This is an optimization exercise on Yosys and OpenROAD, whose aim is small area, a short achievable clock period and few clock cycles per item, not a production implementation.
Where RTL was checked, it was by simulation tests only, not by an equivalence proof against the original.
Not every run is shown, and edits may drop behaviour that the tests do not exercise.
The RTL of runs 2, 4 to 7, 9 and 10 was laid out without a check of its function.

==> flow/design.v, too long to show whole: its modules and the start of the top module <==
// module mul_schedule_rom: 36 lines
// module fe_mul51_core: 13254 lines
// module bctl: 51 lines
// module pg_node: 4 lines
// module csa_fa: 4 lines
// module csa_ha: 4 lines
module fe_mul51_core (
    input  wire         clk,
    input  wire         rst_n,
    input  wire         start,
    input  wire [319:0] a,
    input  wire [319:0] b,
    output reg          ready,
    output wire [319:0] out
);
  // ...
==> flow/flow/run.sh <==
#!/bin/bash
# Own flow: the standard layout (standard.sh) unchanged, except that
# repair_timing is asked to keep a setup slack margin of 15 ns, so that it
# optimises towards a shorter period than the constraint. The SDC, the clock
# period and all other settings are the standard flow's.
set -euo pipefail
export SETUP_SLACK_MARGIN=15
bash standard.sh > standard.log 2>&1
==> flow/standard.sh <==
#!/bin/bash
# synth_recipe.tcl (not shown) runs the flow's synth.tcl, then flattens the netlist and writes it again
# the make line also repeats each setting of config.mk as NAME=value (left out here)
make -C /OpenROAD-flow-scripts/flow DESIGN_CONFIG=/design/flow/config.mk WORK_HOME=/design/flow/orfs CLKGATE_MAP_FILE= SYNTH_SCRIPT=/design/flow/synth_recipe.tcl "${@:-finish}"
==> flow/config.mk <==
export PLATFORM = sky130hd
export DESIGN_NAME = fe_mul51_core
export DESIGN_NICKNAME = fe_mul51_core
export VERILOG_FILES = /design/flow/design.v
export SDC_FILE = /design/flow/constraint.sdc
export NUM_CORES = 8
export LEC_CHECK = 0
export CAP_MARGIN = 20
export CORE_MARGIN = 2
export CORE_UTILIZATION = 40
export SLEW_MARGIN = 20
export SYNTH_HIERARCHICAL = 1
export SYNTH_MINIMUM_KEEP_SIZE = 0
==> flow/constraint.sdc <==
create_clock -name core_clock -period 21.0 [get_ports {clk}]
set_input_delay 4.2000 -clock core_clock [delete_from_list [all_inputs] [get_ports {clk}]]
set_output_delay 4.2000 -clock core_clock [all_outputs]
set_load 0.01 [all_outputs]
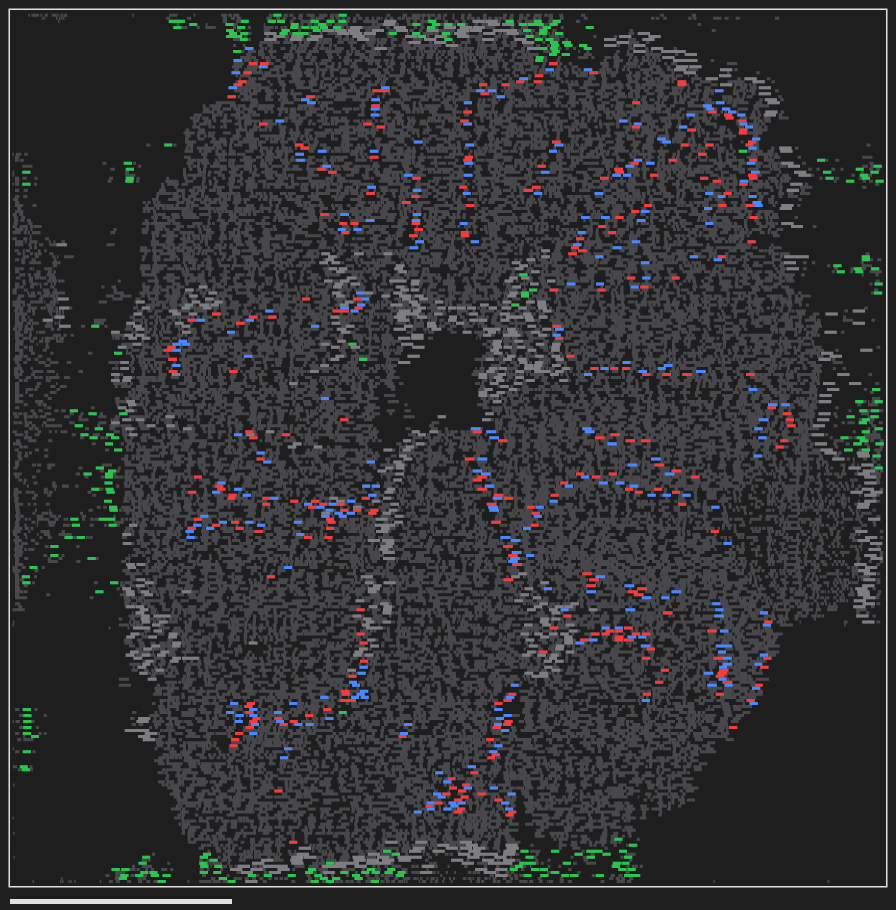
Figure 1: run 1, where the registers sit.
Scale bar: 200 um.
- R: green (flops 255; where spread over the die)
- C: blue (flops 287)
- S: red (flops 288)
- not coloured: 653

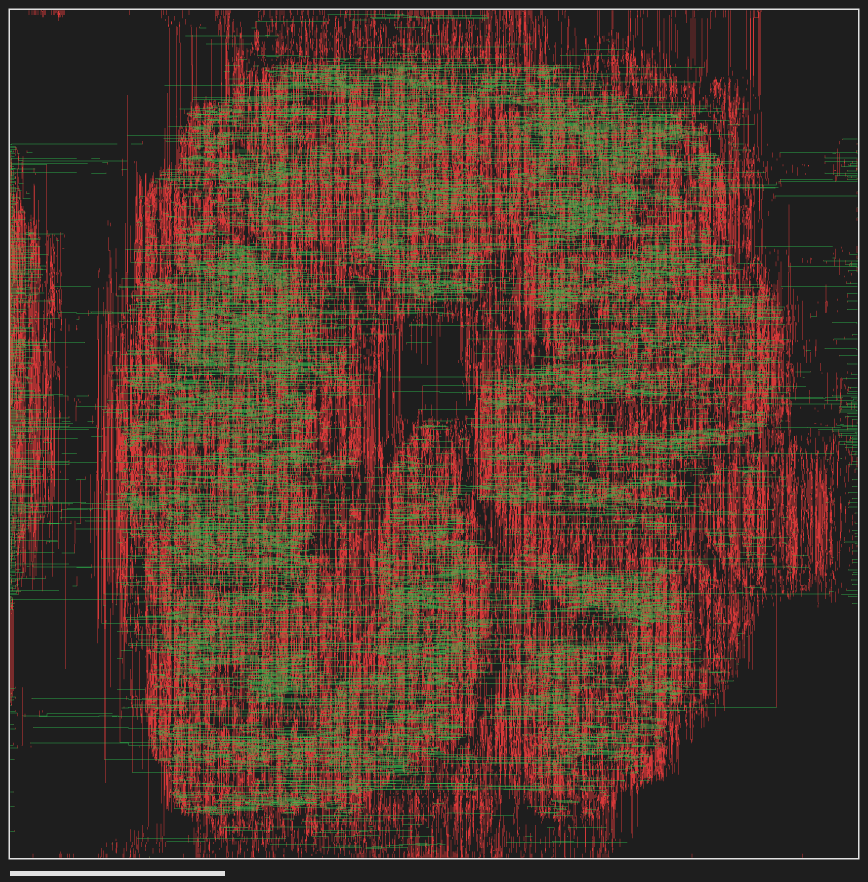
Figure 2: run 1, routed metal, one colour a layer.
Scale bar: 200 um. Two of the layers only.
- metal 2: red (wire length 468 mm)
- metal 3: green (wire length 184 mm)

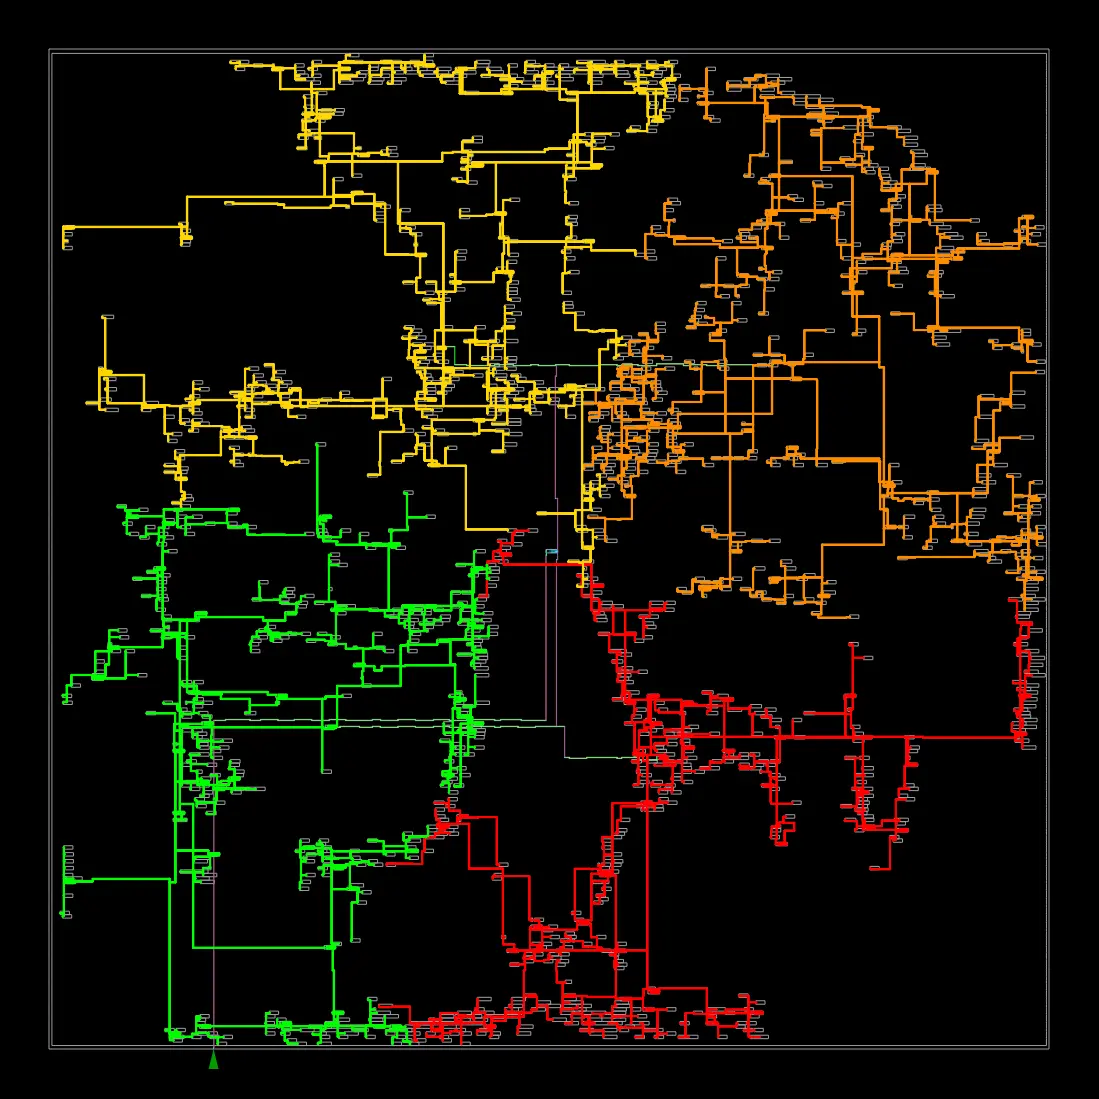
Figure 3: run 1, clock tree after CTS.
# clock sinks: 1483
root buffer cell: clkbuf_16
cts bufs inserted: 201

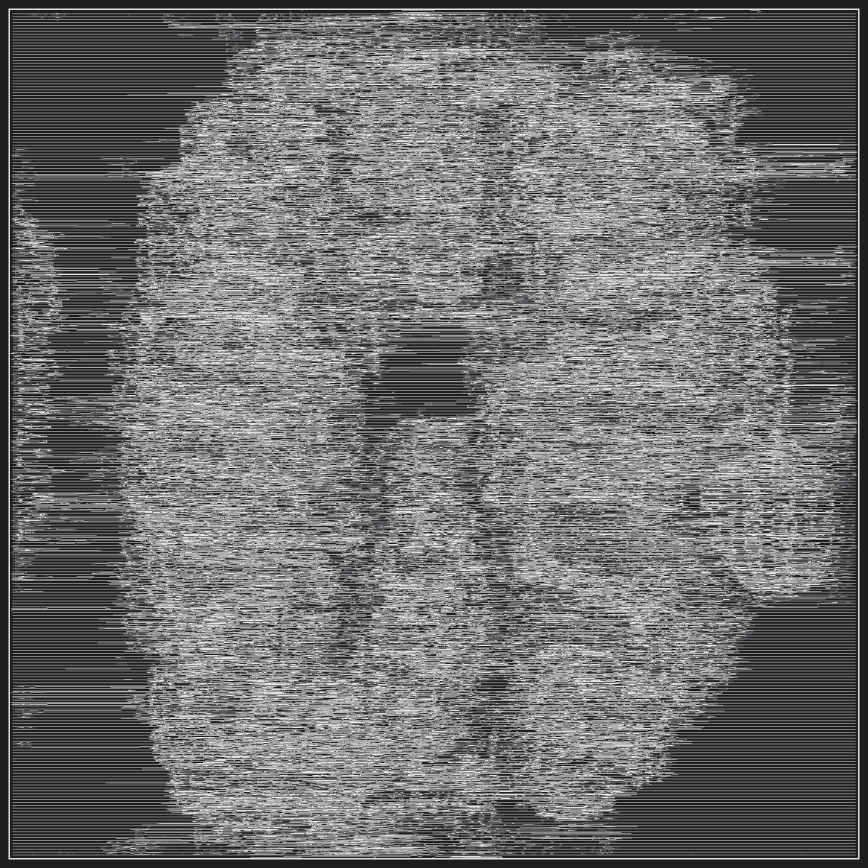
Figure 4: run 1, met1 routing.
Supply wires on this layer in grey.
- longest straight run: 211 um
- main direction: horizontal

==> results_dict.tcl, run 1 <==
set metrics [dict create \
    grt_pass1_wl_mm 1590 \
    end_kind "register" \
    finalInstanceArea_um2 273000 \
    drive_gt1_frac 0.111 \
    dieArea_um2 623000 \
    drtAntennaViolNets 0 \
    largest_register_ffs 288 \
    dr.pass1.iters 10 \
    cp.arrival_ns 7.16 \
    vias 196014 \
    r2r_cells 26 \
    ctsHoldBuffers 0 \
    period_share 0.306 \
    slowest_stage "dfxtp_1" \
    grt_pass1_vias 206338 \
    finClkSkew_ns 0.125 \
    area_growth_pct 10.4 \
    fin_nets 27857 \
    totalWireLength_mm 1160 \
    setup_violations 0 \
    cts_tree "built" \
    grt_max_degree 129 \
    cp_slowest_stage_delay_ns 0.64 \
    nFillCells 56940 \
    path_class "reg -> reg" \
    synthesis.instances 21991 \
    dpl_cell_area_um2 259000 \
    layout_min_cycle_time_ns 6.42 \
    vias_per_cell 6.64 \
    fmax_mhz 156 \
    hold_viol_final 0 \
    hp-class "reg -> reg" \
    portBuffers 768 \
    path_common_cell "a21o_1" \
    cts_buffer_depth 4 \
    status "finished clean" \
    antenna_found_initial 130 \
    placedCellCount 28847 \
    path_clk_slew_ns 0.06 \
    clock_latency_ns 1.08 \
]
Testbench counts for the RTL of run 1, summed over its fixed seeds: cycles 9,600, ops 960.
-- run 1: per-layer routing --
| layer | wire [um] | share of wire | up-vias | GRT usage |
|---|---|---|---|---|
| met5 | 1280 | 0.0011 | - | 0.00786 |
| met4 | 112000 | 0.097 | 107 | 0.275 |
| met3 | 184000 | 0.16 | 4834 | 0.177 |
| met2 | 468000 | 0.40 | 17874 | 0.503 |
| met1 | 393000 | 0.34 | 100352 | 0.418 |
| li1 | - | - | 72847 | - |
-- run 1: per-stage QoR --
step           hold WS (ns)  setup WS, ns
2_1_floorplan         0.517         15.00
3_3_place_gp          0.566         11.40
3_5_place_dp          0.588         11.40
4_1_cts               0.603         14.61
5_1_grt               0.639         14.58
6_report              0.603         14.58
-- run 1: layout by cell type (no fill, tap or decap), drive strengths merged, types with 51 or more instances in the layout --
cell type,n
and2,1405
clkdlybuf4s50,504
a21oi,277
conb,77
diode,106
dfxtp,1222
clkbuf,281
fa,4844
inv,299
dlygate4sd2,192
a21o,780
clkinv,51
xnor2,4349
edfxtp,255
a22oi,4067
buf,802
a222oi,52
nand2,80
ha,1222
nand2b,133
mux2,120
-- run 1: worst max-delay path, delay by kind of cell, from the launching register on --
kind / cells / cell delay [ns]
flops: 1 / 0.64
simple gates: 1 / 0.13
xor+xnor: 1 / 0.39
buf+inv: 7 / 1.15
fa+ha+maj: 3 / 0.94
compound gates: 14 / 2.80
-- run 1: area by class of cell --
cell class / count / area [um2] / share of cell area
tap: 8120 / 10200 / 0.0373
clock buffer: 265 / 5680 / 0.0208
antenna: 106 / 265 / 0.000973
multi-input combinational: 17641 / 206000 / 0.758
clock inverter: 106 / 1200 / 0.00442
sequential: 1483 / 33200 / 0.122
timing repair buffer: 1549 / 14500 / 0.0532
inverter: 272 / 1020 / 0.00375
-- run 1: what timing repair did --
item / 4_1_cts / 5_1_grt
endpoints found under the setup margin: 727 / 348
buffers inserted: 117 / 63
cloned: 22 / 14
gates resized for setup: 1061 / 288
pin swaps: 166 / 127
--- run 2: outline of the changes from run 1 ---
flow/design.v: 13361 -> 12602 lines; modules unchanged: 4
  fe_mul51_core: edited, 13254 -> 12486 lines
  bctl: edited, 51 -> 50 lines
  hold_mux: new, 3 lines
  rbit: new, 3 lines
  tsel: new, 4 lines
==> module bctl as of run 2 <==
module bctl (input wire [32:0] d, output wire [47:0] e);
  assign e[0] = d[1] ^ d[0];
  assign e[1] = d[2] ? (~d[1] & ~d[0]) : (d[1] & d[0]);
  assign e[2] = d[2];
  assign e[3] = d[3] ^ d[2];
  assign e[4] = d[4] ? (~d[3] & ~d[2]) : (d[3] & d[2]);
  assign e[5] = d[4];
  assign e[6] = d[5] ^ d[4];
  assign e[7] = d[6] ? (~d[5] & ~d[4]) : (d[5] & d[4]);
  assign e[8] = d[6];
  assign e[9] = d[7] ^ d[6];
  assign e[10] = d[8] ? (~d[7] & ~d[6]) : (d[7] & d[6]);
  assign e[11] = d[8];
  assign e[12] = d[9] ^ d[8];
  assign e[13] = d[10] ? (~d[9] & ~d[8]) : (d[9] & d[8]);
  assign e[14] = d[10];
  assign e[15] = d[11] ^ d[10];
  assign e[16] = d[12] ? (~d[11] & ~d[10]) : (d[11] & d[10]);
  assign e[17] = d[12];
  assign e[18] = d[13] ^ d[12];
  assign e[19] = d[14] ? (~d[13] & ~d[12]) : (d[13] & d[12]);
  assign e[20] = d[14];
  assign e[21] = d[15] ^ d[14];
  assign e[22] = d[16] ? (~d[15] & ~d[14]) : (d[15] & d[14]);
  assign e[23] = d[16];
  assign e[24] = d[17] ^ d[16];
  assign e[25] = d[18] ? (~d[17] & ~d[16]) : (d[17] & d[16]);
  assign e[26] = d[18];
  assign e[27] = d[19] ^ d[18];
  assign e[28] = d[20] ? (~d[19] & ~d[18]) : (d[19] & d[18]);
  assign e[29] = d[20];
  assign e[30] = d[21] ^ d[20];
  assign e[31] = d[22] ? (~d[21] & ~d[20]) : (d[21] & d[20]);
  assign e[32] = d[22];
  assign e[33] = d[23] ^ d[22];
  assign e[34] = d[24] ? (~d[23] & ~d[22]) : (d[23] & d[22]);
  assign e[35] = d[24];
  assign e[36] = d[25] ^ d[24];
  assign e[37] = d[26] ? (~d[25] & ~d[24]) : (d[25] & d[24]);
  assign e[38] = d[26];
  assign e[39] = d[27] ^ d[26];
  assign e[40] = d[28] ? (~d[27] & ~d[26]) : (d[27] & d[26]);
  assign e[41] = d[28];
  assign e[42] = d[29] ^ d[28];
  assign e[43] = d[30] ? (~d[29] & ~d[28]) : (d[29] & d[28]);
  assign e[44] = d[30];
  assign e[45] = d[31] ^ d[30];
  assign e[46] = d[32] ? (~d[31] & ~d[30]) : (d[31] & d[30]);
  assign e[47] = d[32];
endmodule
==> module hold_mux as of run 2 <==
module hold_mux (input wire s, input wire [254:0] a, input wire [254:0] b, output wire [254:0] y);
  assign y = s ? a : b;
endmodule
==> module rbit as of run 2 <==
module rbit (input wire u, input wire g, input wire p, input wire t, output wire r);
  assign r = u ^ (g | (p & t));
endmodule
==> module tsel as of run 2 <==
module tsel (input wire ty, input wire tx, input wire g, input wire p, output wire y, output wire t);
  assign y = g | (p & ty);
  assign t = y ? ty : tx;
endmodule
==> flow/flow/run.sh (replaced) <==
#!/bin/bash
# Own flow: the standard layout (standard.sh: same synthesis, same SDC and
# clock period, same steps), with three optimisation settings changed:
#  - repair_timing keeps a setup slack margin of 15 ns, so that it optimises
#    towards a shorter period than the constraint;
#  - the port buffers that the flow inserts on every input and output are
#    sky130_fd_sc_hd__buf_2 instead of the delay cell buffer_ports picks by default;
#  - MATCH_CELL_FOOTPRINT=0 lets the resizer change a cell's size freely.
# Tool output goes to standard.log here and to ORFS's logs under orfs/logs.
set -euo pipefail
export SETUP_SLACK_MARGIN=15
export BUFFER_PORTS_ARGS="-buffer_cell sky130_fd_sc_hd__buf_2"
bash standard.sh MATCH_CELL_FOOTPRINT=0 finish > standard.log 2>&1
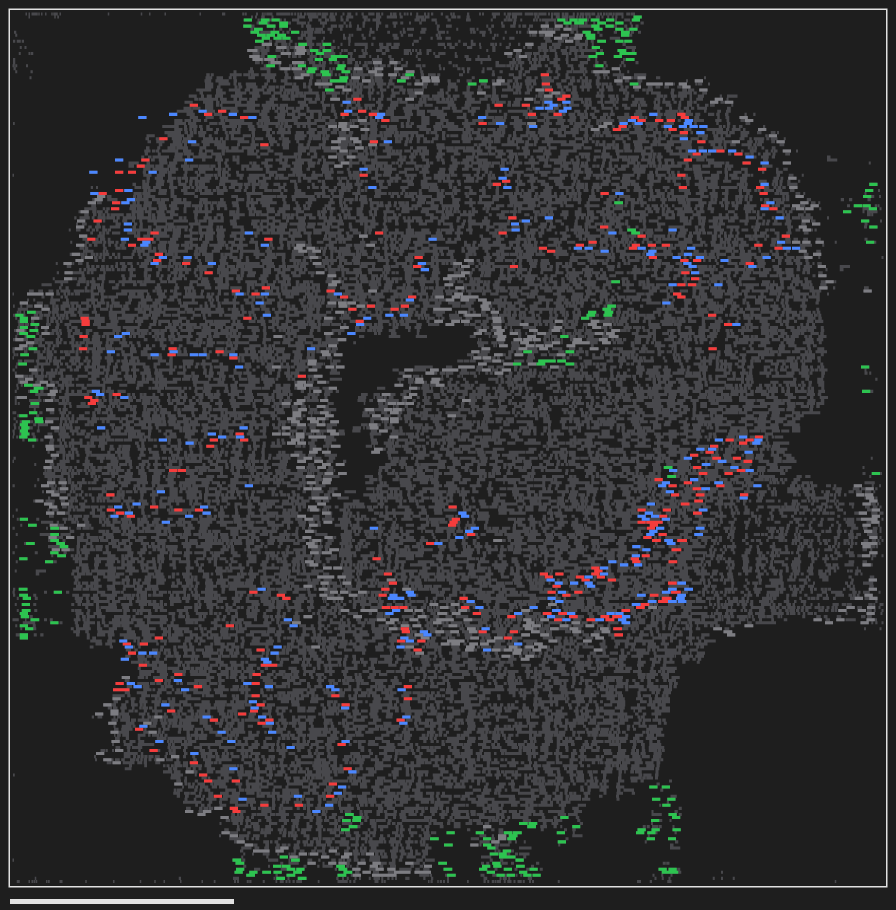
Figure 5: run 2, where the registers sit.
Scale bar: 200 um.
- C: blue (flops 286; where spread over the die)
- R: green (flops 255; where spread over the die)
- S: red (flops 287; where spread over the die)
- not coloured: 654

==> results_dict.tcl, run 2 <==
set metrics [dict create \
    status "finished clean" \
    hold_viol_final 0 \
    period_share 0.303 \
    grt_pass1_vias 199508 \
    cp_slowest_stage_delay_ns 0.59 \
    setup_violations 0 \
    path_clk_slew_ns 0.06 \
    dr.pass1.iters 12 \
    slowest_stage "fa_1" \
    drive_gt1_frac 0.154 \
    multi_input_area_um2 203000 \
    cts_made_buffers 198 \
    pre_cts_slack_ns 13.34 \
    cts_buffer_depth 4 \
    hp-class "reg -> reg" \
    seqCellArea_um2 30500 \
    fin_ws_ns 14.64 \
    totalWireLength_mm 1120 \
    end_kind "register" \
    cp.arrival_ns 7.21 \
    nFillCells 56979 \
    final_cell_mix "4590 x fa_1, 4293 x xnor2_1, 4132 x a22oi_1, 1002 x a21o_1, 946 x dfxtp_1" \
    layout_min_cycle_time_ns 6.36 \
    path_common_cell "fa_1" \
    vias 192419 \
    r2r_cells 23 \
    clock-sinks 1482 \
    cts_tree "built" \
    fin_nets 27100 \
]
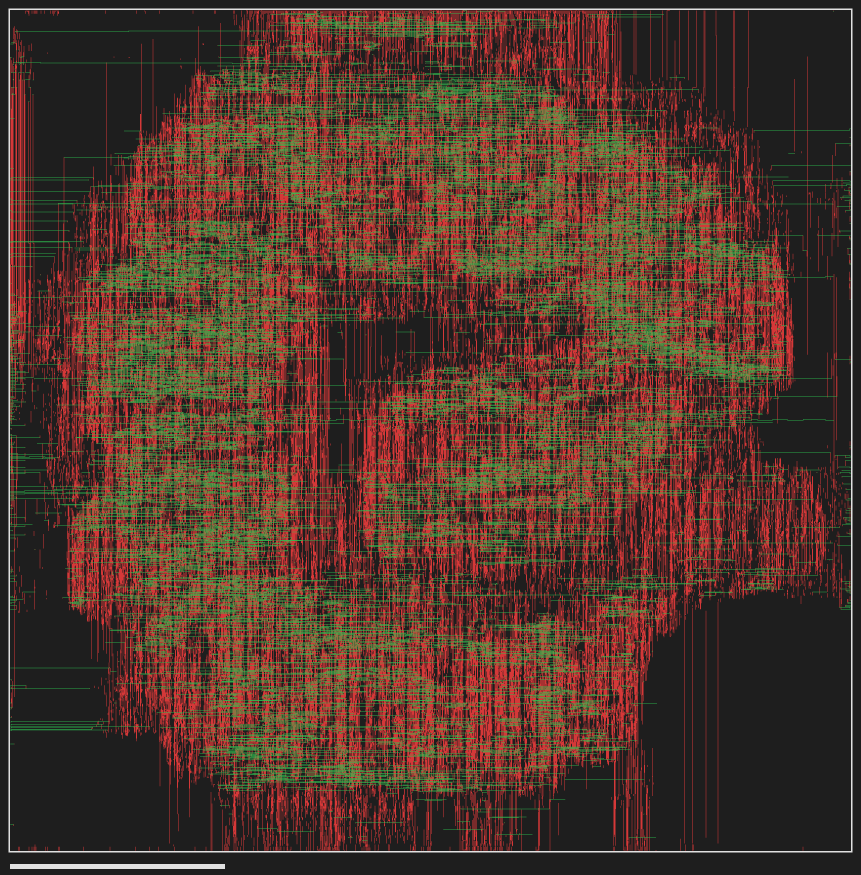
Figure 6: run 2, routed metal, one colour a layer.
Scale bar: 200 um. Two of the layers only.
- metal 2: red (wire length 456 mm)
- metal 3: green (wire length 167 mm)

run 2: routing by layer:
| layer | global-route usage | wire length, um |
|---|---|---|
| met1 | 0.429 | 397000 |
| met2 | 0.496 | 456000 |
| met3 | 0.163 | 167000 |
| met4 | 0.254 | 100000 |
| met5 | 0.00102 | 840 |
run 2: cell type report:
| cell class | instances | share of cell area |
|---|---|---|
| timing repair buffer | 1288 | 0.0323 |
| inverter | 294 | 0.00426 |
| sequential | 1482 | 0.117 |
| clock inverter | 120 | 0.00616 |
| tap | 8064 | 0.0387 |
| clock buffer | 246 | 0.0208 |
| multi-input combinational | 17581 | 0.779 |
| antenna | 140 | 0.00135 |
run 2: critical path: cells and delay by family, from the launching register on:
family	cells	cell delay [ns]
xor gates and xnor gates	1	0.15
AOI/OAI and AO/OA	8	1.47
buffers and inverters	3	0.56
muxes	1	0.29
DFF	1	0.34
adders and majority gates	7	2.90
and+or+nand+nor	3	0.47
run 2: metrics by stage:
step,cells,utilization,area [um2],hold slack [ns]
after floorplan,21727,-,244000,0.451
after global placement,28659,0.412,249000,0.459
after detailed placement,28660,0.412,249000,0.465
after CTS,29064,0.427,259000,0.479
after global routing,29171,0.430,260000,0.490
final,29215,0.430,260000,0.474
run 2: what timing repair did:
| action | CTS | global route |
|---|---|---|
| setup buffers | 24 | 7 |
| gates resized for setup | 354 | 210 |
| pin swaps | 25 | 44 |
| cloned | 14 | 3 |
| endpoints found under the hold margin | 0 | 0 |
| endpoints found under the setup margin | 365 | 285 |
Figure 7. Met1 routing (run 2).
Supply wires on this layer in grey.
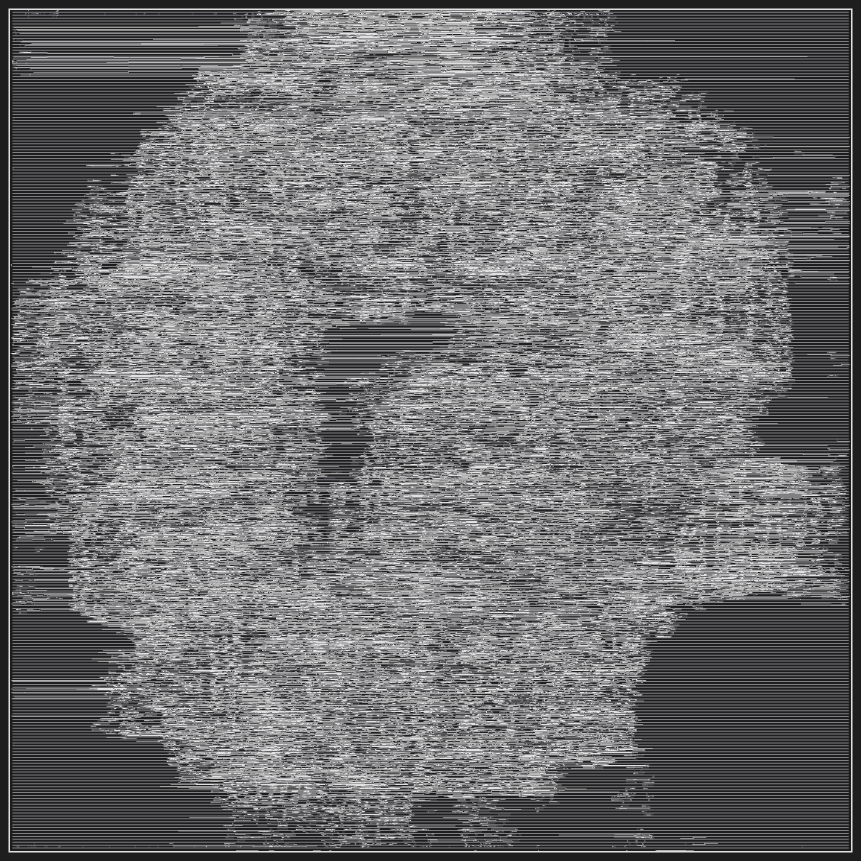

==> run 3: too many edits to list; what changed since run 2 <==
flow/design.v: 12602 -> 12610 lines; modules unchanged: 8
  fe_mul51_core: edited, 12486 -> 12494 lines
--- a/flow/config.mk
+++ b/flow/config.mk
@@ -8,5 +8,6 @@
 export CAP_MARGIN = 20
 export CORE_MARGIN = 2
-export CORE_UTILIZATION = 40
+export CORE_UTILIZATION = 55
+export PLACE_DENSITY = 0.65
 export SLEW_MARGIN = 20
 export SYNTH_HIERARCHICAL = 1
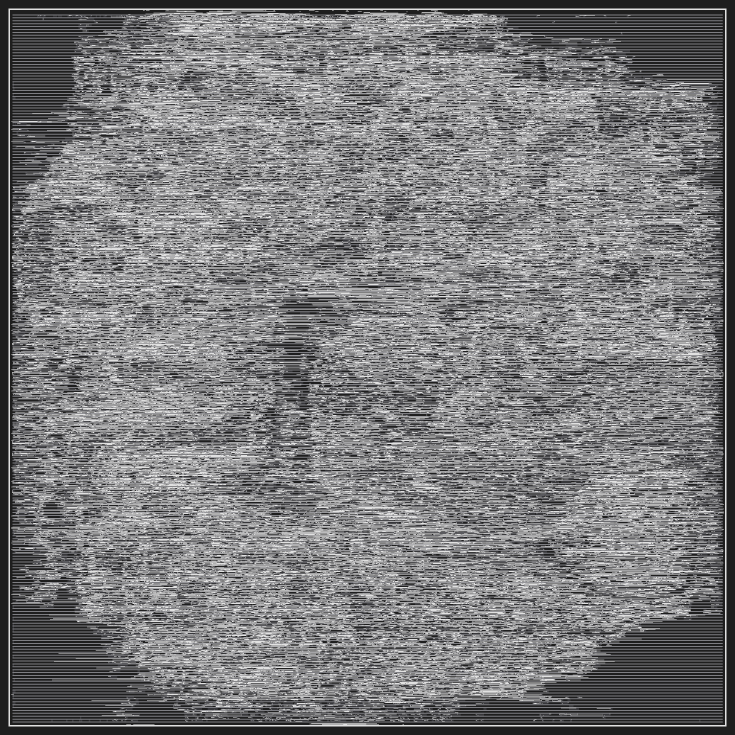
Figure 8: run 3, met1 routing.
Supply wires on this layer in grey.
- wire length on this layer: 359 mm
- main direction: horizontal

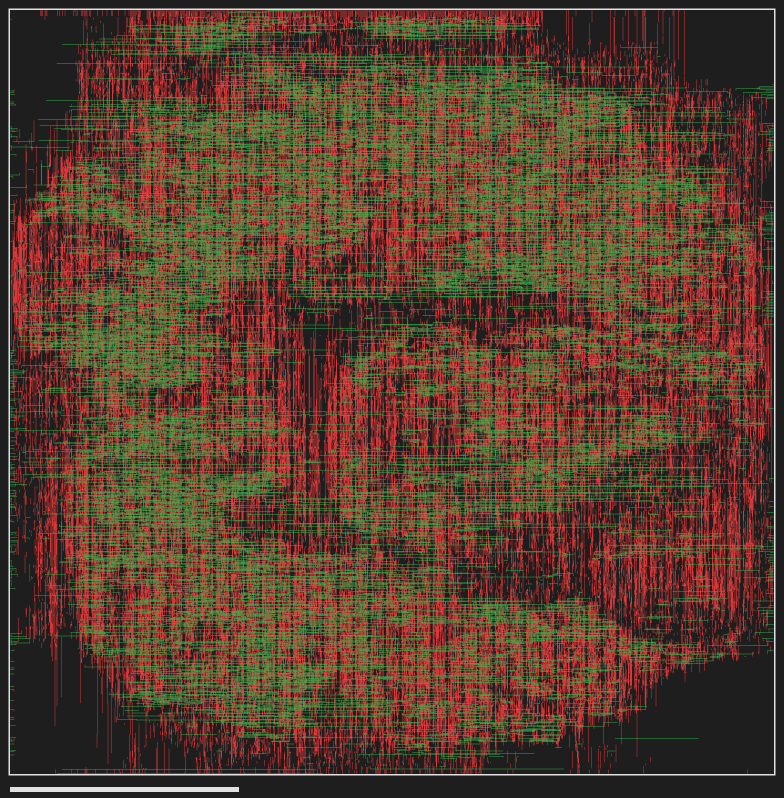
Figure 9: run 3, routed metal, one colour a layer.
Scale bar: 200 um. Two of the layers only.
- metal 3: green (wire length 185 mm)
- metal 2: red (wire length 420 mm)

==> results_dict.tcl, run 3 <==
set metrics [dict create \
    final_common_cell "fa_1" \
    path_class "reg -> reg" \
    fmax_mhz 164 \
    avgSynthCellArea_um2 11.2 \
    grt_max_degree 131 \
    hp-class "reg -> reg" \
    final_cell_mix "4578 x fa_1, 4315 x xnor2_1, 4157 x a22oi_1, 1001 x a21o_1, 930 x ha_1" \
    drtAntennaViolNets 0 \
    finClkSkew_ns 0.111 \
    layout_min_cycle_time_ns 6.08 \
    wl_per_cell_um 40.0 \
    relSlewSlack 0.112 \
    overflow 0 \
    setup_violations 0 \
    cts_made_buffers 193 \
    dieHeight_um 668 \
    pin_count 964 \
    vias_per_cell 7.30 \
    track_usage 0.473 \
    critPathMaxFanout 8 \
    synth_area_um2 243000 \
    fin_nets 27100 \
    cts_buffer_depth 4 \
    dr.pass1.iters 13 \
    period_share 0.290 \
    required_ns 21.87 \
    max_cap_viol_count 0 \
    clock_latency_ns 1.04 \
    r2r_cells 24 \
    drive_gt1_frac 0.148 \
    antenna_found_initial 115 \
    row_count 243 \
    status "finished clean" \
    grt_pass1_wl_mm 1500 \
    initial_utilization 0.553 \
    area_growth_pct 5.61 \
    end_kind "register" \
    cp.arrival_ns 6.95 \
    grt_pass1_vias 204122 \
    clock-sinks 1482 \
    vias 197003 \
    die_w_um 668 \
    totalWireLength_mm 1080 \
    final_util 0.584 \
    path_clk_slew_ns 0.06 \
    cts_tree "built" \
    hold_viol_final 0 \
    dr.first_iter.drc_count 29639 \
]
Testbench counts for the RTL of run 3, summed over its fixed seeds: cycles 9,600, ops 960.
==> run 3: per-stage QoR <==
step | hold slack, ns | cells | setup WS, ns | area [um2]
floorplan | 0.496 | 21749 | 14.73 | 243000
global placement | 0.460 | 26450 | 12.74 | 246000
detailed placement | 0.464 | 26451 | 12.86 | 246000
CTS | 0.477 | 26848 | 15.00 | 254000
global route | 0.485 | 26911 | 14.85 | 256000
finish | 0.475 | 26978 | 14.92 | 256000
==> run 3: critical path, cell delays in order, from the launching register on <==
cell	delay, ns
dfxtp_2	0.33
ha_4	0.17
fa_1	0.45
fa_1	0.51
fa_1	0.45
fa_1	0.58
inv_2	0.06
ha_4	0.30
inv_2	0.05
ha_4	0.22
a21o_1	0.18
a21o_1	0.17
a21o_1	0.17
a21o_1	0.20
a21o_4	0.25
a21oi_2	0.16
o32a_4	0.21
buf_12	0.15
clkbuf_16	0.33
o21ai_4	0.11
o21ai_4	0.16
buf_12	0.23
a21oi_4	0.07
xnor2_1	0.15
mux2_2	0.27
==> run 3: repair_timing <==
| action | CTS | global route |
|---|---|---|
| setup buffers | 36 | 28 |
| endpoints found under the hold margin | 0 | 0 |
| hold buffers | 0 | 0 |
| gates cloned | 6 | 8 |
| setup endpoints to repair | 335 | 321 |
| gates resized for setup | 275 | 205 |
| pin swaps | 26 | 75 |
==> run 3: layout make-up <==
type                    instances  area, um2
clock inverters               111       1300
multi-input cells           17599     202000
well taps                    5880       7360
flip-flops and latches       1482      30600
diodes                         93        233
clock buffers                 244       5270
fillers                     36946     182000
repair buffers               1267       8180
inverters                     302       1130
==> run 3: metal layers <==
layer	up-vias	global-route usage	wire length, um
met5	-	0.0126	1320
met4	116	0.398	116000
met3	6090	0.259	185000
met2	19855	0.628	420000
met1	98744	0.551	359000
li1	72198	-	-
Figure 10. Clock tree after CTS (run 3).
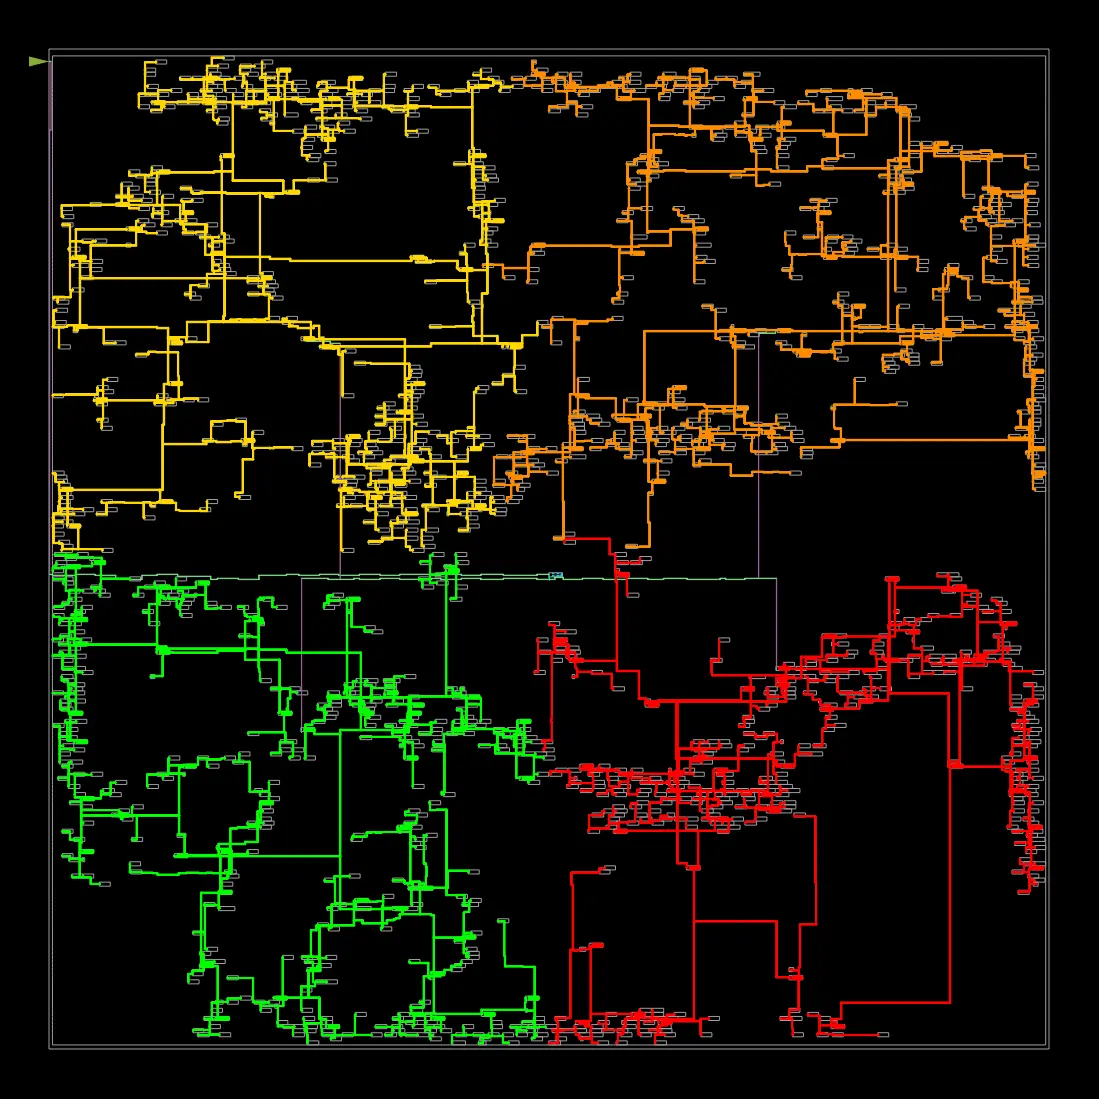

==> run 4: too many edits to list; what changed since run 3 <==
flow/design.v: 12610 -> 13615 lines; modules unchanged: 8
  fe_mul51_core: edited, 12494 -> 13486 lines
  go_gate: new, 3 lines
  tselq: new, 5 lines
  rbitq: new, 5 lines
==> module tselq as of run 4 <==
module tselq (input wire ty, input wire tx, input wire g, input wire p, input wire cv, output wire y, output wire yq, output wire t);
  assign y = g | (p & ty);
  assign yq = cv & y;
  assign t = cv & (y ? ty : tx);
endmodule
==> module go_gate as of run 4 <==
module go_gate (input wire s, input wire b, output wire g);
  assign g = s & ~b;
endmodule
==> module rbitq as of run 4 <==
module rbitq (input wire u, input wire g, input wire p, input wire t, input wire q, input wire cv, output wire r);
  wire uq = cv ? u : q;
  wire gq = cv & g;
  assign r = uq ^ (gq | (p & t));
endmodule
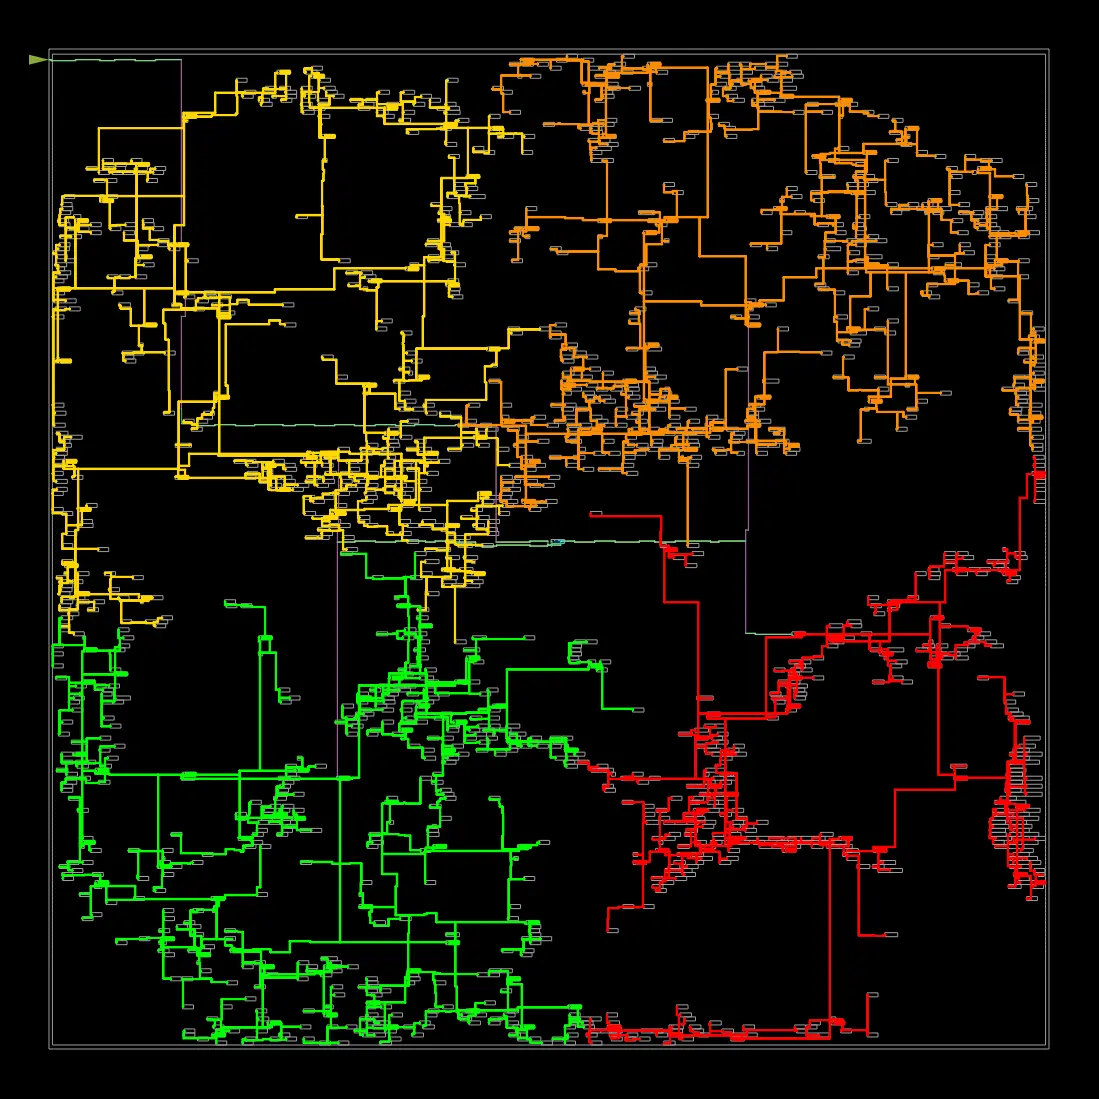
Figure 11: run 4, clock tree after CTS.
# clock sinks: 1497
seq_cells: 1497
cts bufs inserted: 194

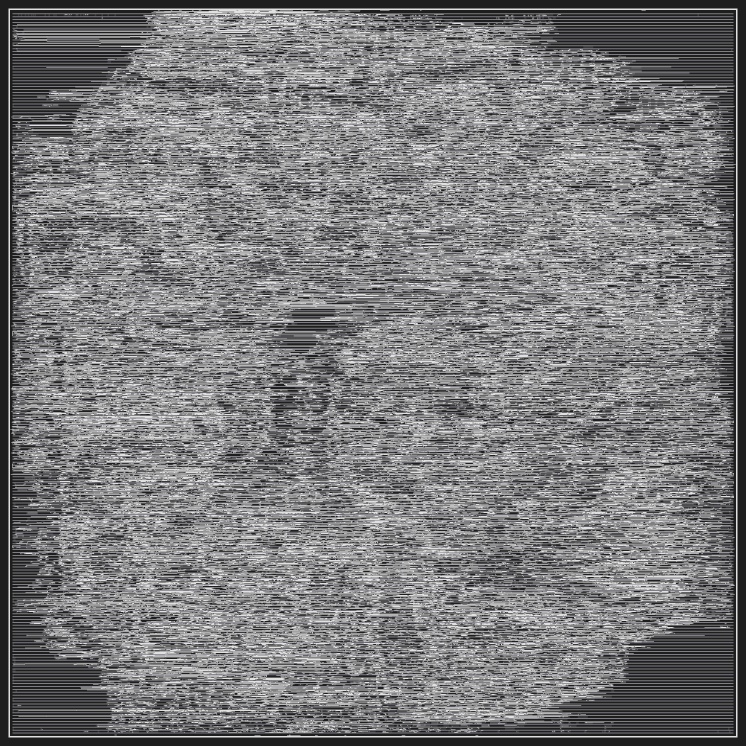
Figure 12: run 4, met1 routing.
Supply wires on this layer in grey.
- wire length on this layer: 367 mm
- share of all routed wire: 34%
- main direction: horizontal
- nets with wire on the layer: 25123

==> results_dict.tcl, run 4 <==
set metrics [dict create \
    fmax_mhz 166 \
    relSlewSlack 0.113 \
    gr-max-usage-layer "met2" \
    seqCellArea_um2 31400 \
    vias_per_cell 7.14 \
    synth_area_um2 250000 \
    setup_violations 0 \
    path_class "in -> reg" \
    multi_input_area_um2 207000 \
    required_ns 21.81 \
    layout_min_cycle_time_ns 6.02 \
    critPathMaxFanout 27 \
    finClkSkew_ns 0.136 \
    final_common_cell "fa_1" \
    dpl_cell_area_um2 254000 \
    cp_slowest_stage_delay_ns 0.94 \
    vias 198155 \
    avgSynthCellArea_um2 11.2 \
    cts_buffer_depth 4 \
    row_count 247 \
    drtAntennaViolNets 0 \
    final_cell_mix "4792 x fa_1, 4144 x a22oi_1, 4137 x xnor2_1, 1011 x ha_1, 1004 x a21o_1" \
    pin_count 964 \
    hp-class "reg -> reg" \
    dieHeight_um 678 \
    status "finished clean" \
    path_cells "buf_2 > a22oi_2 > nand4_1 > buf_4 > ha_1 > mux2_4" \
    fin_nets 27974 \
    die_w_um 678 \
    grt_max_degree 66 \
    slowest_stage "nand4_1" \
    totalWireLength_mm 1080 \
    met3_usage 0.217 \
    period_share 0.287 \
]
==> run 4: cell type report <==
| type | instances | area share |
|---|---|---|
| inverter | 285 | 0.00414 |
| clock inverter | 115 | 0.00585 |
| sequential | 1497 | 0.120 |
| antenna | 136 | 0.00130 |
| tap | 5976 | 0.0285 |
| multi-input combinational | 18261 | 0.790 |
| timing repair buffer | 1243 | 0.0296 |
| clock buffer | 247 | 0.0207 |
==> run 4: worst max-delay path, delay by kind of cell <==
| kind | cells | cell delay (ns) |
|---|---|---|
| compound gates | 1 | 0.17 |
| buf+inv | 2 | 0.83 |
| mux | 1 | 0.26 |
| fa+ha+maj | 1 | 0.34 |
| simple gates | 1 | 0.94 |
==> run 4: what timing repair did <==
action | in CTS | in global routing
cloned | 4 | 1
endpoints found under the hold margin | 0 | 0
buffers inserted | 25 | 6
pin swaps | 15 | 2
resized for setup | 128 | 88
endpoints found under the setup margin | 317 | 296
==> run 4: routing by layer <==
layer  part of all wire  vias to the layer above
met2               0.40                    18316
met3               0.16                     5139
li1                   -                    74257
met1               0.34                   100365
met5             0.0010                        -
met4               0.10                       78
==> run 4: stage by stage <==
step                      cells  utilization  hold WS (ns)
after floorplan           22364            -         0.495
after global placement    27222        0.561         0.518
after detailed placement  27223        0.561         0.519
after CTS                 27614        0.578         0.528
after global routing      27701        0.579         0.565
final                     27760        0.580         0.532
Figure 13. Routed metal, one colour a layer (run 4).
Scale bar: 200 um. Two of the layers only.
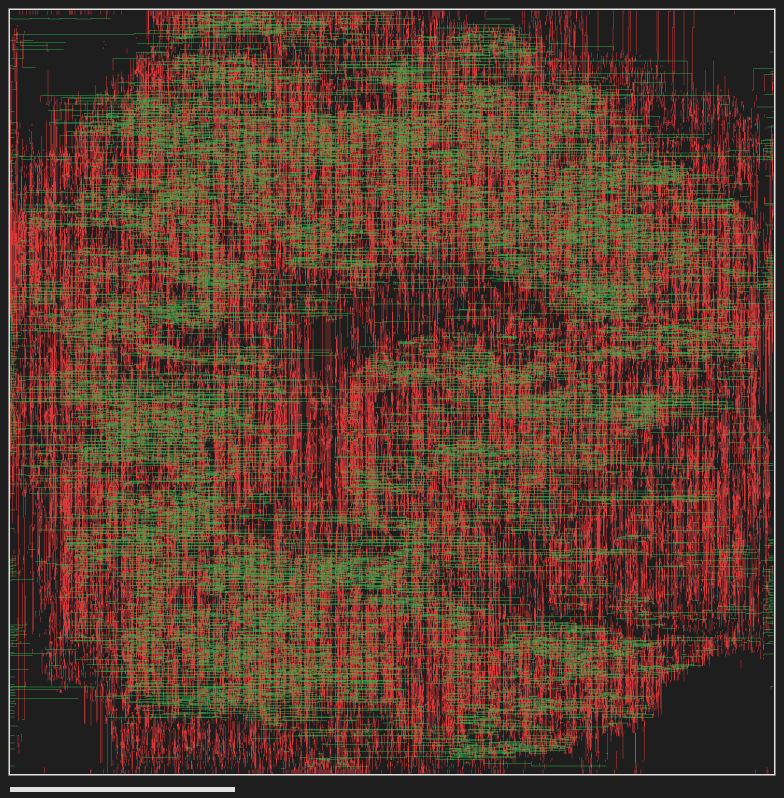

--- run 5: outline of the changes from run 4 ---
flow/design.v: 13615 -> 13828 lines; modules unchanged: 11
  fe_mul51_core: edited, 13486 -> 13699 lines
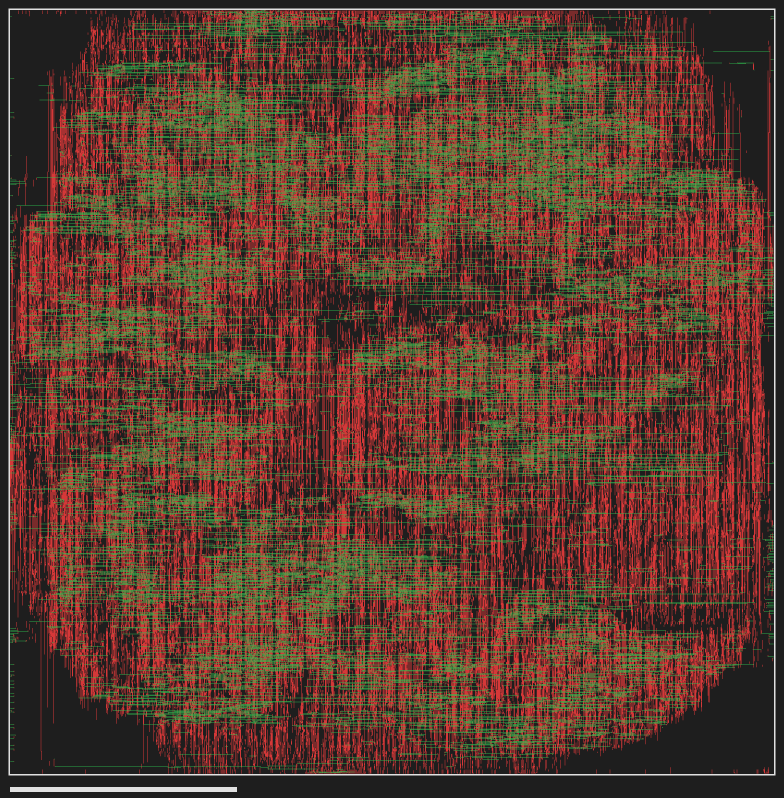
Figure 14: run 5, routed metal, one colour a layer.
Scale bar: 200 um. Two of the layers only.
- metal 3: green (wire length 159 mm)
- metal 2: red (wire length 428 mm)

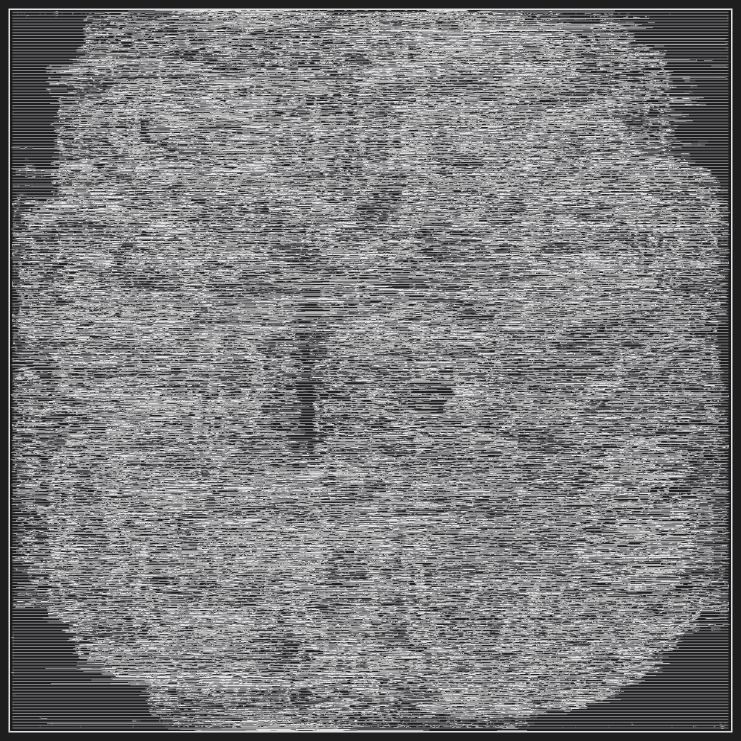
Figure 15: run 5, met1 routing.
Supply wires on this layer in grey.
- wire length on this layer: 369 mm
- longest straight run: 169 um
- main direction: horizontal
- share of all routed wire: 35%

==> results_dict.tcl, run 5 <==
set metrics [dict create \
    crit_family "flip-flops" \
    setup_violations 0 \
    synth_area_um2 247000 \
    layout_min_cycle_time_ns 6.04 \
    drive_gt1_frac 0.122 \
    fin_nets 28137 \
    path_class "reg -> out" \
    cp.depth 1 \
    final_common_cell "fa_1" \
    avgSynthCellArea_um2 10.9 \
    critPathMaxFanout 2 \
    status "finished clean" \
    die_w_um 674 \
    vias_per_cell 7.07 \
    finClkSkew_ns 0.145 \
    clock-sinks 1497 \
    cts_made_buffers 193 \
    required_ns 16.80 \
    fmax_mhz 166 \
    whs_ns 0.516 \
    path_buf_inv 1 \
    grt_max_degree 141 \
    period_share 0.288 \
    drtAntennaViolNets 0 \
    pin_count 964 \
    final_util 0.580 \
    path_cells "buf_2" \
    vias 196755 \
    hp-class "reg -> reg" \
    cp_slowest_stage_delay_ns 0.58 \
    row_count 246 \
    totalWireLength_mm 1060 \
    slowest_stage "dfxtp_1" \
]
==> run 5: layout make-up <==
| type | count | area [um2] | share of cell area |
|---|---|---|---|
| Multi-Input combinational cell | 18467 | 206000 | 0.791 |
| Sequential cell | 1497 | 31300 | 0.121 |
| Tap cell | 5952 | 7450 | 0.0287 |
| Timing Repair Buffer | 1201 | 7200 | 0.0277 |
| Clock buffer | 231 | 5180 | 0.0199 |
| Clock inverter | 126 | 1790 | 0.00689 |
| Inverter | 285 | 1090 | 0.00418 |
| Antenna cell | 59 | 148 | 0.000569 |
==> run 5: routing by layer <==
| layer | up-vias | wire, um | track usage |
|---|---|---|---|
| li1 | 74441 | - | - |
| met1 | 100180 | 369000 | 0.560 |
| met2 | 17470 | 428000 | 0.637 |
| met3 | 4602 | 159000 | 0.202 |
| met4 | 62 | 106000 | 0.368 |
| met5 | - | 726 | 0.0109 |
==> run 5: per-stage QoR <==
step	instances	instance area, um2	setup slack (ns)
2_1_floorplan	22647	247000	14.73
3_3_place_gp	27391	252000	14.00
3_5_place_dp	27391	252000	14.04
4_1_cts	27759	259000	15.00
5_1_grt	27778	260000	15.00
6_report	27818	260000	14.96
==> run 5: what timing repair did <==
item                                    CTS  global route
pin swaps                                 6             0
gates resized for setup                  95            25
setup buffers                            11             0
hold endpoints to repair                  0             0
endpoints found under the setup margin  308           135
Figure 16. Where the registers sit (run 5).
Scale bar: 200 um.
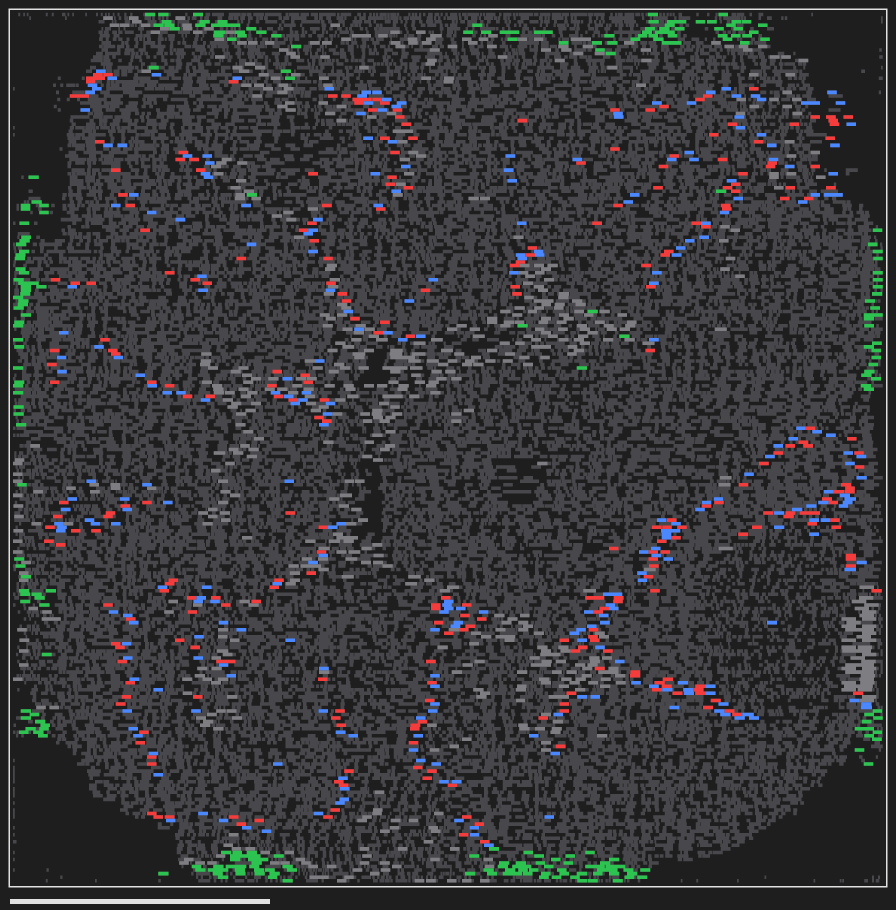

--- run 6 (diff from run 5) ---
==> flow/flow/run.sh (replaced) <==
#!/bin/bash
# Own flow: the standard layout (standard.sh: same synthesis, same SDC and
# clock period, same steps), with three optimisation settings changed:
#  - repair_timing keeps a setup slack margin of 15.5 ns, so that it optimises
#    towards a shorter period than the constraint;
#  - the port buffers that the flow inserts on every input and output are
#    sky130_fd_sc_hd__buf_2 instead of the delay cell buffer_ports picks by default;
#  - MATCH_CELL_FOOTPRINT=0 lets the resizer change a cell's size freely.
# Tool output goes to standard.log here and to ORFS's logs under orfs/logs.
set -euo pipefail
export SETUP_SLACK_MARGIN=15.5
export BUFFER_PORTS_ARGS="-buffer_cell sky130_fd_sc_hd__buf_2"
bash standard.sh MATCH_CELL_FOOTPRINT=0 finish > standard.log 2>&1
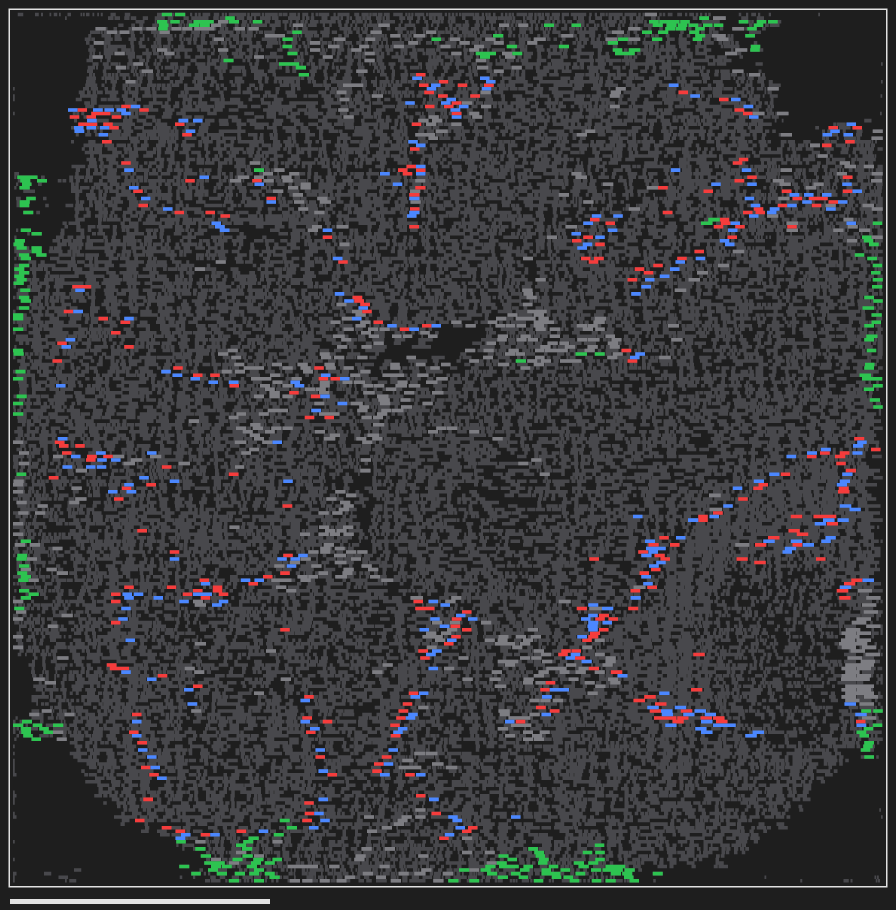
Figure 17: run 6, where the registers sit.
Scale bar: 200 um.
- C: blue (flops 286; where spread over the die)
- R: green (flops 255; where spread over the die)
- S: red (flops 287; where spread over the die)
- not coloured: 669

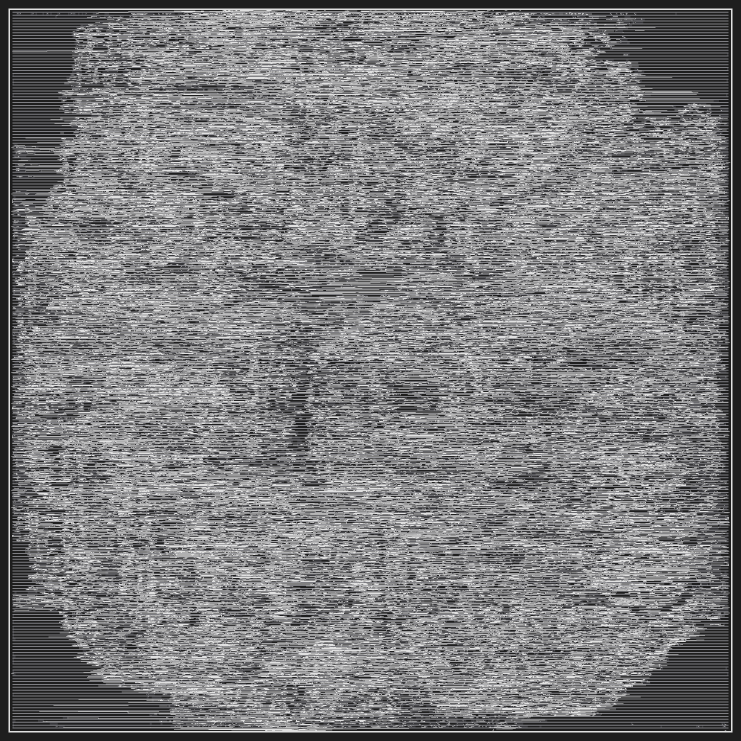
Figure 18: run 6, met1 routing.
Supply wires on this layer in grey.
- main direction: horizontal
- wire length on this layer: 372 mm

==> results_dict.tcl, run 6 <==
set metrics [dict create \
    grt_max_degree 99 \
    cts_root_buf "clkbuf_16" \
    layout_min_cycle_time_ns 5.81 \
    finClkSkew_ns 0.107 \
    pin_count 964 \
    row_count 246 \
    cp.depth 1 \
    totalWireLength_mm 1070 \
    synthesis.instances 22555 \
    place_congestion 1.03 \
    yosysWarnings 7 \
    synth_area_um2 247000 \
    critPathMaxFanout 1 \
    path_class "reg -> out" \
    end_kind "primary output" \
    die_w_um 674 \
    setup_violations 0 \
    clock-sinks 1497 \
    cp_slowest_stage_delay_ns 0.49 \
    period_share 0.277 \
    holdPathStages 1 \
    seqCellArea_um2 32000 \
    crit_family "flip-flops" \
    drtAntennaViolNets 0 \
    drive_gt1_frac 0.153 \
    hp-class "reg -> reg" \
    fmax_mhz 172 \
    path_cells "buf_6" \
    portBuffers 768 \
    final_common_cell "fa_1" \
    status "finished clean" \
    slowest_stage "dfrtp_2" \
    whs_ns 0.506 \
    fin_nets 28370 \
    vias 198527 \
    vias_per_cell 7.08 \
    cts_made_buffers 194 \
    required_ns 16.80 \
    start_kind "register" \
    avgSynthCellArea_um2 10.9 \
    multi_input_area_um2 207000 \
]
==> run 6: routing by layer <==
metal | vias up | part of all wire | wire [um] | global-route usage
li1 | 74905 | - | - | -
met1 | 101158 | 0.35 | 372000 | 0.568
met3 | 4480 | 0.15 | 163000 | 0.198
met4 | 86 | 0.095 | 102000 | 0.352
met5 | - | 0.00086 | 921 | 0.00691
met2 | 17898 | 0.40 | 430000 | 0.635
==> run 6: per-stage QoR <==
stage / worst slack, ns / cells / cell area (um2) / util
finish: 15.19 / 28038 / 266000 / 0.593
global placement: 13.68 / 27405 / 252000 / 0.563
floorplan: 14.73 / 22647 / 247000 / -
CTS: 15.16 / 27845 / 263000 / 0.586
global route: 15.19 / 28004 / 266000 / 0.593
detailed placement: 13.67 / 27407 / 252000 / 0.564
==> run 6: final cells by class <==
cell class | count | area share
inverters | 285 | 0.00409
clock inverters | 110 | 0.00535
well taps | 5952 | 0.0280
clock buffers | 249 | 0.0205
repair buffers | 1424 | 0.0410
multi-input cells | 18476 | 0.780
diodes | 45 | 0.000424
flip-flops and latches | 1497 | 0.120
==> run 6: repair_timing <==
| item | in CTS | in global routing |
|---|---|---|
| pin swaps | 35 | 152 |
| gates resized for setup | 938 | 381 |
| hold buffers | 0 | 0 |
| setup endpoints to repair | 559 | 579 |
| cloned | 9 | 5 |
| buffers inserted | 70 | 142 |
| endpoints found under the hold margin | 0 | 0 |
Figure 19. Routed metal, one colour a layer (run 6).
Scale bar: 200 um. Two of the layers only.
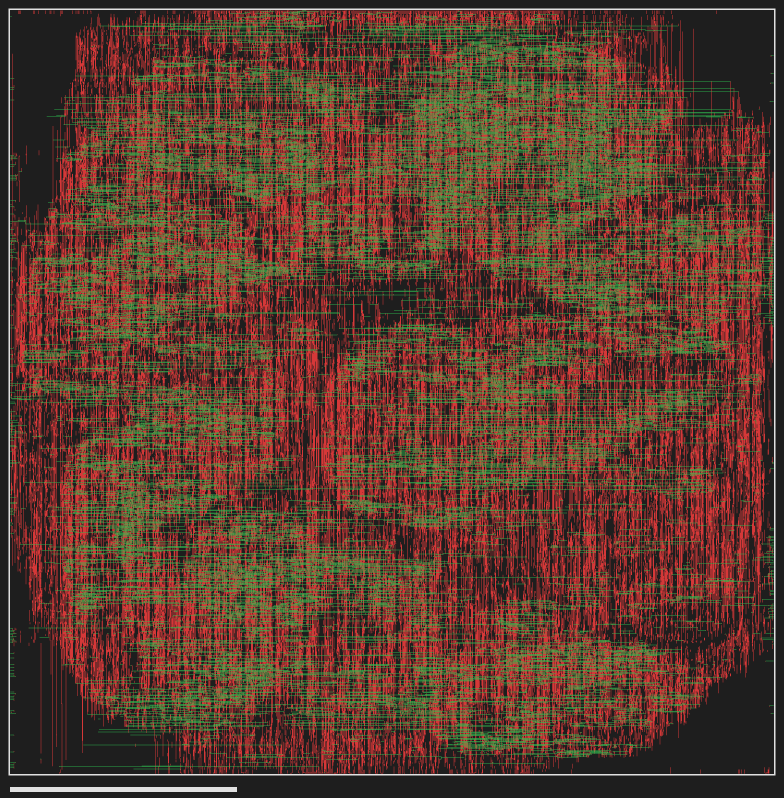

--- run 7 (diff from run 6) ---
==> flow/flow/run.sh (replaced) <==
#!/bin/bash
# Own flow: the standard layout (standard.sh: same synthesis, same SDC and
# clock period, same steps), with three optimisation settings changed:
#  - repair_timing keeps a setup slack margin of 16 ns, so that it optimises
#    towards a shorter period than the constraint;
#  - the port buffers that the flow inserts on every input and output are
#    sky130_fd_sc_hd__buf_2 instead of the delay cell buffer_ports picks by default;
#  - MATCH_CELL_FOOTPRINT=0 lets the resizer change a cell's size freely.
# Tool output goes to standard.log here and to ORFS's logs under orfs/logs.
set -euo pipefail
export SETUP_SLACK_MARGIN=16
export BUFFER_PORTS_ARGS="-buffer_cell sky130_fd_sc_hd__buf_2"
bash standard.sh MATCH_CELL_FOOTPRINT=0 finish > standard.log 2>&1
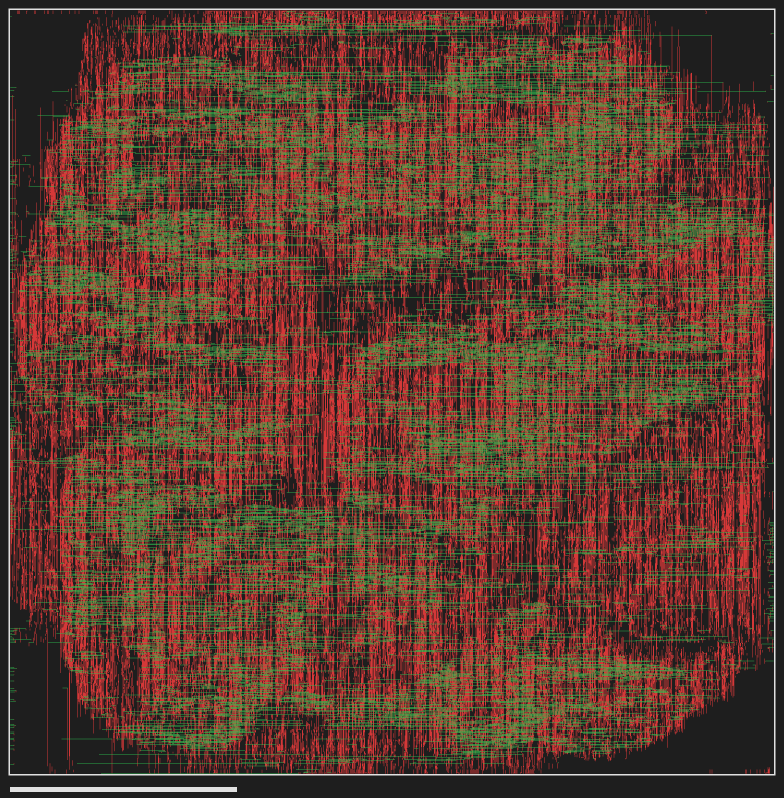
Figure 20: run 7, routed metal, one colour a layer.
Scale bar: 200 um. Two of the layers only.
- metal 2: red (wire length 440 mm)
- metal 3: green (wire length 166 mm)

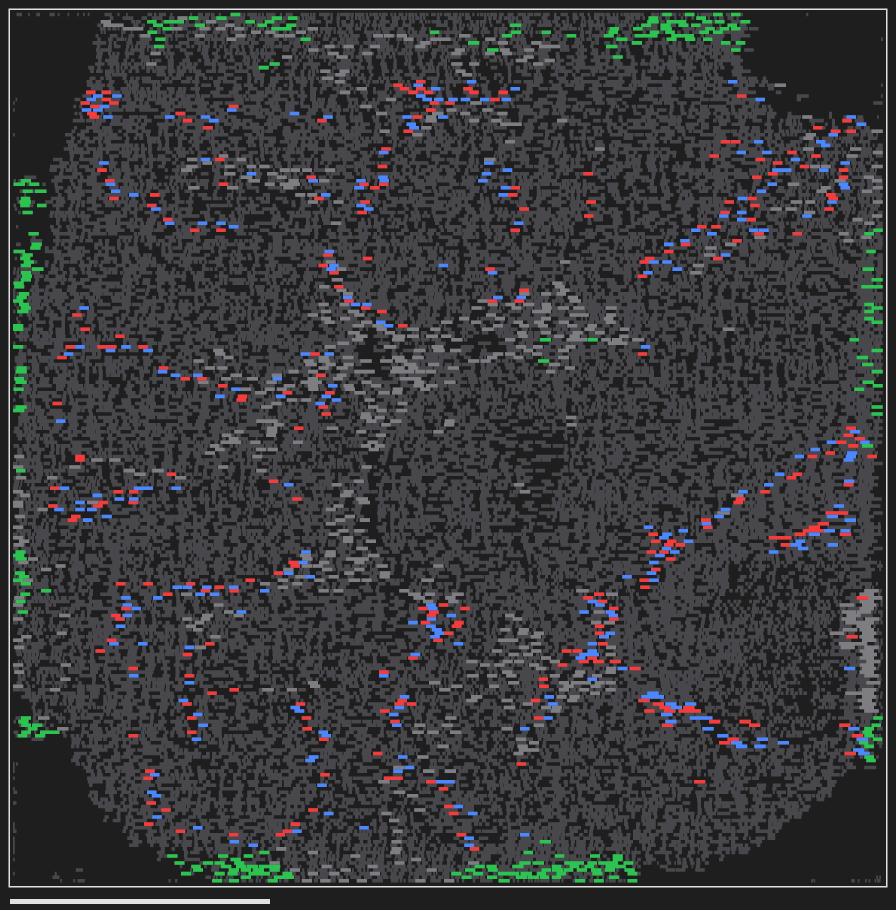
Figure 21: run 7, where the registers sit.
Scale bar: 200 um.
- C: blue (flops 286; where spread over the die)
- S: red (flops 287; where spread over the die)
- R: green (flops 255; where spread over the die)
- not coloured: 669

==> results_dict.tcl, run 7 <==
set metrics [dict create \
    vias_per_cell 7.08 \
    cp.depth 1 \
    die_w_um 674 \
    required_ns 16.80 \
    portBuffers 768 \
    cts_made_buffers 196 \
    grt_max_degree 161 \
    hp-class "reg -> reg" \
    dpl_cell_area_um2 253000 \
    start_kind "register" \
    pre_cts_slack_ns 13.54 \
    slowest_stage "dfxtp_4" \
    tightestPinTransition_ns 1.23 \
    avgSynthCellArea_um2 10.9 \
    status "finished clean" \
    synthesis.instances 22555 \
    fin_nets 28457 \
    place_congestion 1.01 \
    fin_ws_ns 15.16 \
    drive_gt1_frac 0.161 \
    clock-sinks 1497 \
    ctsHoldBuffers 0 \
    critPathMaxFanout 2 \
    layout_min_cycle_time_ns 5.84 \
    hold_viol_final 0 \
    finalInstanceArea_um2 271000 \
    path_buf_inv 1 \
    row_count 246 \
    fmax_mhz 171 \
    cts_root_buf "clkbuf_16" \
    finClkSkew_ns 0.131 \
    yosysWarnings 7 \
    final_common_cell "fa_1" \
    setup_violations 0 \
    cp_slowest_stage_delay_ns 0.48 \
    vias 199273 \
    crit_family "flip-flops" \
    pin_count 964 \
    path_cells "buf_6" \
    holdPathStages 1 \
    synth_area_um2 247000 \
    clock_latency_ns 1.06 \
    totalWireLength_mm 1090 \
    period_share 0.278 \
]
[run 7: cell count changes in the layout (fill, tap and decap cells not counted), moves of 21 or more]
cell	before	now
buf_6	216	278
a21oi_2	162	31
clkbuf_16	204	229
nand2_4	5	26
o21ai_4	14	38
a21oi_4	51	182
dfxtp_2	658	556
buf_12	41	131
dfxtp_4	158	247
fa_2	83	109
buf_4	588	445
nand2_1	713	683
diode_2	45	74
fa_1	4709	4683
[run 7: what timing repair did]
item	in CTS	in global routing
hold endpoints to repair	0	0
endpoints found under the setup margin	760	715
pin swaps	99	107
gates resized for setup	1394	506
cloned	17	26
setup buffers	159	108
[run 7: stage by stage]
stage / instances / utilization
3_5_place_dp: 27409 / 0.565
2_1_floorplan: 22647 / -
3_3_place_gp: 27408 / 0.565
5_1_grt: 28104 / 0.604
6_report: 28150 / 0.604
4_1_cts: 27942 / 0.595
[run 7: routing by layer]
layer  vias to the layer above  share of wire  GRT usage
li1                      75124              -          -
met1                    101543           0.34      0.560
met2                     17887           0.40      0.644
met3                      4642           0.15      0.205
met4                        77           0.10      0.376
met5                         -         0.0014     0.0216
[run 7: layout make-up]
class / count / area, um2
Antenna cell: 74 / 185
Clock buffer: 243 / 5320
Clock inverter: 114 / 1420
Fill cell: 36864 / 177000
Inverter: 285 / 1090
Multi-Input combinational cell: 18480 / 209000
Sequential cell: 1497 / 32200
Tap cell: 5952 / 7450
Timing Repair Buffer: 1505 / 13800
Figure 22. Met1 routing (run 7).
Supply wires on this layer in grey.
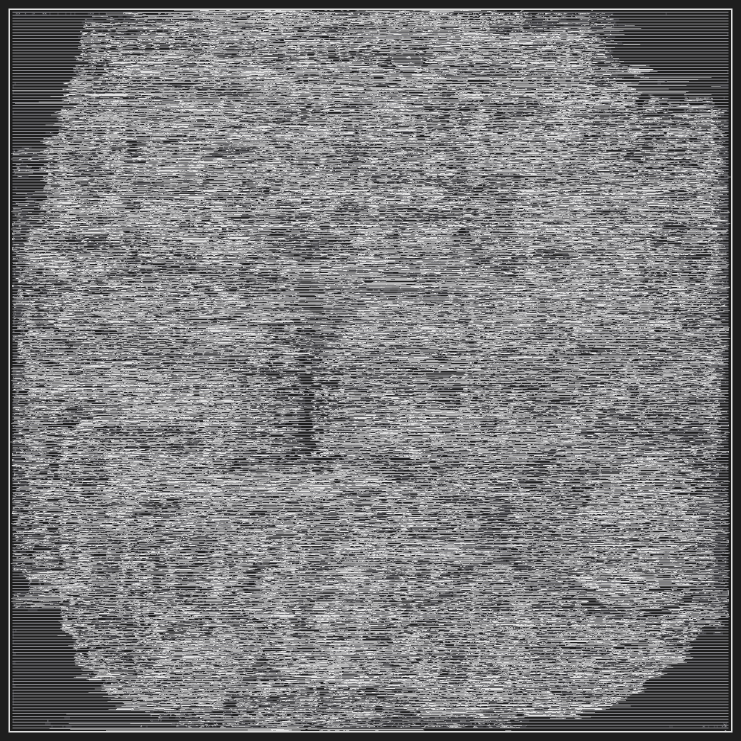

--- run 8 (diff from run 7) ---
--- a/flow/design.v
+++ b/flow/design.v
@@ -13261,7 +13261,8 @@
   tselq u_tsel14 (.ty(ty), .tx(tx), .g(uqg12231), .p(uqp12232), .cv(cv), .y(ysel[14]), .yq(yqsel[14]), .t(tsel[14]));
   tselq u_tsel15 (.ty(ty), .tx(tx), .g(uqg12231), .p(uqp12232), .cv(cv), .y(ysel[15]), .yq(yqsel[15]), .t(tsel[15]));
   wire [254:0] qnext;
-  wire [40:0] qlx = cv ? lxs[40:0] : Q[40:0];
+  wire [40:0] qlx;
+  hold_mux_low u_qlx (.s(cv), .a(lxs[40:0]), .b(Q[40:0]), .y(qlx));
   assign qnext[0] = yqsel[0] ? lys[0] : qlx[0];
   assign qnext[1] = yqsel[0] ? lys[1] : qlx[1];
   assign qnext[2] = yqsel[0] ? lys[2] : qlx[2];
@@ -13303,7 +13304,8 @@
   assign qnext[38] = yqsel[2] ? lys[38] : qlx[38];
   assign qnext[39] = yqsel[2] ? lys[39] : qlx[39];
   assign qnext[40] = yqsel[2] ? lys[40] : qlx[40];
-  assign qnext[41] = cv ? (cp[41] ^ (ysel[2] ? by : bx)) : Q[41];
+  wire qu0 = cp[41] ^ (ysel[2] ? by : bx);
+  hold_mux1 u_qu (.s(cv), .a(qu0), .b(Q[41]), .y(qnext[41]));
   wire [212:0] uq = cv ? up[212:0] : Q[254:42];
   rbit u_rbitq0 (.u(uq[0]), .g(1'b0), .p(1'b1), .t(tsel[2]), .r(qnext[42]));
   wire gq1 = cv & ug[0];
@@ -13791,6 +13793,12 @@
   assign e[46] = d[32] ? (~d[31] & ~d[30]) : (d[31] & d[30]);
   assign e[47] = d[32];
 endmodule
+module hold_mux_low (input wire s, input wire [40:0] a, input wire [40:0] b, output wire [40:0] y);
+  assign y = s ? a : b;
+endmodule
+module hold_mux1 (input wire s, input wire a, input wire b, output wire y);
+  assign y = s ? a : b;
+endmodule
 module hold_mux (input wire s, input wire [254:0] a, input wire [254:0] b, output wire [254:0] y);
   assign y = s ? a : b;
 endmodule
==> flow/flow/run.sh (replaced) <==
#!/bin/bash
# Own flow: the standard layout (standard.sh: same synthesis, same SDC and
# clock period, same steps), with three optimisation settings changed:
#  - repair_timing keeps a setup slack margin of 15.5 ns, so that it optimises
#    towards a shorter period than the constraint;
#  - the port buffers that the flow inserts on every input and output are
#    sky130_fd_sc_hd__buf_2 instead of the delay cell buffer_ports picks by default;
#  - MATCH_CELL_FOOTPRINT=0 lets the resizer change a cell's size freely.
# Tool output goes to standard.log here and to ORFS's logs under orfs/logs.
set -euo pipefail
export SETUP_SLACK_MARGIN=15.5
export BUFFER_PORTS_ARGS="-buffer_cell sky130_fd_sc_hd__buf_2"
bash standard.sh MATCH_CELL_FOOTPRINT=0 finish > standard.log 2>&1
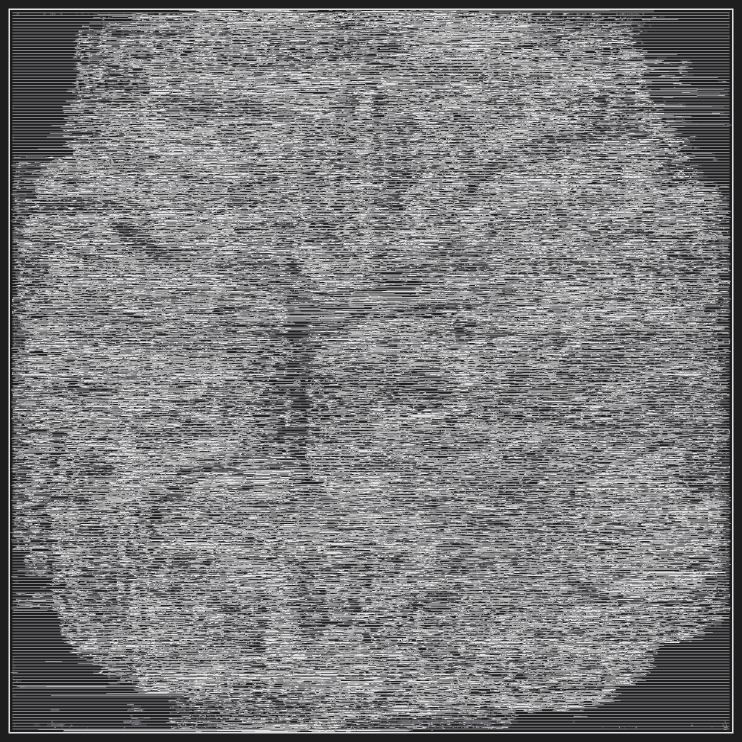
Figure 23: run 8, met1 routing.
Supply wires on this layer in grey.
- nets with wire on the layer: 25589
- wire length on this layer: 369 mm
- main direction: horizontal

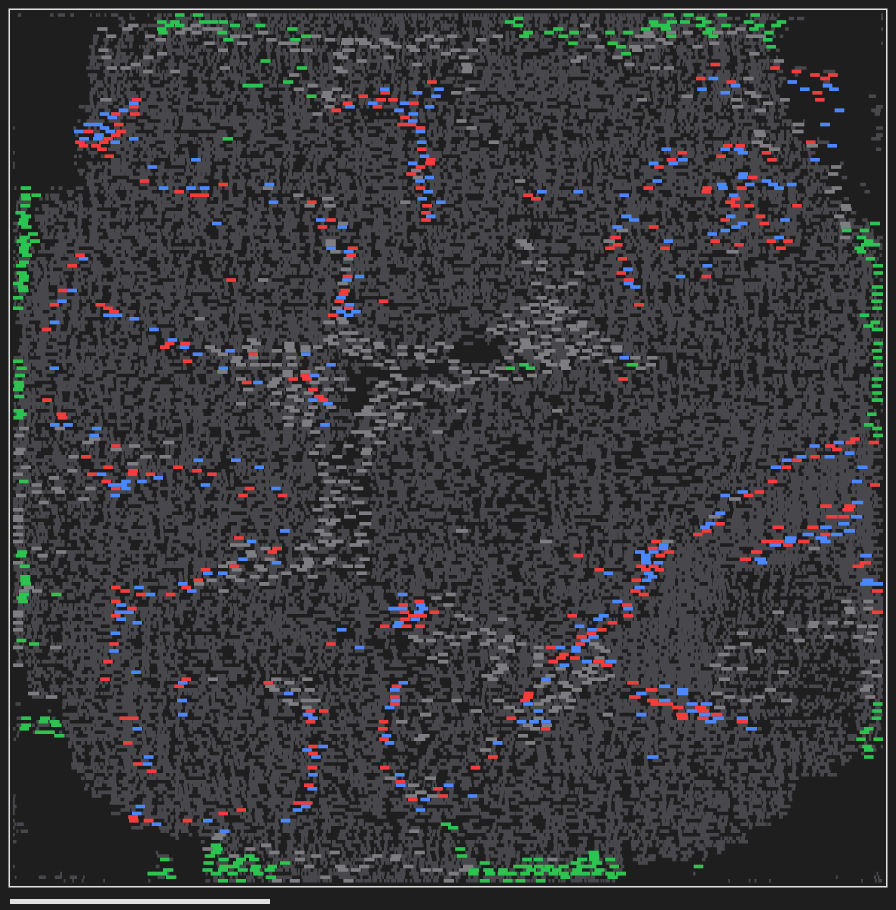
Figure 24: run 8, where the registers sit.
Scale bar: 200 um.
- R: green (flops 255; where spread over the die)
- S: red (flops 287; where spread over the die)
- C: blue (flops 286; where spread over the die)

==> results_dict.tcl, run 8 <==
set metrics [dict create \
    status "finished clean" \
    final_common_cell "fa_1" \
    hold_viol_final 0 \
    grt_max_degree 97 \
    ctsHoldBuffers 0 \
    pin_count 964 \
    place_congestion 1.02 \
    portBuffers 768 \
    required_ns 16.80 \
    hp-class "reg -> reg" \
    cts_root_buf "clkbuf_16" \
    tightestPinTransition_ns 1.27 \
    pre_cts_slack_ns 13.92 \
    drive_gt1_frac 0.154 \
    setup_violations 0 \
    met1_length_mm 369 \
    cp_slowest_stage_delay_ns 0.53 \
    crit_family "flip-flops" \
    holdPathStages 3 \
    finalInstanceArea_um2 266000 \
    vias_per_cell 7.06 \
    totalWireLength_mm 1070 \
    placedCellCount 27433 \
    finClkSkew_ns 0.128 \
    final_util 0.593 \
    cts_made_buffers 195 \
    nFillCells 37567 \
    highest-signal-layer "met5" \
    synth_area_um2 247000 \
    clock_latency_ns 1.04 \
    cp.depth 1 \
    yosysWarnings 7 \
    layout_min_cycle_time_ns 5.82 \
    vias 198266 \
    row_count 246 \
    multi_input_area_um2 208000 \
    period_share 0.277 \
    final_cells 28067 \
    fin_nets 28388 \
    fin_ws_ns 15.18 \
    wl_met2_mm 430 \
    dpl_cell_area_um2 252000 \
]
Testbench counts for the RTL of run 8, summed over its fixed seeds: cycles 9,600, ops 960.
## run 8: final cells by class
cell class	instances	share of cell area
clock inverters	98	0.00462
multi-input cells	18512	0.782
diodes	60	0.000565
repair buffers	1405	0.0407
flip-flops and latches	1497	0.119
well taps	5952	0.0280
inverters	285	0.00406
clock buffers	258	0.0209
## run 8: layer usage
layer,track usage,vias up
met4,0.375,78
met3,0.206,4470
met2,0.633,17846
li1,-,74992
met5,0.0134,-
met1,0.560,100880
## run 8: worst register-to-register path, cell delays in order, from the launching register on
cell	delay, ns
dfxtp_1	0.63
ha_1	0.32
ha_1	0.34
and2_1	0.15
and2_1	0.15
and2_1	0.73
and2_1	0.45
and2_1	0.20
and2_1	0.15
and2_1	0.15
clkbuf_8	0.36
and2_1	0.33
and2_2	0.21
buf_12	0.30
a21o_4	0.24
mux2i_4	0.24
xnor2_2	0.13
mux2_4	0.29
## run 8: metrics by stage
| step | hold WS [ns] |
|---|---|
| global placement | 0.539 |
| finish | 0.549 |
| global route | 0.573 |
| floorplan | 0.507 |
| CTS | 0.530 |
| detailed placement | 0.542 |
## run 8: repair_timing
action	in CTS	in global routing
cloned	2	8
endpoints found under the setup margin	577	531
setup buffers	77	129
resized for setup	1020	307
pin swaps	32	139
hold endpoints to repair	0	0
Figure 25. Clock tree after CTS (run 8).
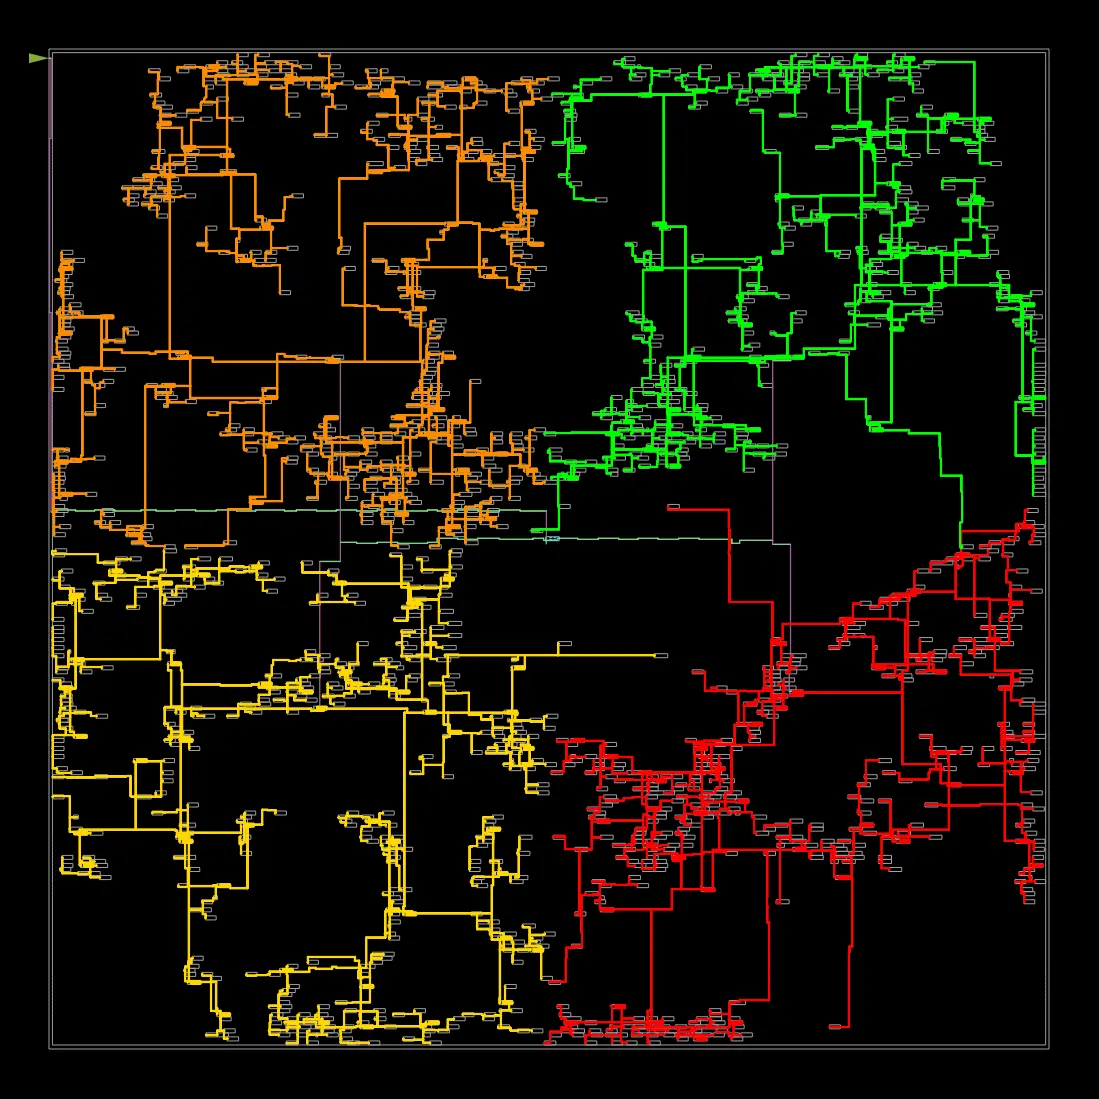

## Run 9: large edit since run 8, in outline
flow/design.v: 13836 -> 13988 lines; modules unchanged: 11
  fe_mul51_core: edited, 13701 -> 13859 lines
  removed: hold_mux_low, hold_mux1
==> flow/flow/run.sh (replaced) <==
#!/bin/bash
# Own flow: the standard layout (standard.sh: same synthesis, same SDC and
# clock period, same steps), with three optimisation settings changed:
#  - repair_timing keeps a setup slack margin of 15 ns, so that it optimises
#    towards a shorter period than the constraint;
#  - the port buffers that the flow inserts on every input and output are
#    sky130_fd_sc_hd__buf_2 instead of the delay cell buffer_ports picks by default;
#  - MATCH_CELL_FOOTPRINT=0 lets the resizer change a cell's size freely.
# Tool output goes to standard.log here and to ORFS's logs under orfs/logs.
set -euo pipefail
export SETUP_SLACK_MARGIN=15
export BUFFER_PORTS_ARGS="-buffer_cell sky130_fd_sc_hd__buf_2"
bash standard.sh MATCH_CELL_FOOTPRINT=0 finish > standard.log 2>&1
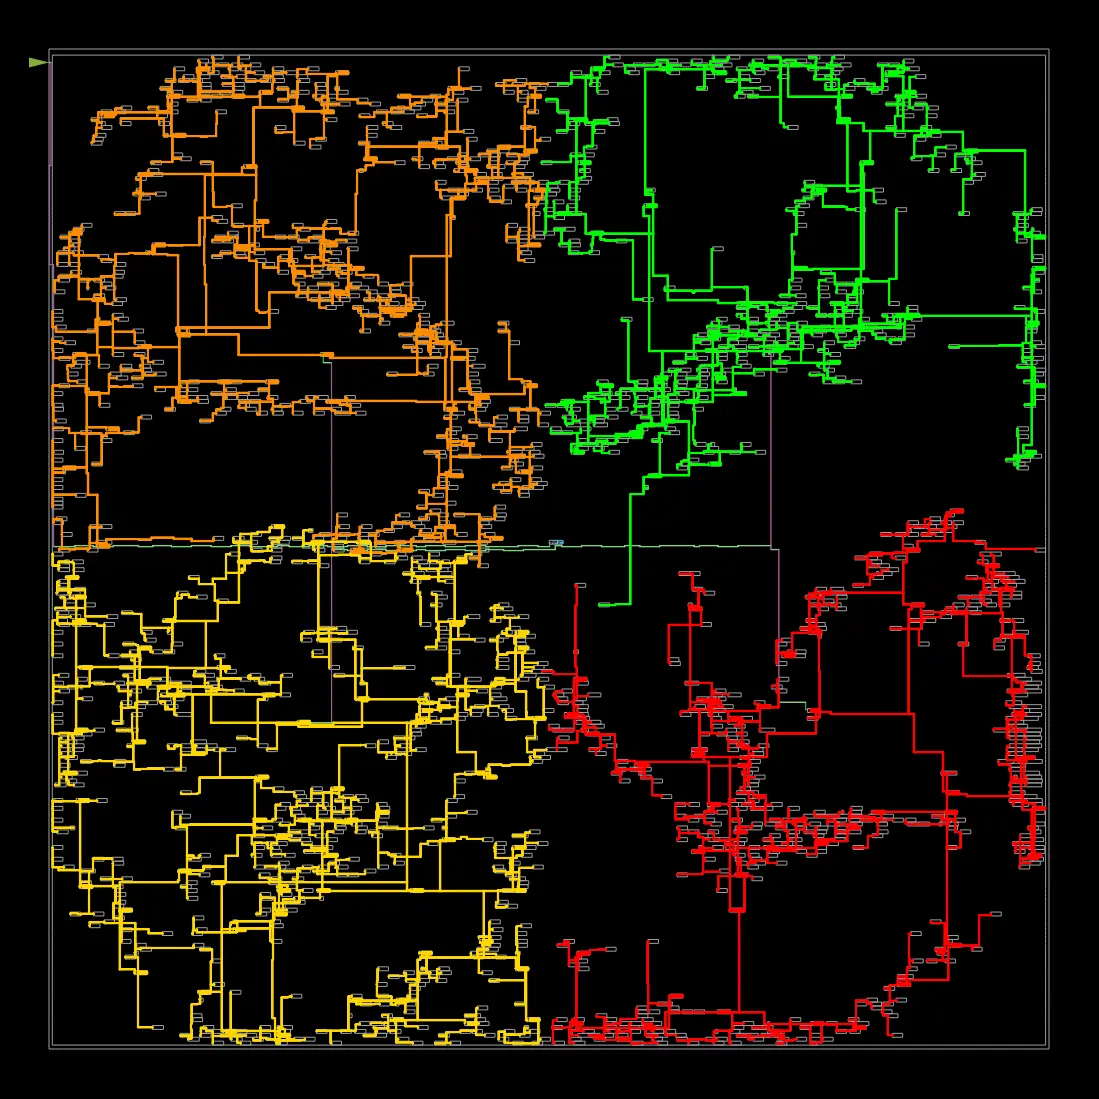
Figure 26: run 9, clock tree after CTS.
# clock sinks: 1881
cts bufs inserted: 230

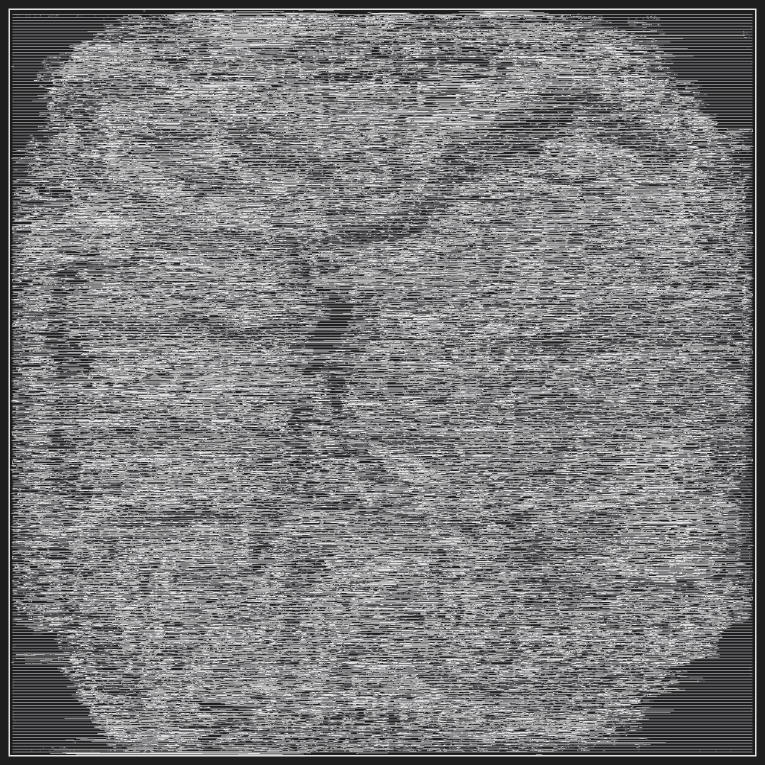
Figure 27: run 9, met1 routing.
Supply wires on this layer in grey.
- wire length on this layer: 383 mm
- main direction: horizontal
- longest straight run: 244 um
- share of all routed wire: 37%
- nets with wire on the layer: 26366

==> results_dict.tcl, run 9 <==
set metrics [dict create \
    grt_max_degree 110 \
    holdPathStages 1 \
    clock_latency_ns 1.06 \
    cts_root_buf "clkbuf_16" \
    layout_min_cycle_time_ns 6.01 \
    placedCellCount 28750 \
    final_common_cell "fa_1" \
    drive_gt1_frac 0.108 \
    cp.depth 9 \
    dpl_cell_area_um2 266000 \
    required_ns 21.88 \
    finClkSkew_ns 0.114 \
    final_cells 29295 \
    hold_viol_final 0 \
    hp-class "reg -> reg" \
    pre_cts_slack_ns 13.69 \
    totalWireLength_mm 1040 \
    yosysWarnings 7 \
    nFillCells 40504 \
    tightestPinTransition_ns 1.22 \
    setup_violations 0 \
    row_count 253 \
    synth_area_um2 263000 \
    vias_per_cell 6.68 \
    period_share 0.286 \
    status "finished clean" \
    vias 195701 \
    ctsHoldBuffers 0 \
]
-- run 9: per-stage QoR --
step / hold slack (ns) / utilization
2_1_floorplan: 0.472 / -
3_3_place_gp: 0.487 / 0.559
3_5_place_dp: 0.499 / 0.559
4_1_cts: 0.507 / 0.577
5_1_grt: 0.531 / 0.577
6_report: 0.507 / 0.577
-- run 9: timing repair --
item                       in CTS  in global routing
buffers inserted               10                  0
pin swaps                       5                  1
setup endpoints to repair     347                226
resized for setup             131                 45
cloned                          1                  0
-- run 9: metal layers --
metal,share of wire,track usage
met1,0.37,0.544
met2,0.42,0.610
met3,0.13,0.159
met4,0.080,0.281
met5,0.00049,0
-- run 9: layout make-up --
class                      instances  area, um2  area share
inverter                         541       2050     0.00746
clock buffer                     301       6440      0.0235
multi-input combinational      18852     211000       0.769
timing repair buffer            1113       6670      0.0243
tap                             6375       7980      0.0291
sequential                      1881      38600       0.141
clock inverter                   123       1510     0.00552
antenna                          109        273    0.000994
Figure 28. Where the registers sit (run 9).
Scale bar: 200 um.
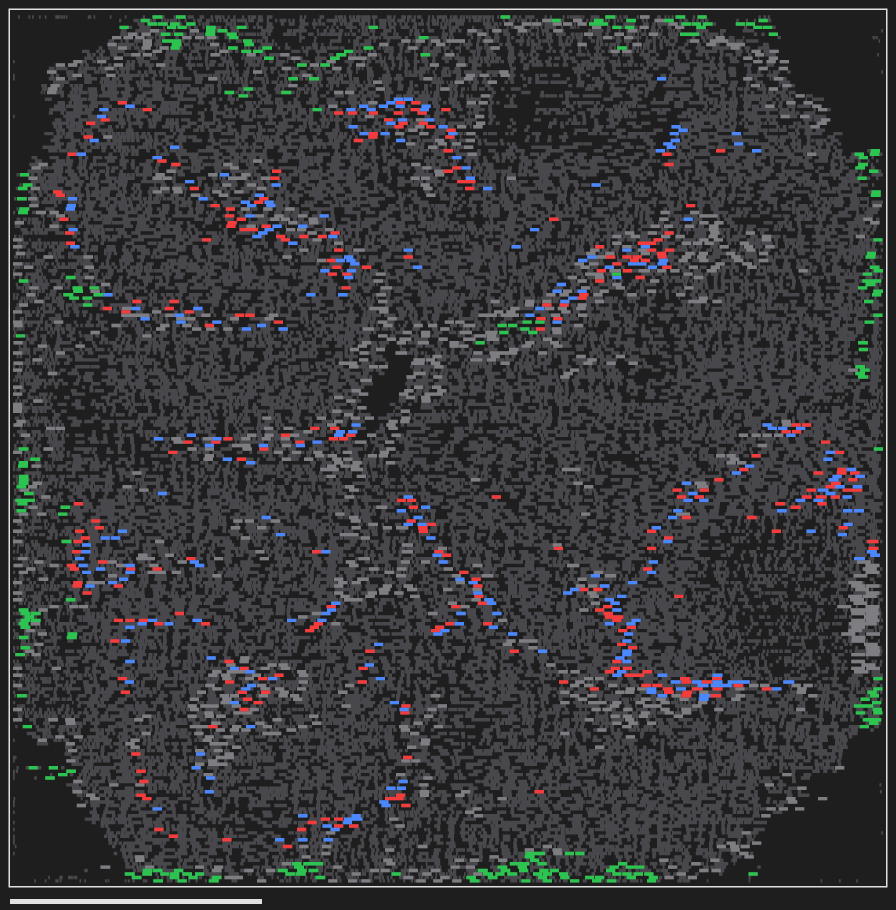

==> run 10: too many edits to list; what changed since run 9 <==
flow/design.v: 13988 -> 13748 lines; modules unchanged: 11
  fe_mul51_core: edited, 13859 -> 13619 lines
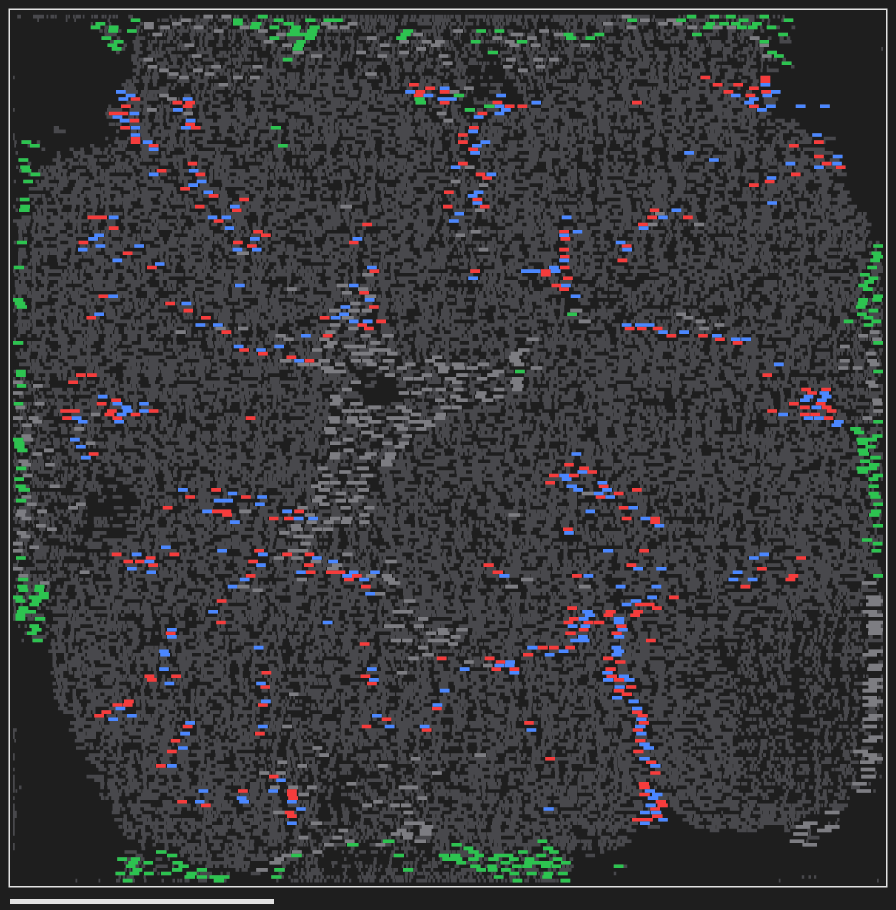
Figure 29: run 10, where the registers sit.
Scale bar: 200 um.
- R: green (flops 255; where spread over the die)
- C: blue (flops 286; where spread over the die)
- S: red (flops 287; where spread over the die)
- not coloured: 477

==> results_dict.tcl, run 10 <==
set metrics [dict create \
    clock-sinks 1305 \
    hold_viol_final 0 \
    required_ns 21.64 \
    vias 198293 \
    synth_area_um2 240000 \
    layout_min_cycle_time_ns 6.02 \
    cts_root_buf "clkbuf_16" \
    yosysWarnings 7 \
    status "finished clean" \
    ff2ff_setup_slack_ns 14.98 \
    totalWireLength_mm 1070 \
    cts_made_buffers 178 \
    track_usage 0.474 \
    finClkSkew_ns 0.143 \
    fin_nets 27548 \
    hp-class "reg -> reg" \
    ctsHoldBuffers 0 \
    final_common_cell "fa_1" \
    clock_latency_ns 1.03 \
    grt_max_degree 213 \
    dieArea_um2 442000 \
    setup_violations 0 \
    final_util 0.580 \
    drive_gt1_frac 0.113 \
    tightestPinTransition_ns 1.31 \
    htree_levels 4 \
    cts_buffer_depth 4 \
    row_count 242 \
    vias_per_cell 7.31 \
    period_share 0.287 \
    nFillCells 36792 \
    pin_count 964 \
    holdPathStages 1 \
]
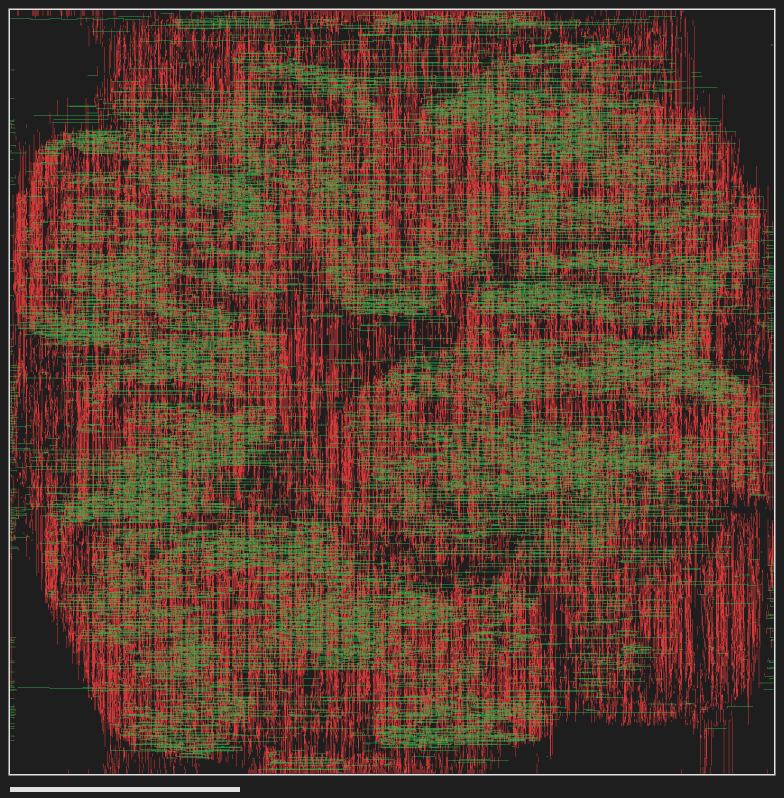
Figure 30: run 10, routed metal, one colour a layer.
Scale bar: 200 um. Two of the layers only.
- metal 2: red (wire length 422 mm)
- metal 3: green (wire length 177 mm)

-- run 10: cell count changes in the layout (fill, tap and decap cells not counted), sizes merged, moves of 61 or more --
cell | before | now
inv | 566 | 184
dfxtp | 1809 | 1233
mux2 | 257 | 65
diode | 109 | 48
ha | 1313 | 929
buf | 1110 | 1264
clkbuf | 304 | 222
-- run 10: what timing repair did --
| action | in CTS | in global routing |
|---|---|---|
| pin swaps | 2 | 1 |
| endpoints found under the setup margin | 314 | 314 |
| setup buffers | 1 | 2 |
| gates cloned | 2 | 1 |
| resized for setup | 85 | 65 |
-- run 10: layout make-up --
class | instances | area, um2 | area share
Clock inverter | 102 | 1220 | 0.00486
Tap cell | 5734 | 7170 | 0.0284
Multi-Input combinational cell | 18278 | 203000 | 0.805
Sequential cell | 1305 | 27400 | 0.109
Antenna cell | 48 | 120 | 0.000476
Inverter | 157 | 606 | 0.00240
Clock buffer | 222 | 4870 | 0.0193
Timing Repair Buffer | 1264 | 7910 | 0.0314
-- run 10: routing by layer --
metal,vias to the layer above,GRT usage,routed length (um)
li1,72996,-,-
met1,99115,0.570,360000
met2,20411,0.641,422000
met3,5672,0.225,177000
met4,99,0.385,110000
met5,-,0.0113,1200
-- run 10: per-stage QoR --
| stage | hold WS, ns | setup WS, ns | cells | area [um2] |
|---|---|---|---|---|
| 2_1_floorplan | 0.472 | 15.34 | 22135 | 240000 |
| 3_3_place_gp | 0.491 | 14.23 | 26724 | 245000 |
| 3_5_place_dp | 0.504 | 14.14 | 26726 | 245000 |
| 4_1_cts | 0.511 | 15.00 | 27053 | 252000 |
| 5_1_grt | 0.544 | 14.99 | 27074 | 252000 |
| 6_report | 0.513 | 14.98 | 27110 | 252000 |
-- run 10: critical path: stages (launching register included) --
cell and delay, ns:
dfxtp_1 0.72, ha_1 0.41, ha_1 0.35, and2_1 0.15
and2_1 0.21, and2_1 0.38, and2_1 0.25, and2_1 0.62
and2_1 0.34, and2_1 0.33, and2_1 0.31, and2_2 0.20
buf_6 0.43, a21o_1 0.18, and2_1 0.13, buf_6 0.24
mux2_2 0.37
Figure 31. Clock tree after CTS (run 10).
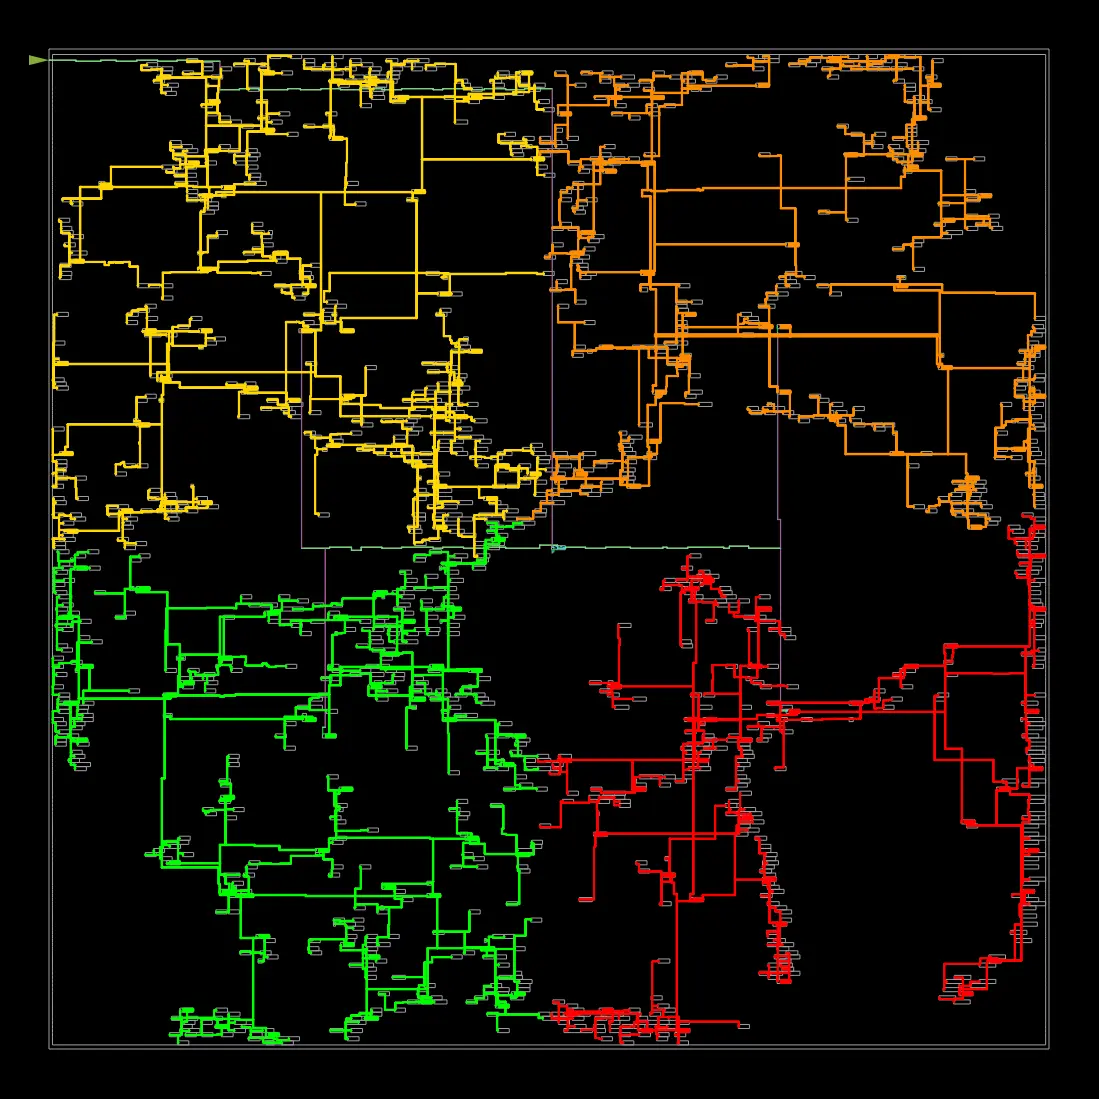

--- run 11 (diff from run 10) ---
--- a/flow/design.v
+++ b/flow/design.v
@@ -13181,7 +13181,8 @@
   tselq u_tsel14 (.ty(ty), .tx(tx), .g(uqg12231), .p(uqp12232), .cv(cv), .y(ysel[14]), .yq(yqsel[14]), .t(tsel[14]));
   tselq u_tsel15 (.ty(ty), .tx(tx), .g(uqg12231), .p(uqp12232), .cv(cv), .y(ysel[15]), .yq(yqsel[15]), .t(tsel[15]));
   wire [254:0] qnext;
-  wire [40:0] qlx = cv ? lxs[40:0] : Q[40:0];
+  wire [40:0] qlx;
+  hold_mux_low u_qlx (.s(cv), .a(lxs[40:0]), .b(Q[40:0]), .y(qlx));
   assign qnext[0] = yqsel[0] ? lys[0] : qlx[0];
   assign qnext[1] = yqsel[0] ? lys[1] : qlx[1];
   assign qnext[2] = yqsel[0] ? lys[2] : qlx[2];
@@ -13223,7 +13224,8 @@
   assign qnext[38] = yqsel[2] ? lys[38] : qlx[38];
   assign qnext[39] = yqsel[2] ? lys[39] : qlx[39];
   assign qnext[40] = yqsel[2] ? lys[40] : qlx[40];
-  assign qnext[41] = cv ? (cp[41] ^ (ysel[2] ? by : bx)) : Q[41];
+  wire qu0 = cp[41] ^ (ysel[2] ? by : bx);
+  hold_mux1 u_qu (.s(cv), .a(qu0), .b(Q[41]), .y(qnext[41]));
   wire [212:0] uq = cv ? up[212:0] : Q[254:42];
   rbit u_rbitq0 (.u(uq[0]), .g(1'b0), .p(1'b1), .t(tsel[2]), .r(qnext[42]));
   wire gq1 = cv & ug[0];
@@ -13711,6 +13713,12 @@
   assign e[46] = d[32] ? (~d[31] & ~d[30]) : (d[31] & d[30]);
   assign e[47] = d[32];
 endmodule
+module hold_mux_low (input wire s, input wire [40:0] a, input wire [40:0] b, output wire [40:0] y);
+  assign y = s ? a : b;
+endmodule
+module hold_mux1 (input wire s, input wire a, input wire b, output wire y);
+  assign y = s ? a : b;
+endmodule
 module hold_mux (input wire s, input wire [254:0] a, input wire [254:0] b, output wire [254:0] y);
   assign y = s ? a : b;
 endmodule
==> flow/flow/run.sh (replaced) <==
#!/bin/bash
# Own flow: the standard layout (standard.sh: same synthesis, same SDC and
# clock period, same steps), with three optimisation settings changed:
#  - repair_timing keeps a setup slack margin of 15.5 ns, so that it optimises
#    towards a shorter period than the constraint;
#  - the port buffers that the flow inserts on every input and output are
#    sky130_fd_sc_hd__buf_2 instead of the delay cell buffer_ports picks by default;
#  - MATCH_CELL_FOOTPRINT=0 lets the resizer change a cell's size freely.
# Tool output goes to standard.log here and to ORFS's logs under orfs/logs.
set -euo pipefail
export SETUP_SLACK_MARGIN=15.5
export BUFFER_PORTS_ARGS="-buffer_cell sky130_fd_sc_hd__buf_2"
bash standard.sh MATCH_CELL_FOOTPRINT=0 finish > standard.log 2>&1
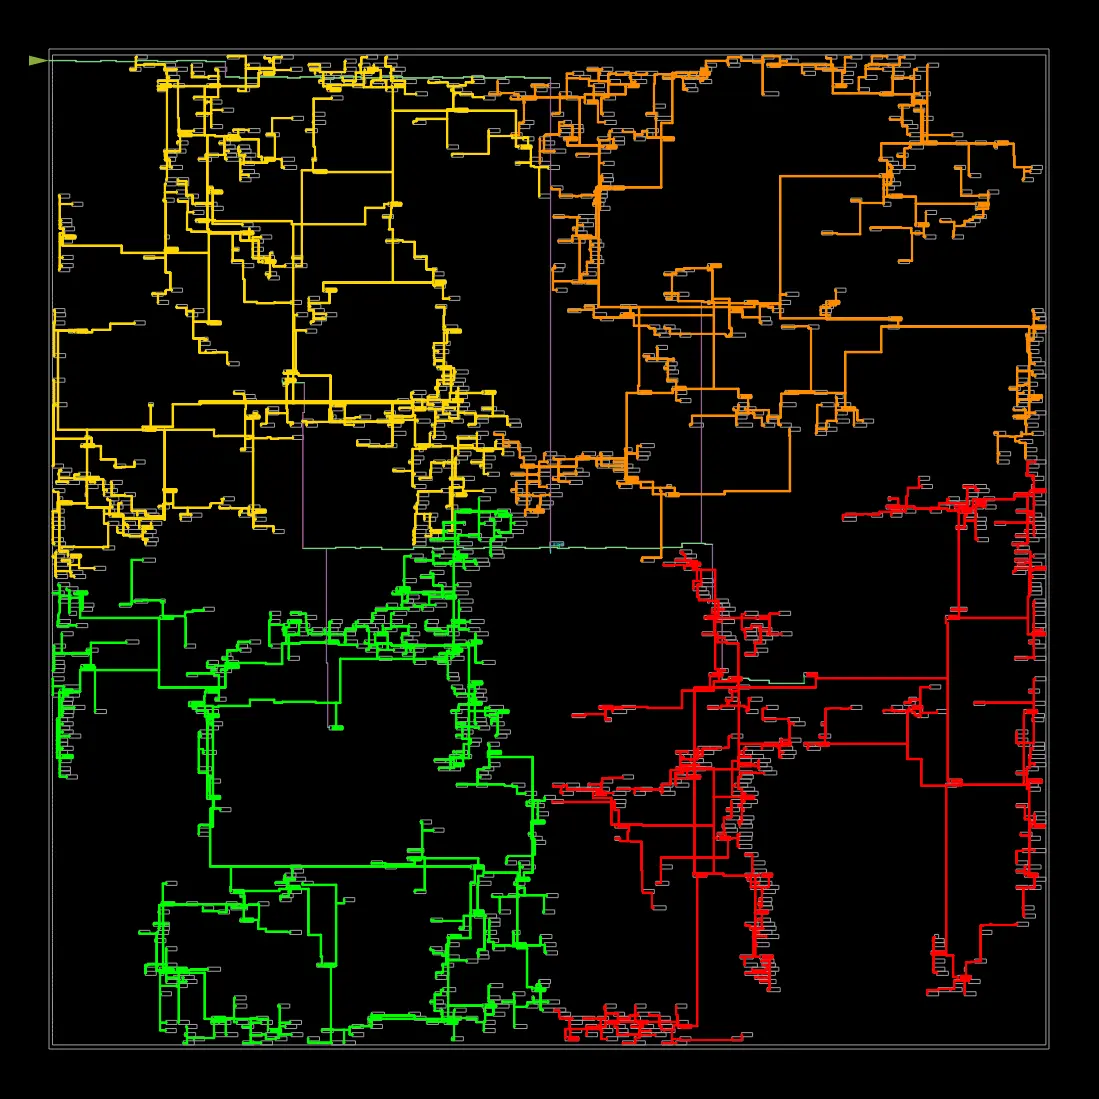
Figure 32: run 11, clock tree after CTS.
cts bufs inserted: 175
seq_cells: 1305
# clock sinks: 1305
H-tree Lvls: 4

==> results_dict.tcl, run 11 <==
set metrics [dict create \
    vias 200297 \
    synth_area_um2 240000 \
    hp-class "reg -> reg" \
    cts_root_buf "clkbuf_16" \
    grt_max_degree 88 \
    met1_length_mm 365 \
    layout_min_cycle_time_ns 5.81 \
    highest-signal-layer "met5" \
    route.met3.wl_mm 178 \
    status "finished clean" \
    pre_cts_slack_ns 14.15 \
    cts_buffer_depth 4 \
    finalInstanceArea_um2 260000 \
    ff2ff_setup_slack_ns 15.31 \
    slowest_stage "dfxtp_4" \
    dieArea_um2 442000 \
    final_util 0.597 \
    pin_count 964 \
    vias_per_cell 7.33 \
    dpl_cell_area_um2 246000 \
    period_share 0.277 \
    track_usage 0.481 \
    path_buf_inv 1 \
    final_common_cell "fa_1" \
    crit_family "flip-flops" \
    wl_met2_mm 431 \
    cp.depth 1 \
    yosysWarnings 7 \
    fin_ws_ns 15.19 \
    setup_violations 0 \
    totalWireLength_mm 1090 \
    hold_viol_final 0 \
    tightestPinTransition_ns 1.39 \
    whs_ns 0.546 \
]
Testbench counts for the RTL of run 11, summed over its fixed seeds: cycles 9,600, ops 960.
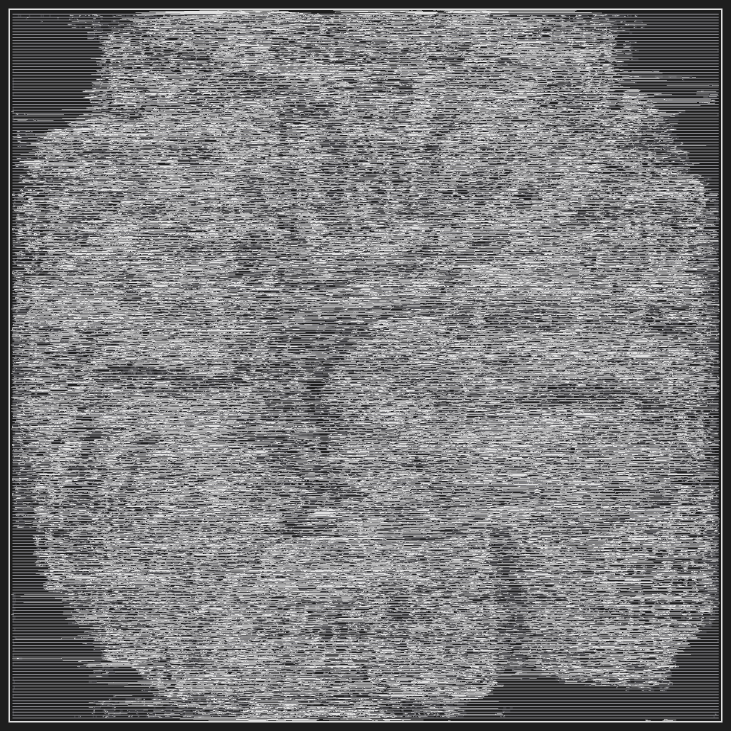
Figure 33: run 11, met1 routing.
Supply wires on this layer in grey.
- main direction: horizontal
- wire length on this layer: 365 mm

-- run 11: cell types whose count changed in the layout (fill, tap and decap cells not counted), sizes merged, moves of 14 or more --
cell / before / now
dfxtp: 1233 / 1275
o21ai: 58 / 18
clkbuf: 222 / 236
mux2: 65 / 107
nor2: 4 / 44
buf: 1264 / 1453
nand2: 727 / 687
a21oi: 213 / 253
edfxtp: 42 / 0
-- run 11: timing repair --
item                       4_1_cts  5_1_grt
pin swaps                       27       73
gates resized for setup       1113      452
hold buffers                     0        0
setup buffers                   73      114
setup endpoints to repair      604      666
gates cloned                     5        7
-- run 11: routing by layer --
layer	vias up	GRT usage
met5	-	0.00966
met4	67	0.389
met3	5787	0.230
met2	20221	0.655
li1	73507	-
met1	100715	0.576
-- run 11: area by class of cell --
class,count,area (um2)
antenna,44,110
clock buffer,226,4880
clock inverter,90,1130
fill,36466,175000
inverter,157,597
multi-input combinational,18318,206000
sequential,1305,27700
tap,5734,7170
timing repair buffer,1463,12100
-- run 11: worst min-delay path, cell delays in order (launching register included) --
cell and delay [ns]:
dfxtp_2 0.33, nand2_1 0.05, nand2_1 0.07, xnor2_1 0.06

==> notes/layouts.md <==
Pictures saved along the way, in no particular order.

Routed metal, one colour a layer.
Scale bar: 200 um. Two of the layers only.
picture 1
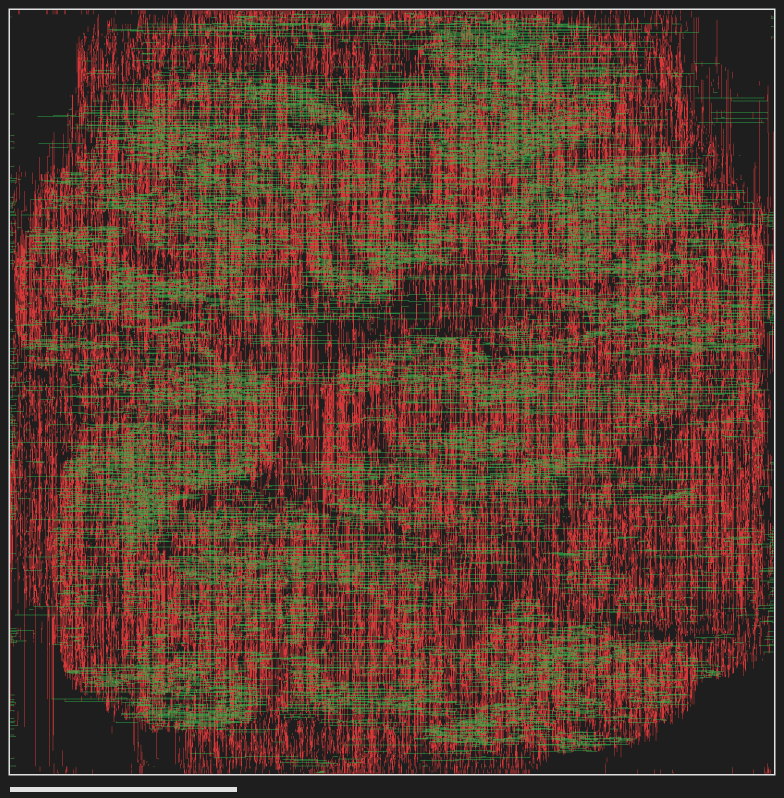
picture 2
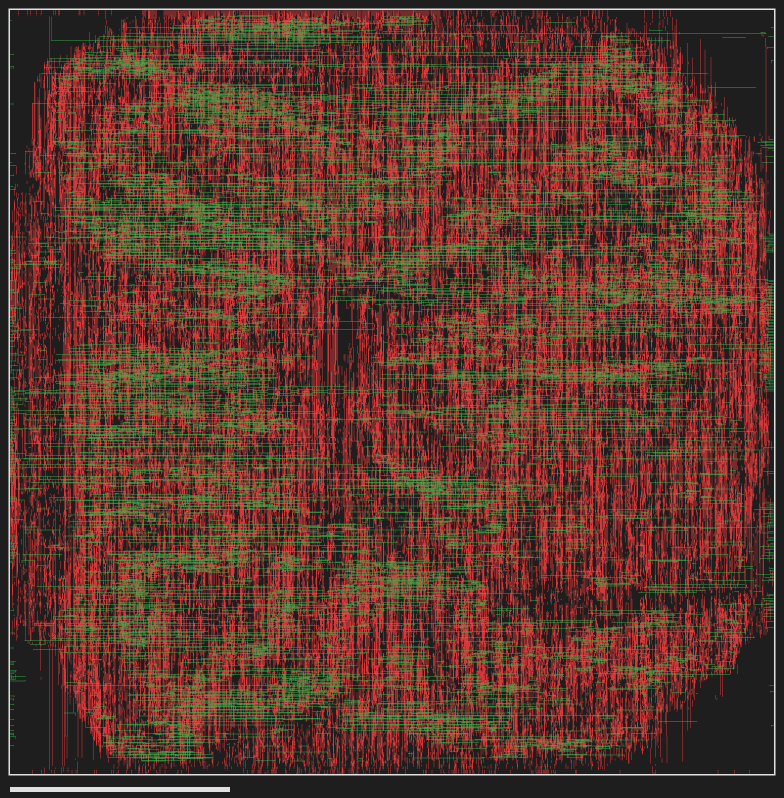
| picture | from |
|---|---|
| picture 2 | run 9 |
| picture 1 | run 8 |

afterwards: timing with drivers on the ports:
The flow's constraints put no driver on any port. The routed layouts listed below were extracted and timed again, unchanged, in two steps.
Step 1, drivers: a clkbuf_16 drives clk and a buf_2 each remaining input, both assumed.
Step 2, shift: input delay + t, output delay - t, t = (earliest + latest rising clock arrival at the registers) / 2. This alone moves slack from input paths to output paths.
a / b / c = ideal / step 1 / step 2; a / b = the first two.
run | t, ns | slack for setup (ns) | hold slack, ns | worst slew at a driven data input, ns
run 1 | 1.157 | 14.578 / 14.538 / 13.924 | 0.603 / 0.603 / 0.603 | 0.32
run 2 | 1.153 | 14.638 / 14.638 / 14.196 | 0.474 / 0.474 / 0.474 | 0.30
run 3 | 1.111 | 14.919 / 14.919 / 14.420 | 0.475 / 0.475 / 0.475 | 0.71
run 4 | 1.101 | 14.979 / 14.850 / 13.993 | 0.532 / 0.532 / 0.532 | 0.31
run 5 | 1.112 | 14.962 / 14.837 / 14.525 | 0.516 / 0.516 / 0.516 | 0.10
run 6 | 1.116 | 15.185 / 15.050 / 14.685 | 0.506 / 0.506 / 0.506 | 0.15
run 7 | 1.118 | 15.160 / 15.031 / 14.990 | 0.513 / 0.513 / 0.513 | 0.10
run 8 | 1.103 | 15.178 / 15.053 / 14.439 | 0.549 / 0.549 / 0.549 | 0.12
run 9 | 1.146 | 14.987 / 14.873 / 13.957 | 0.507 / 0.507 / 0.507 | 0.31
run 10 | 1.097 | 14.976 / 14.879 / 14.433 | 0.513 / 0.513 / 0.513 | 0.28
run 11 | 1.110 | 15.193 / 15.053 / 14.420 | 0.546 / 0.546 / 0.546 | 0.16
After both steps every run listed still meets setup and hold. The setup slack of run 9, which loses most, moves by -0.114 ns with the drivers and by -1.030 ns with both steps.
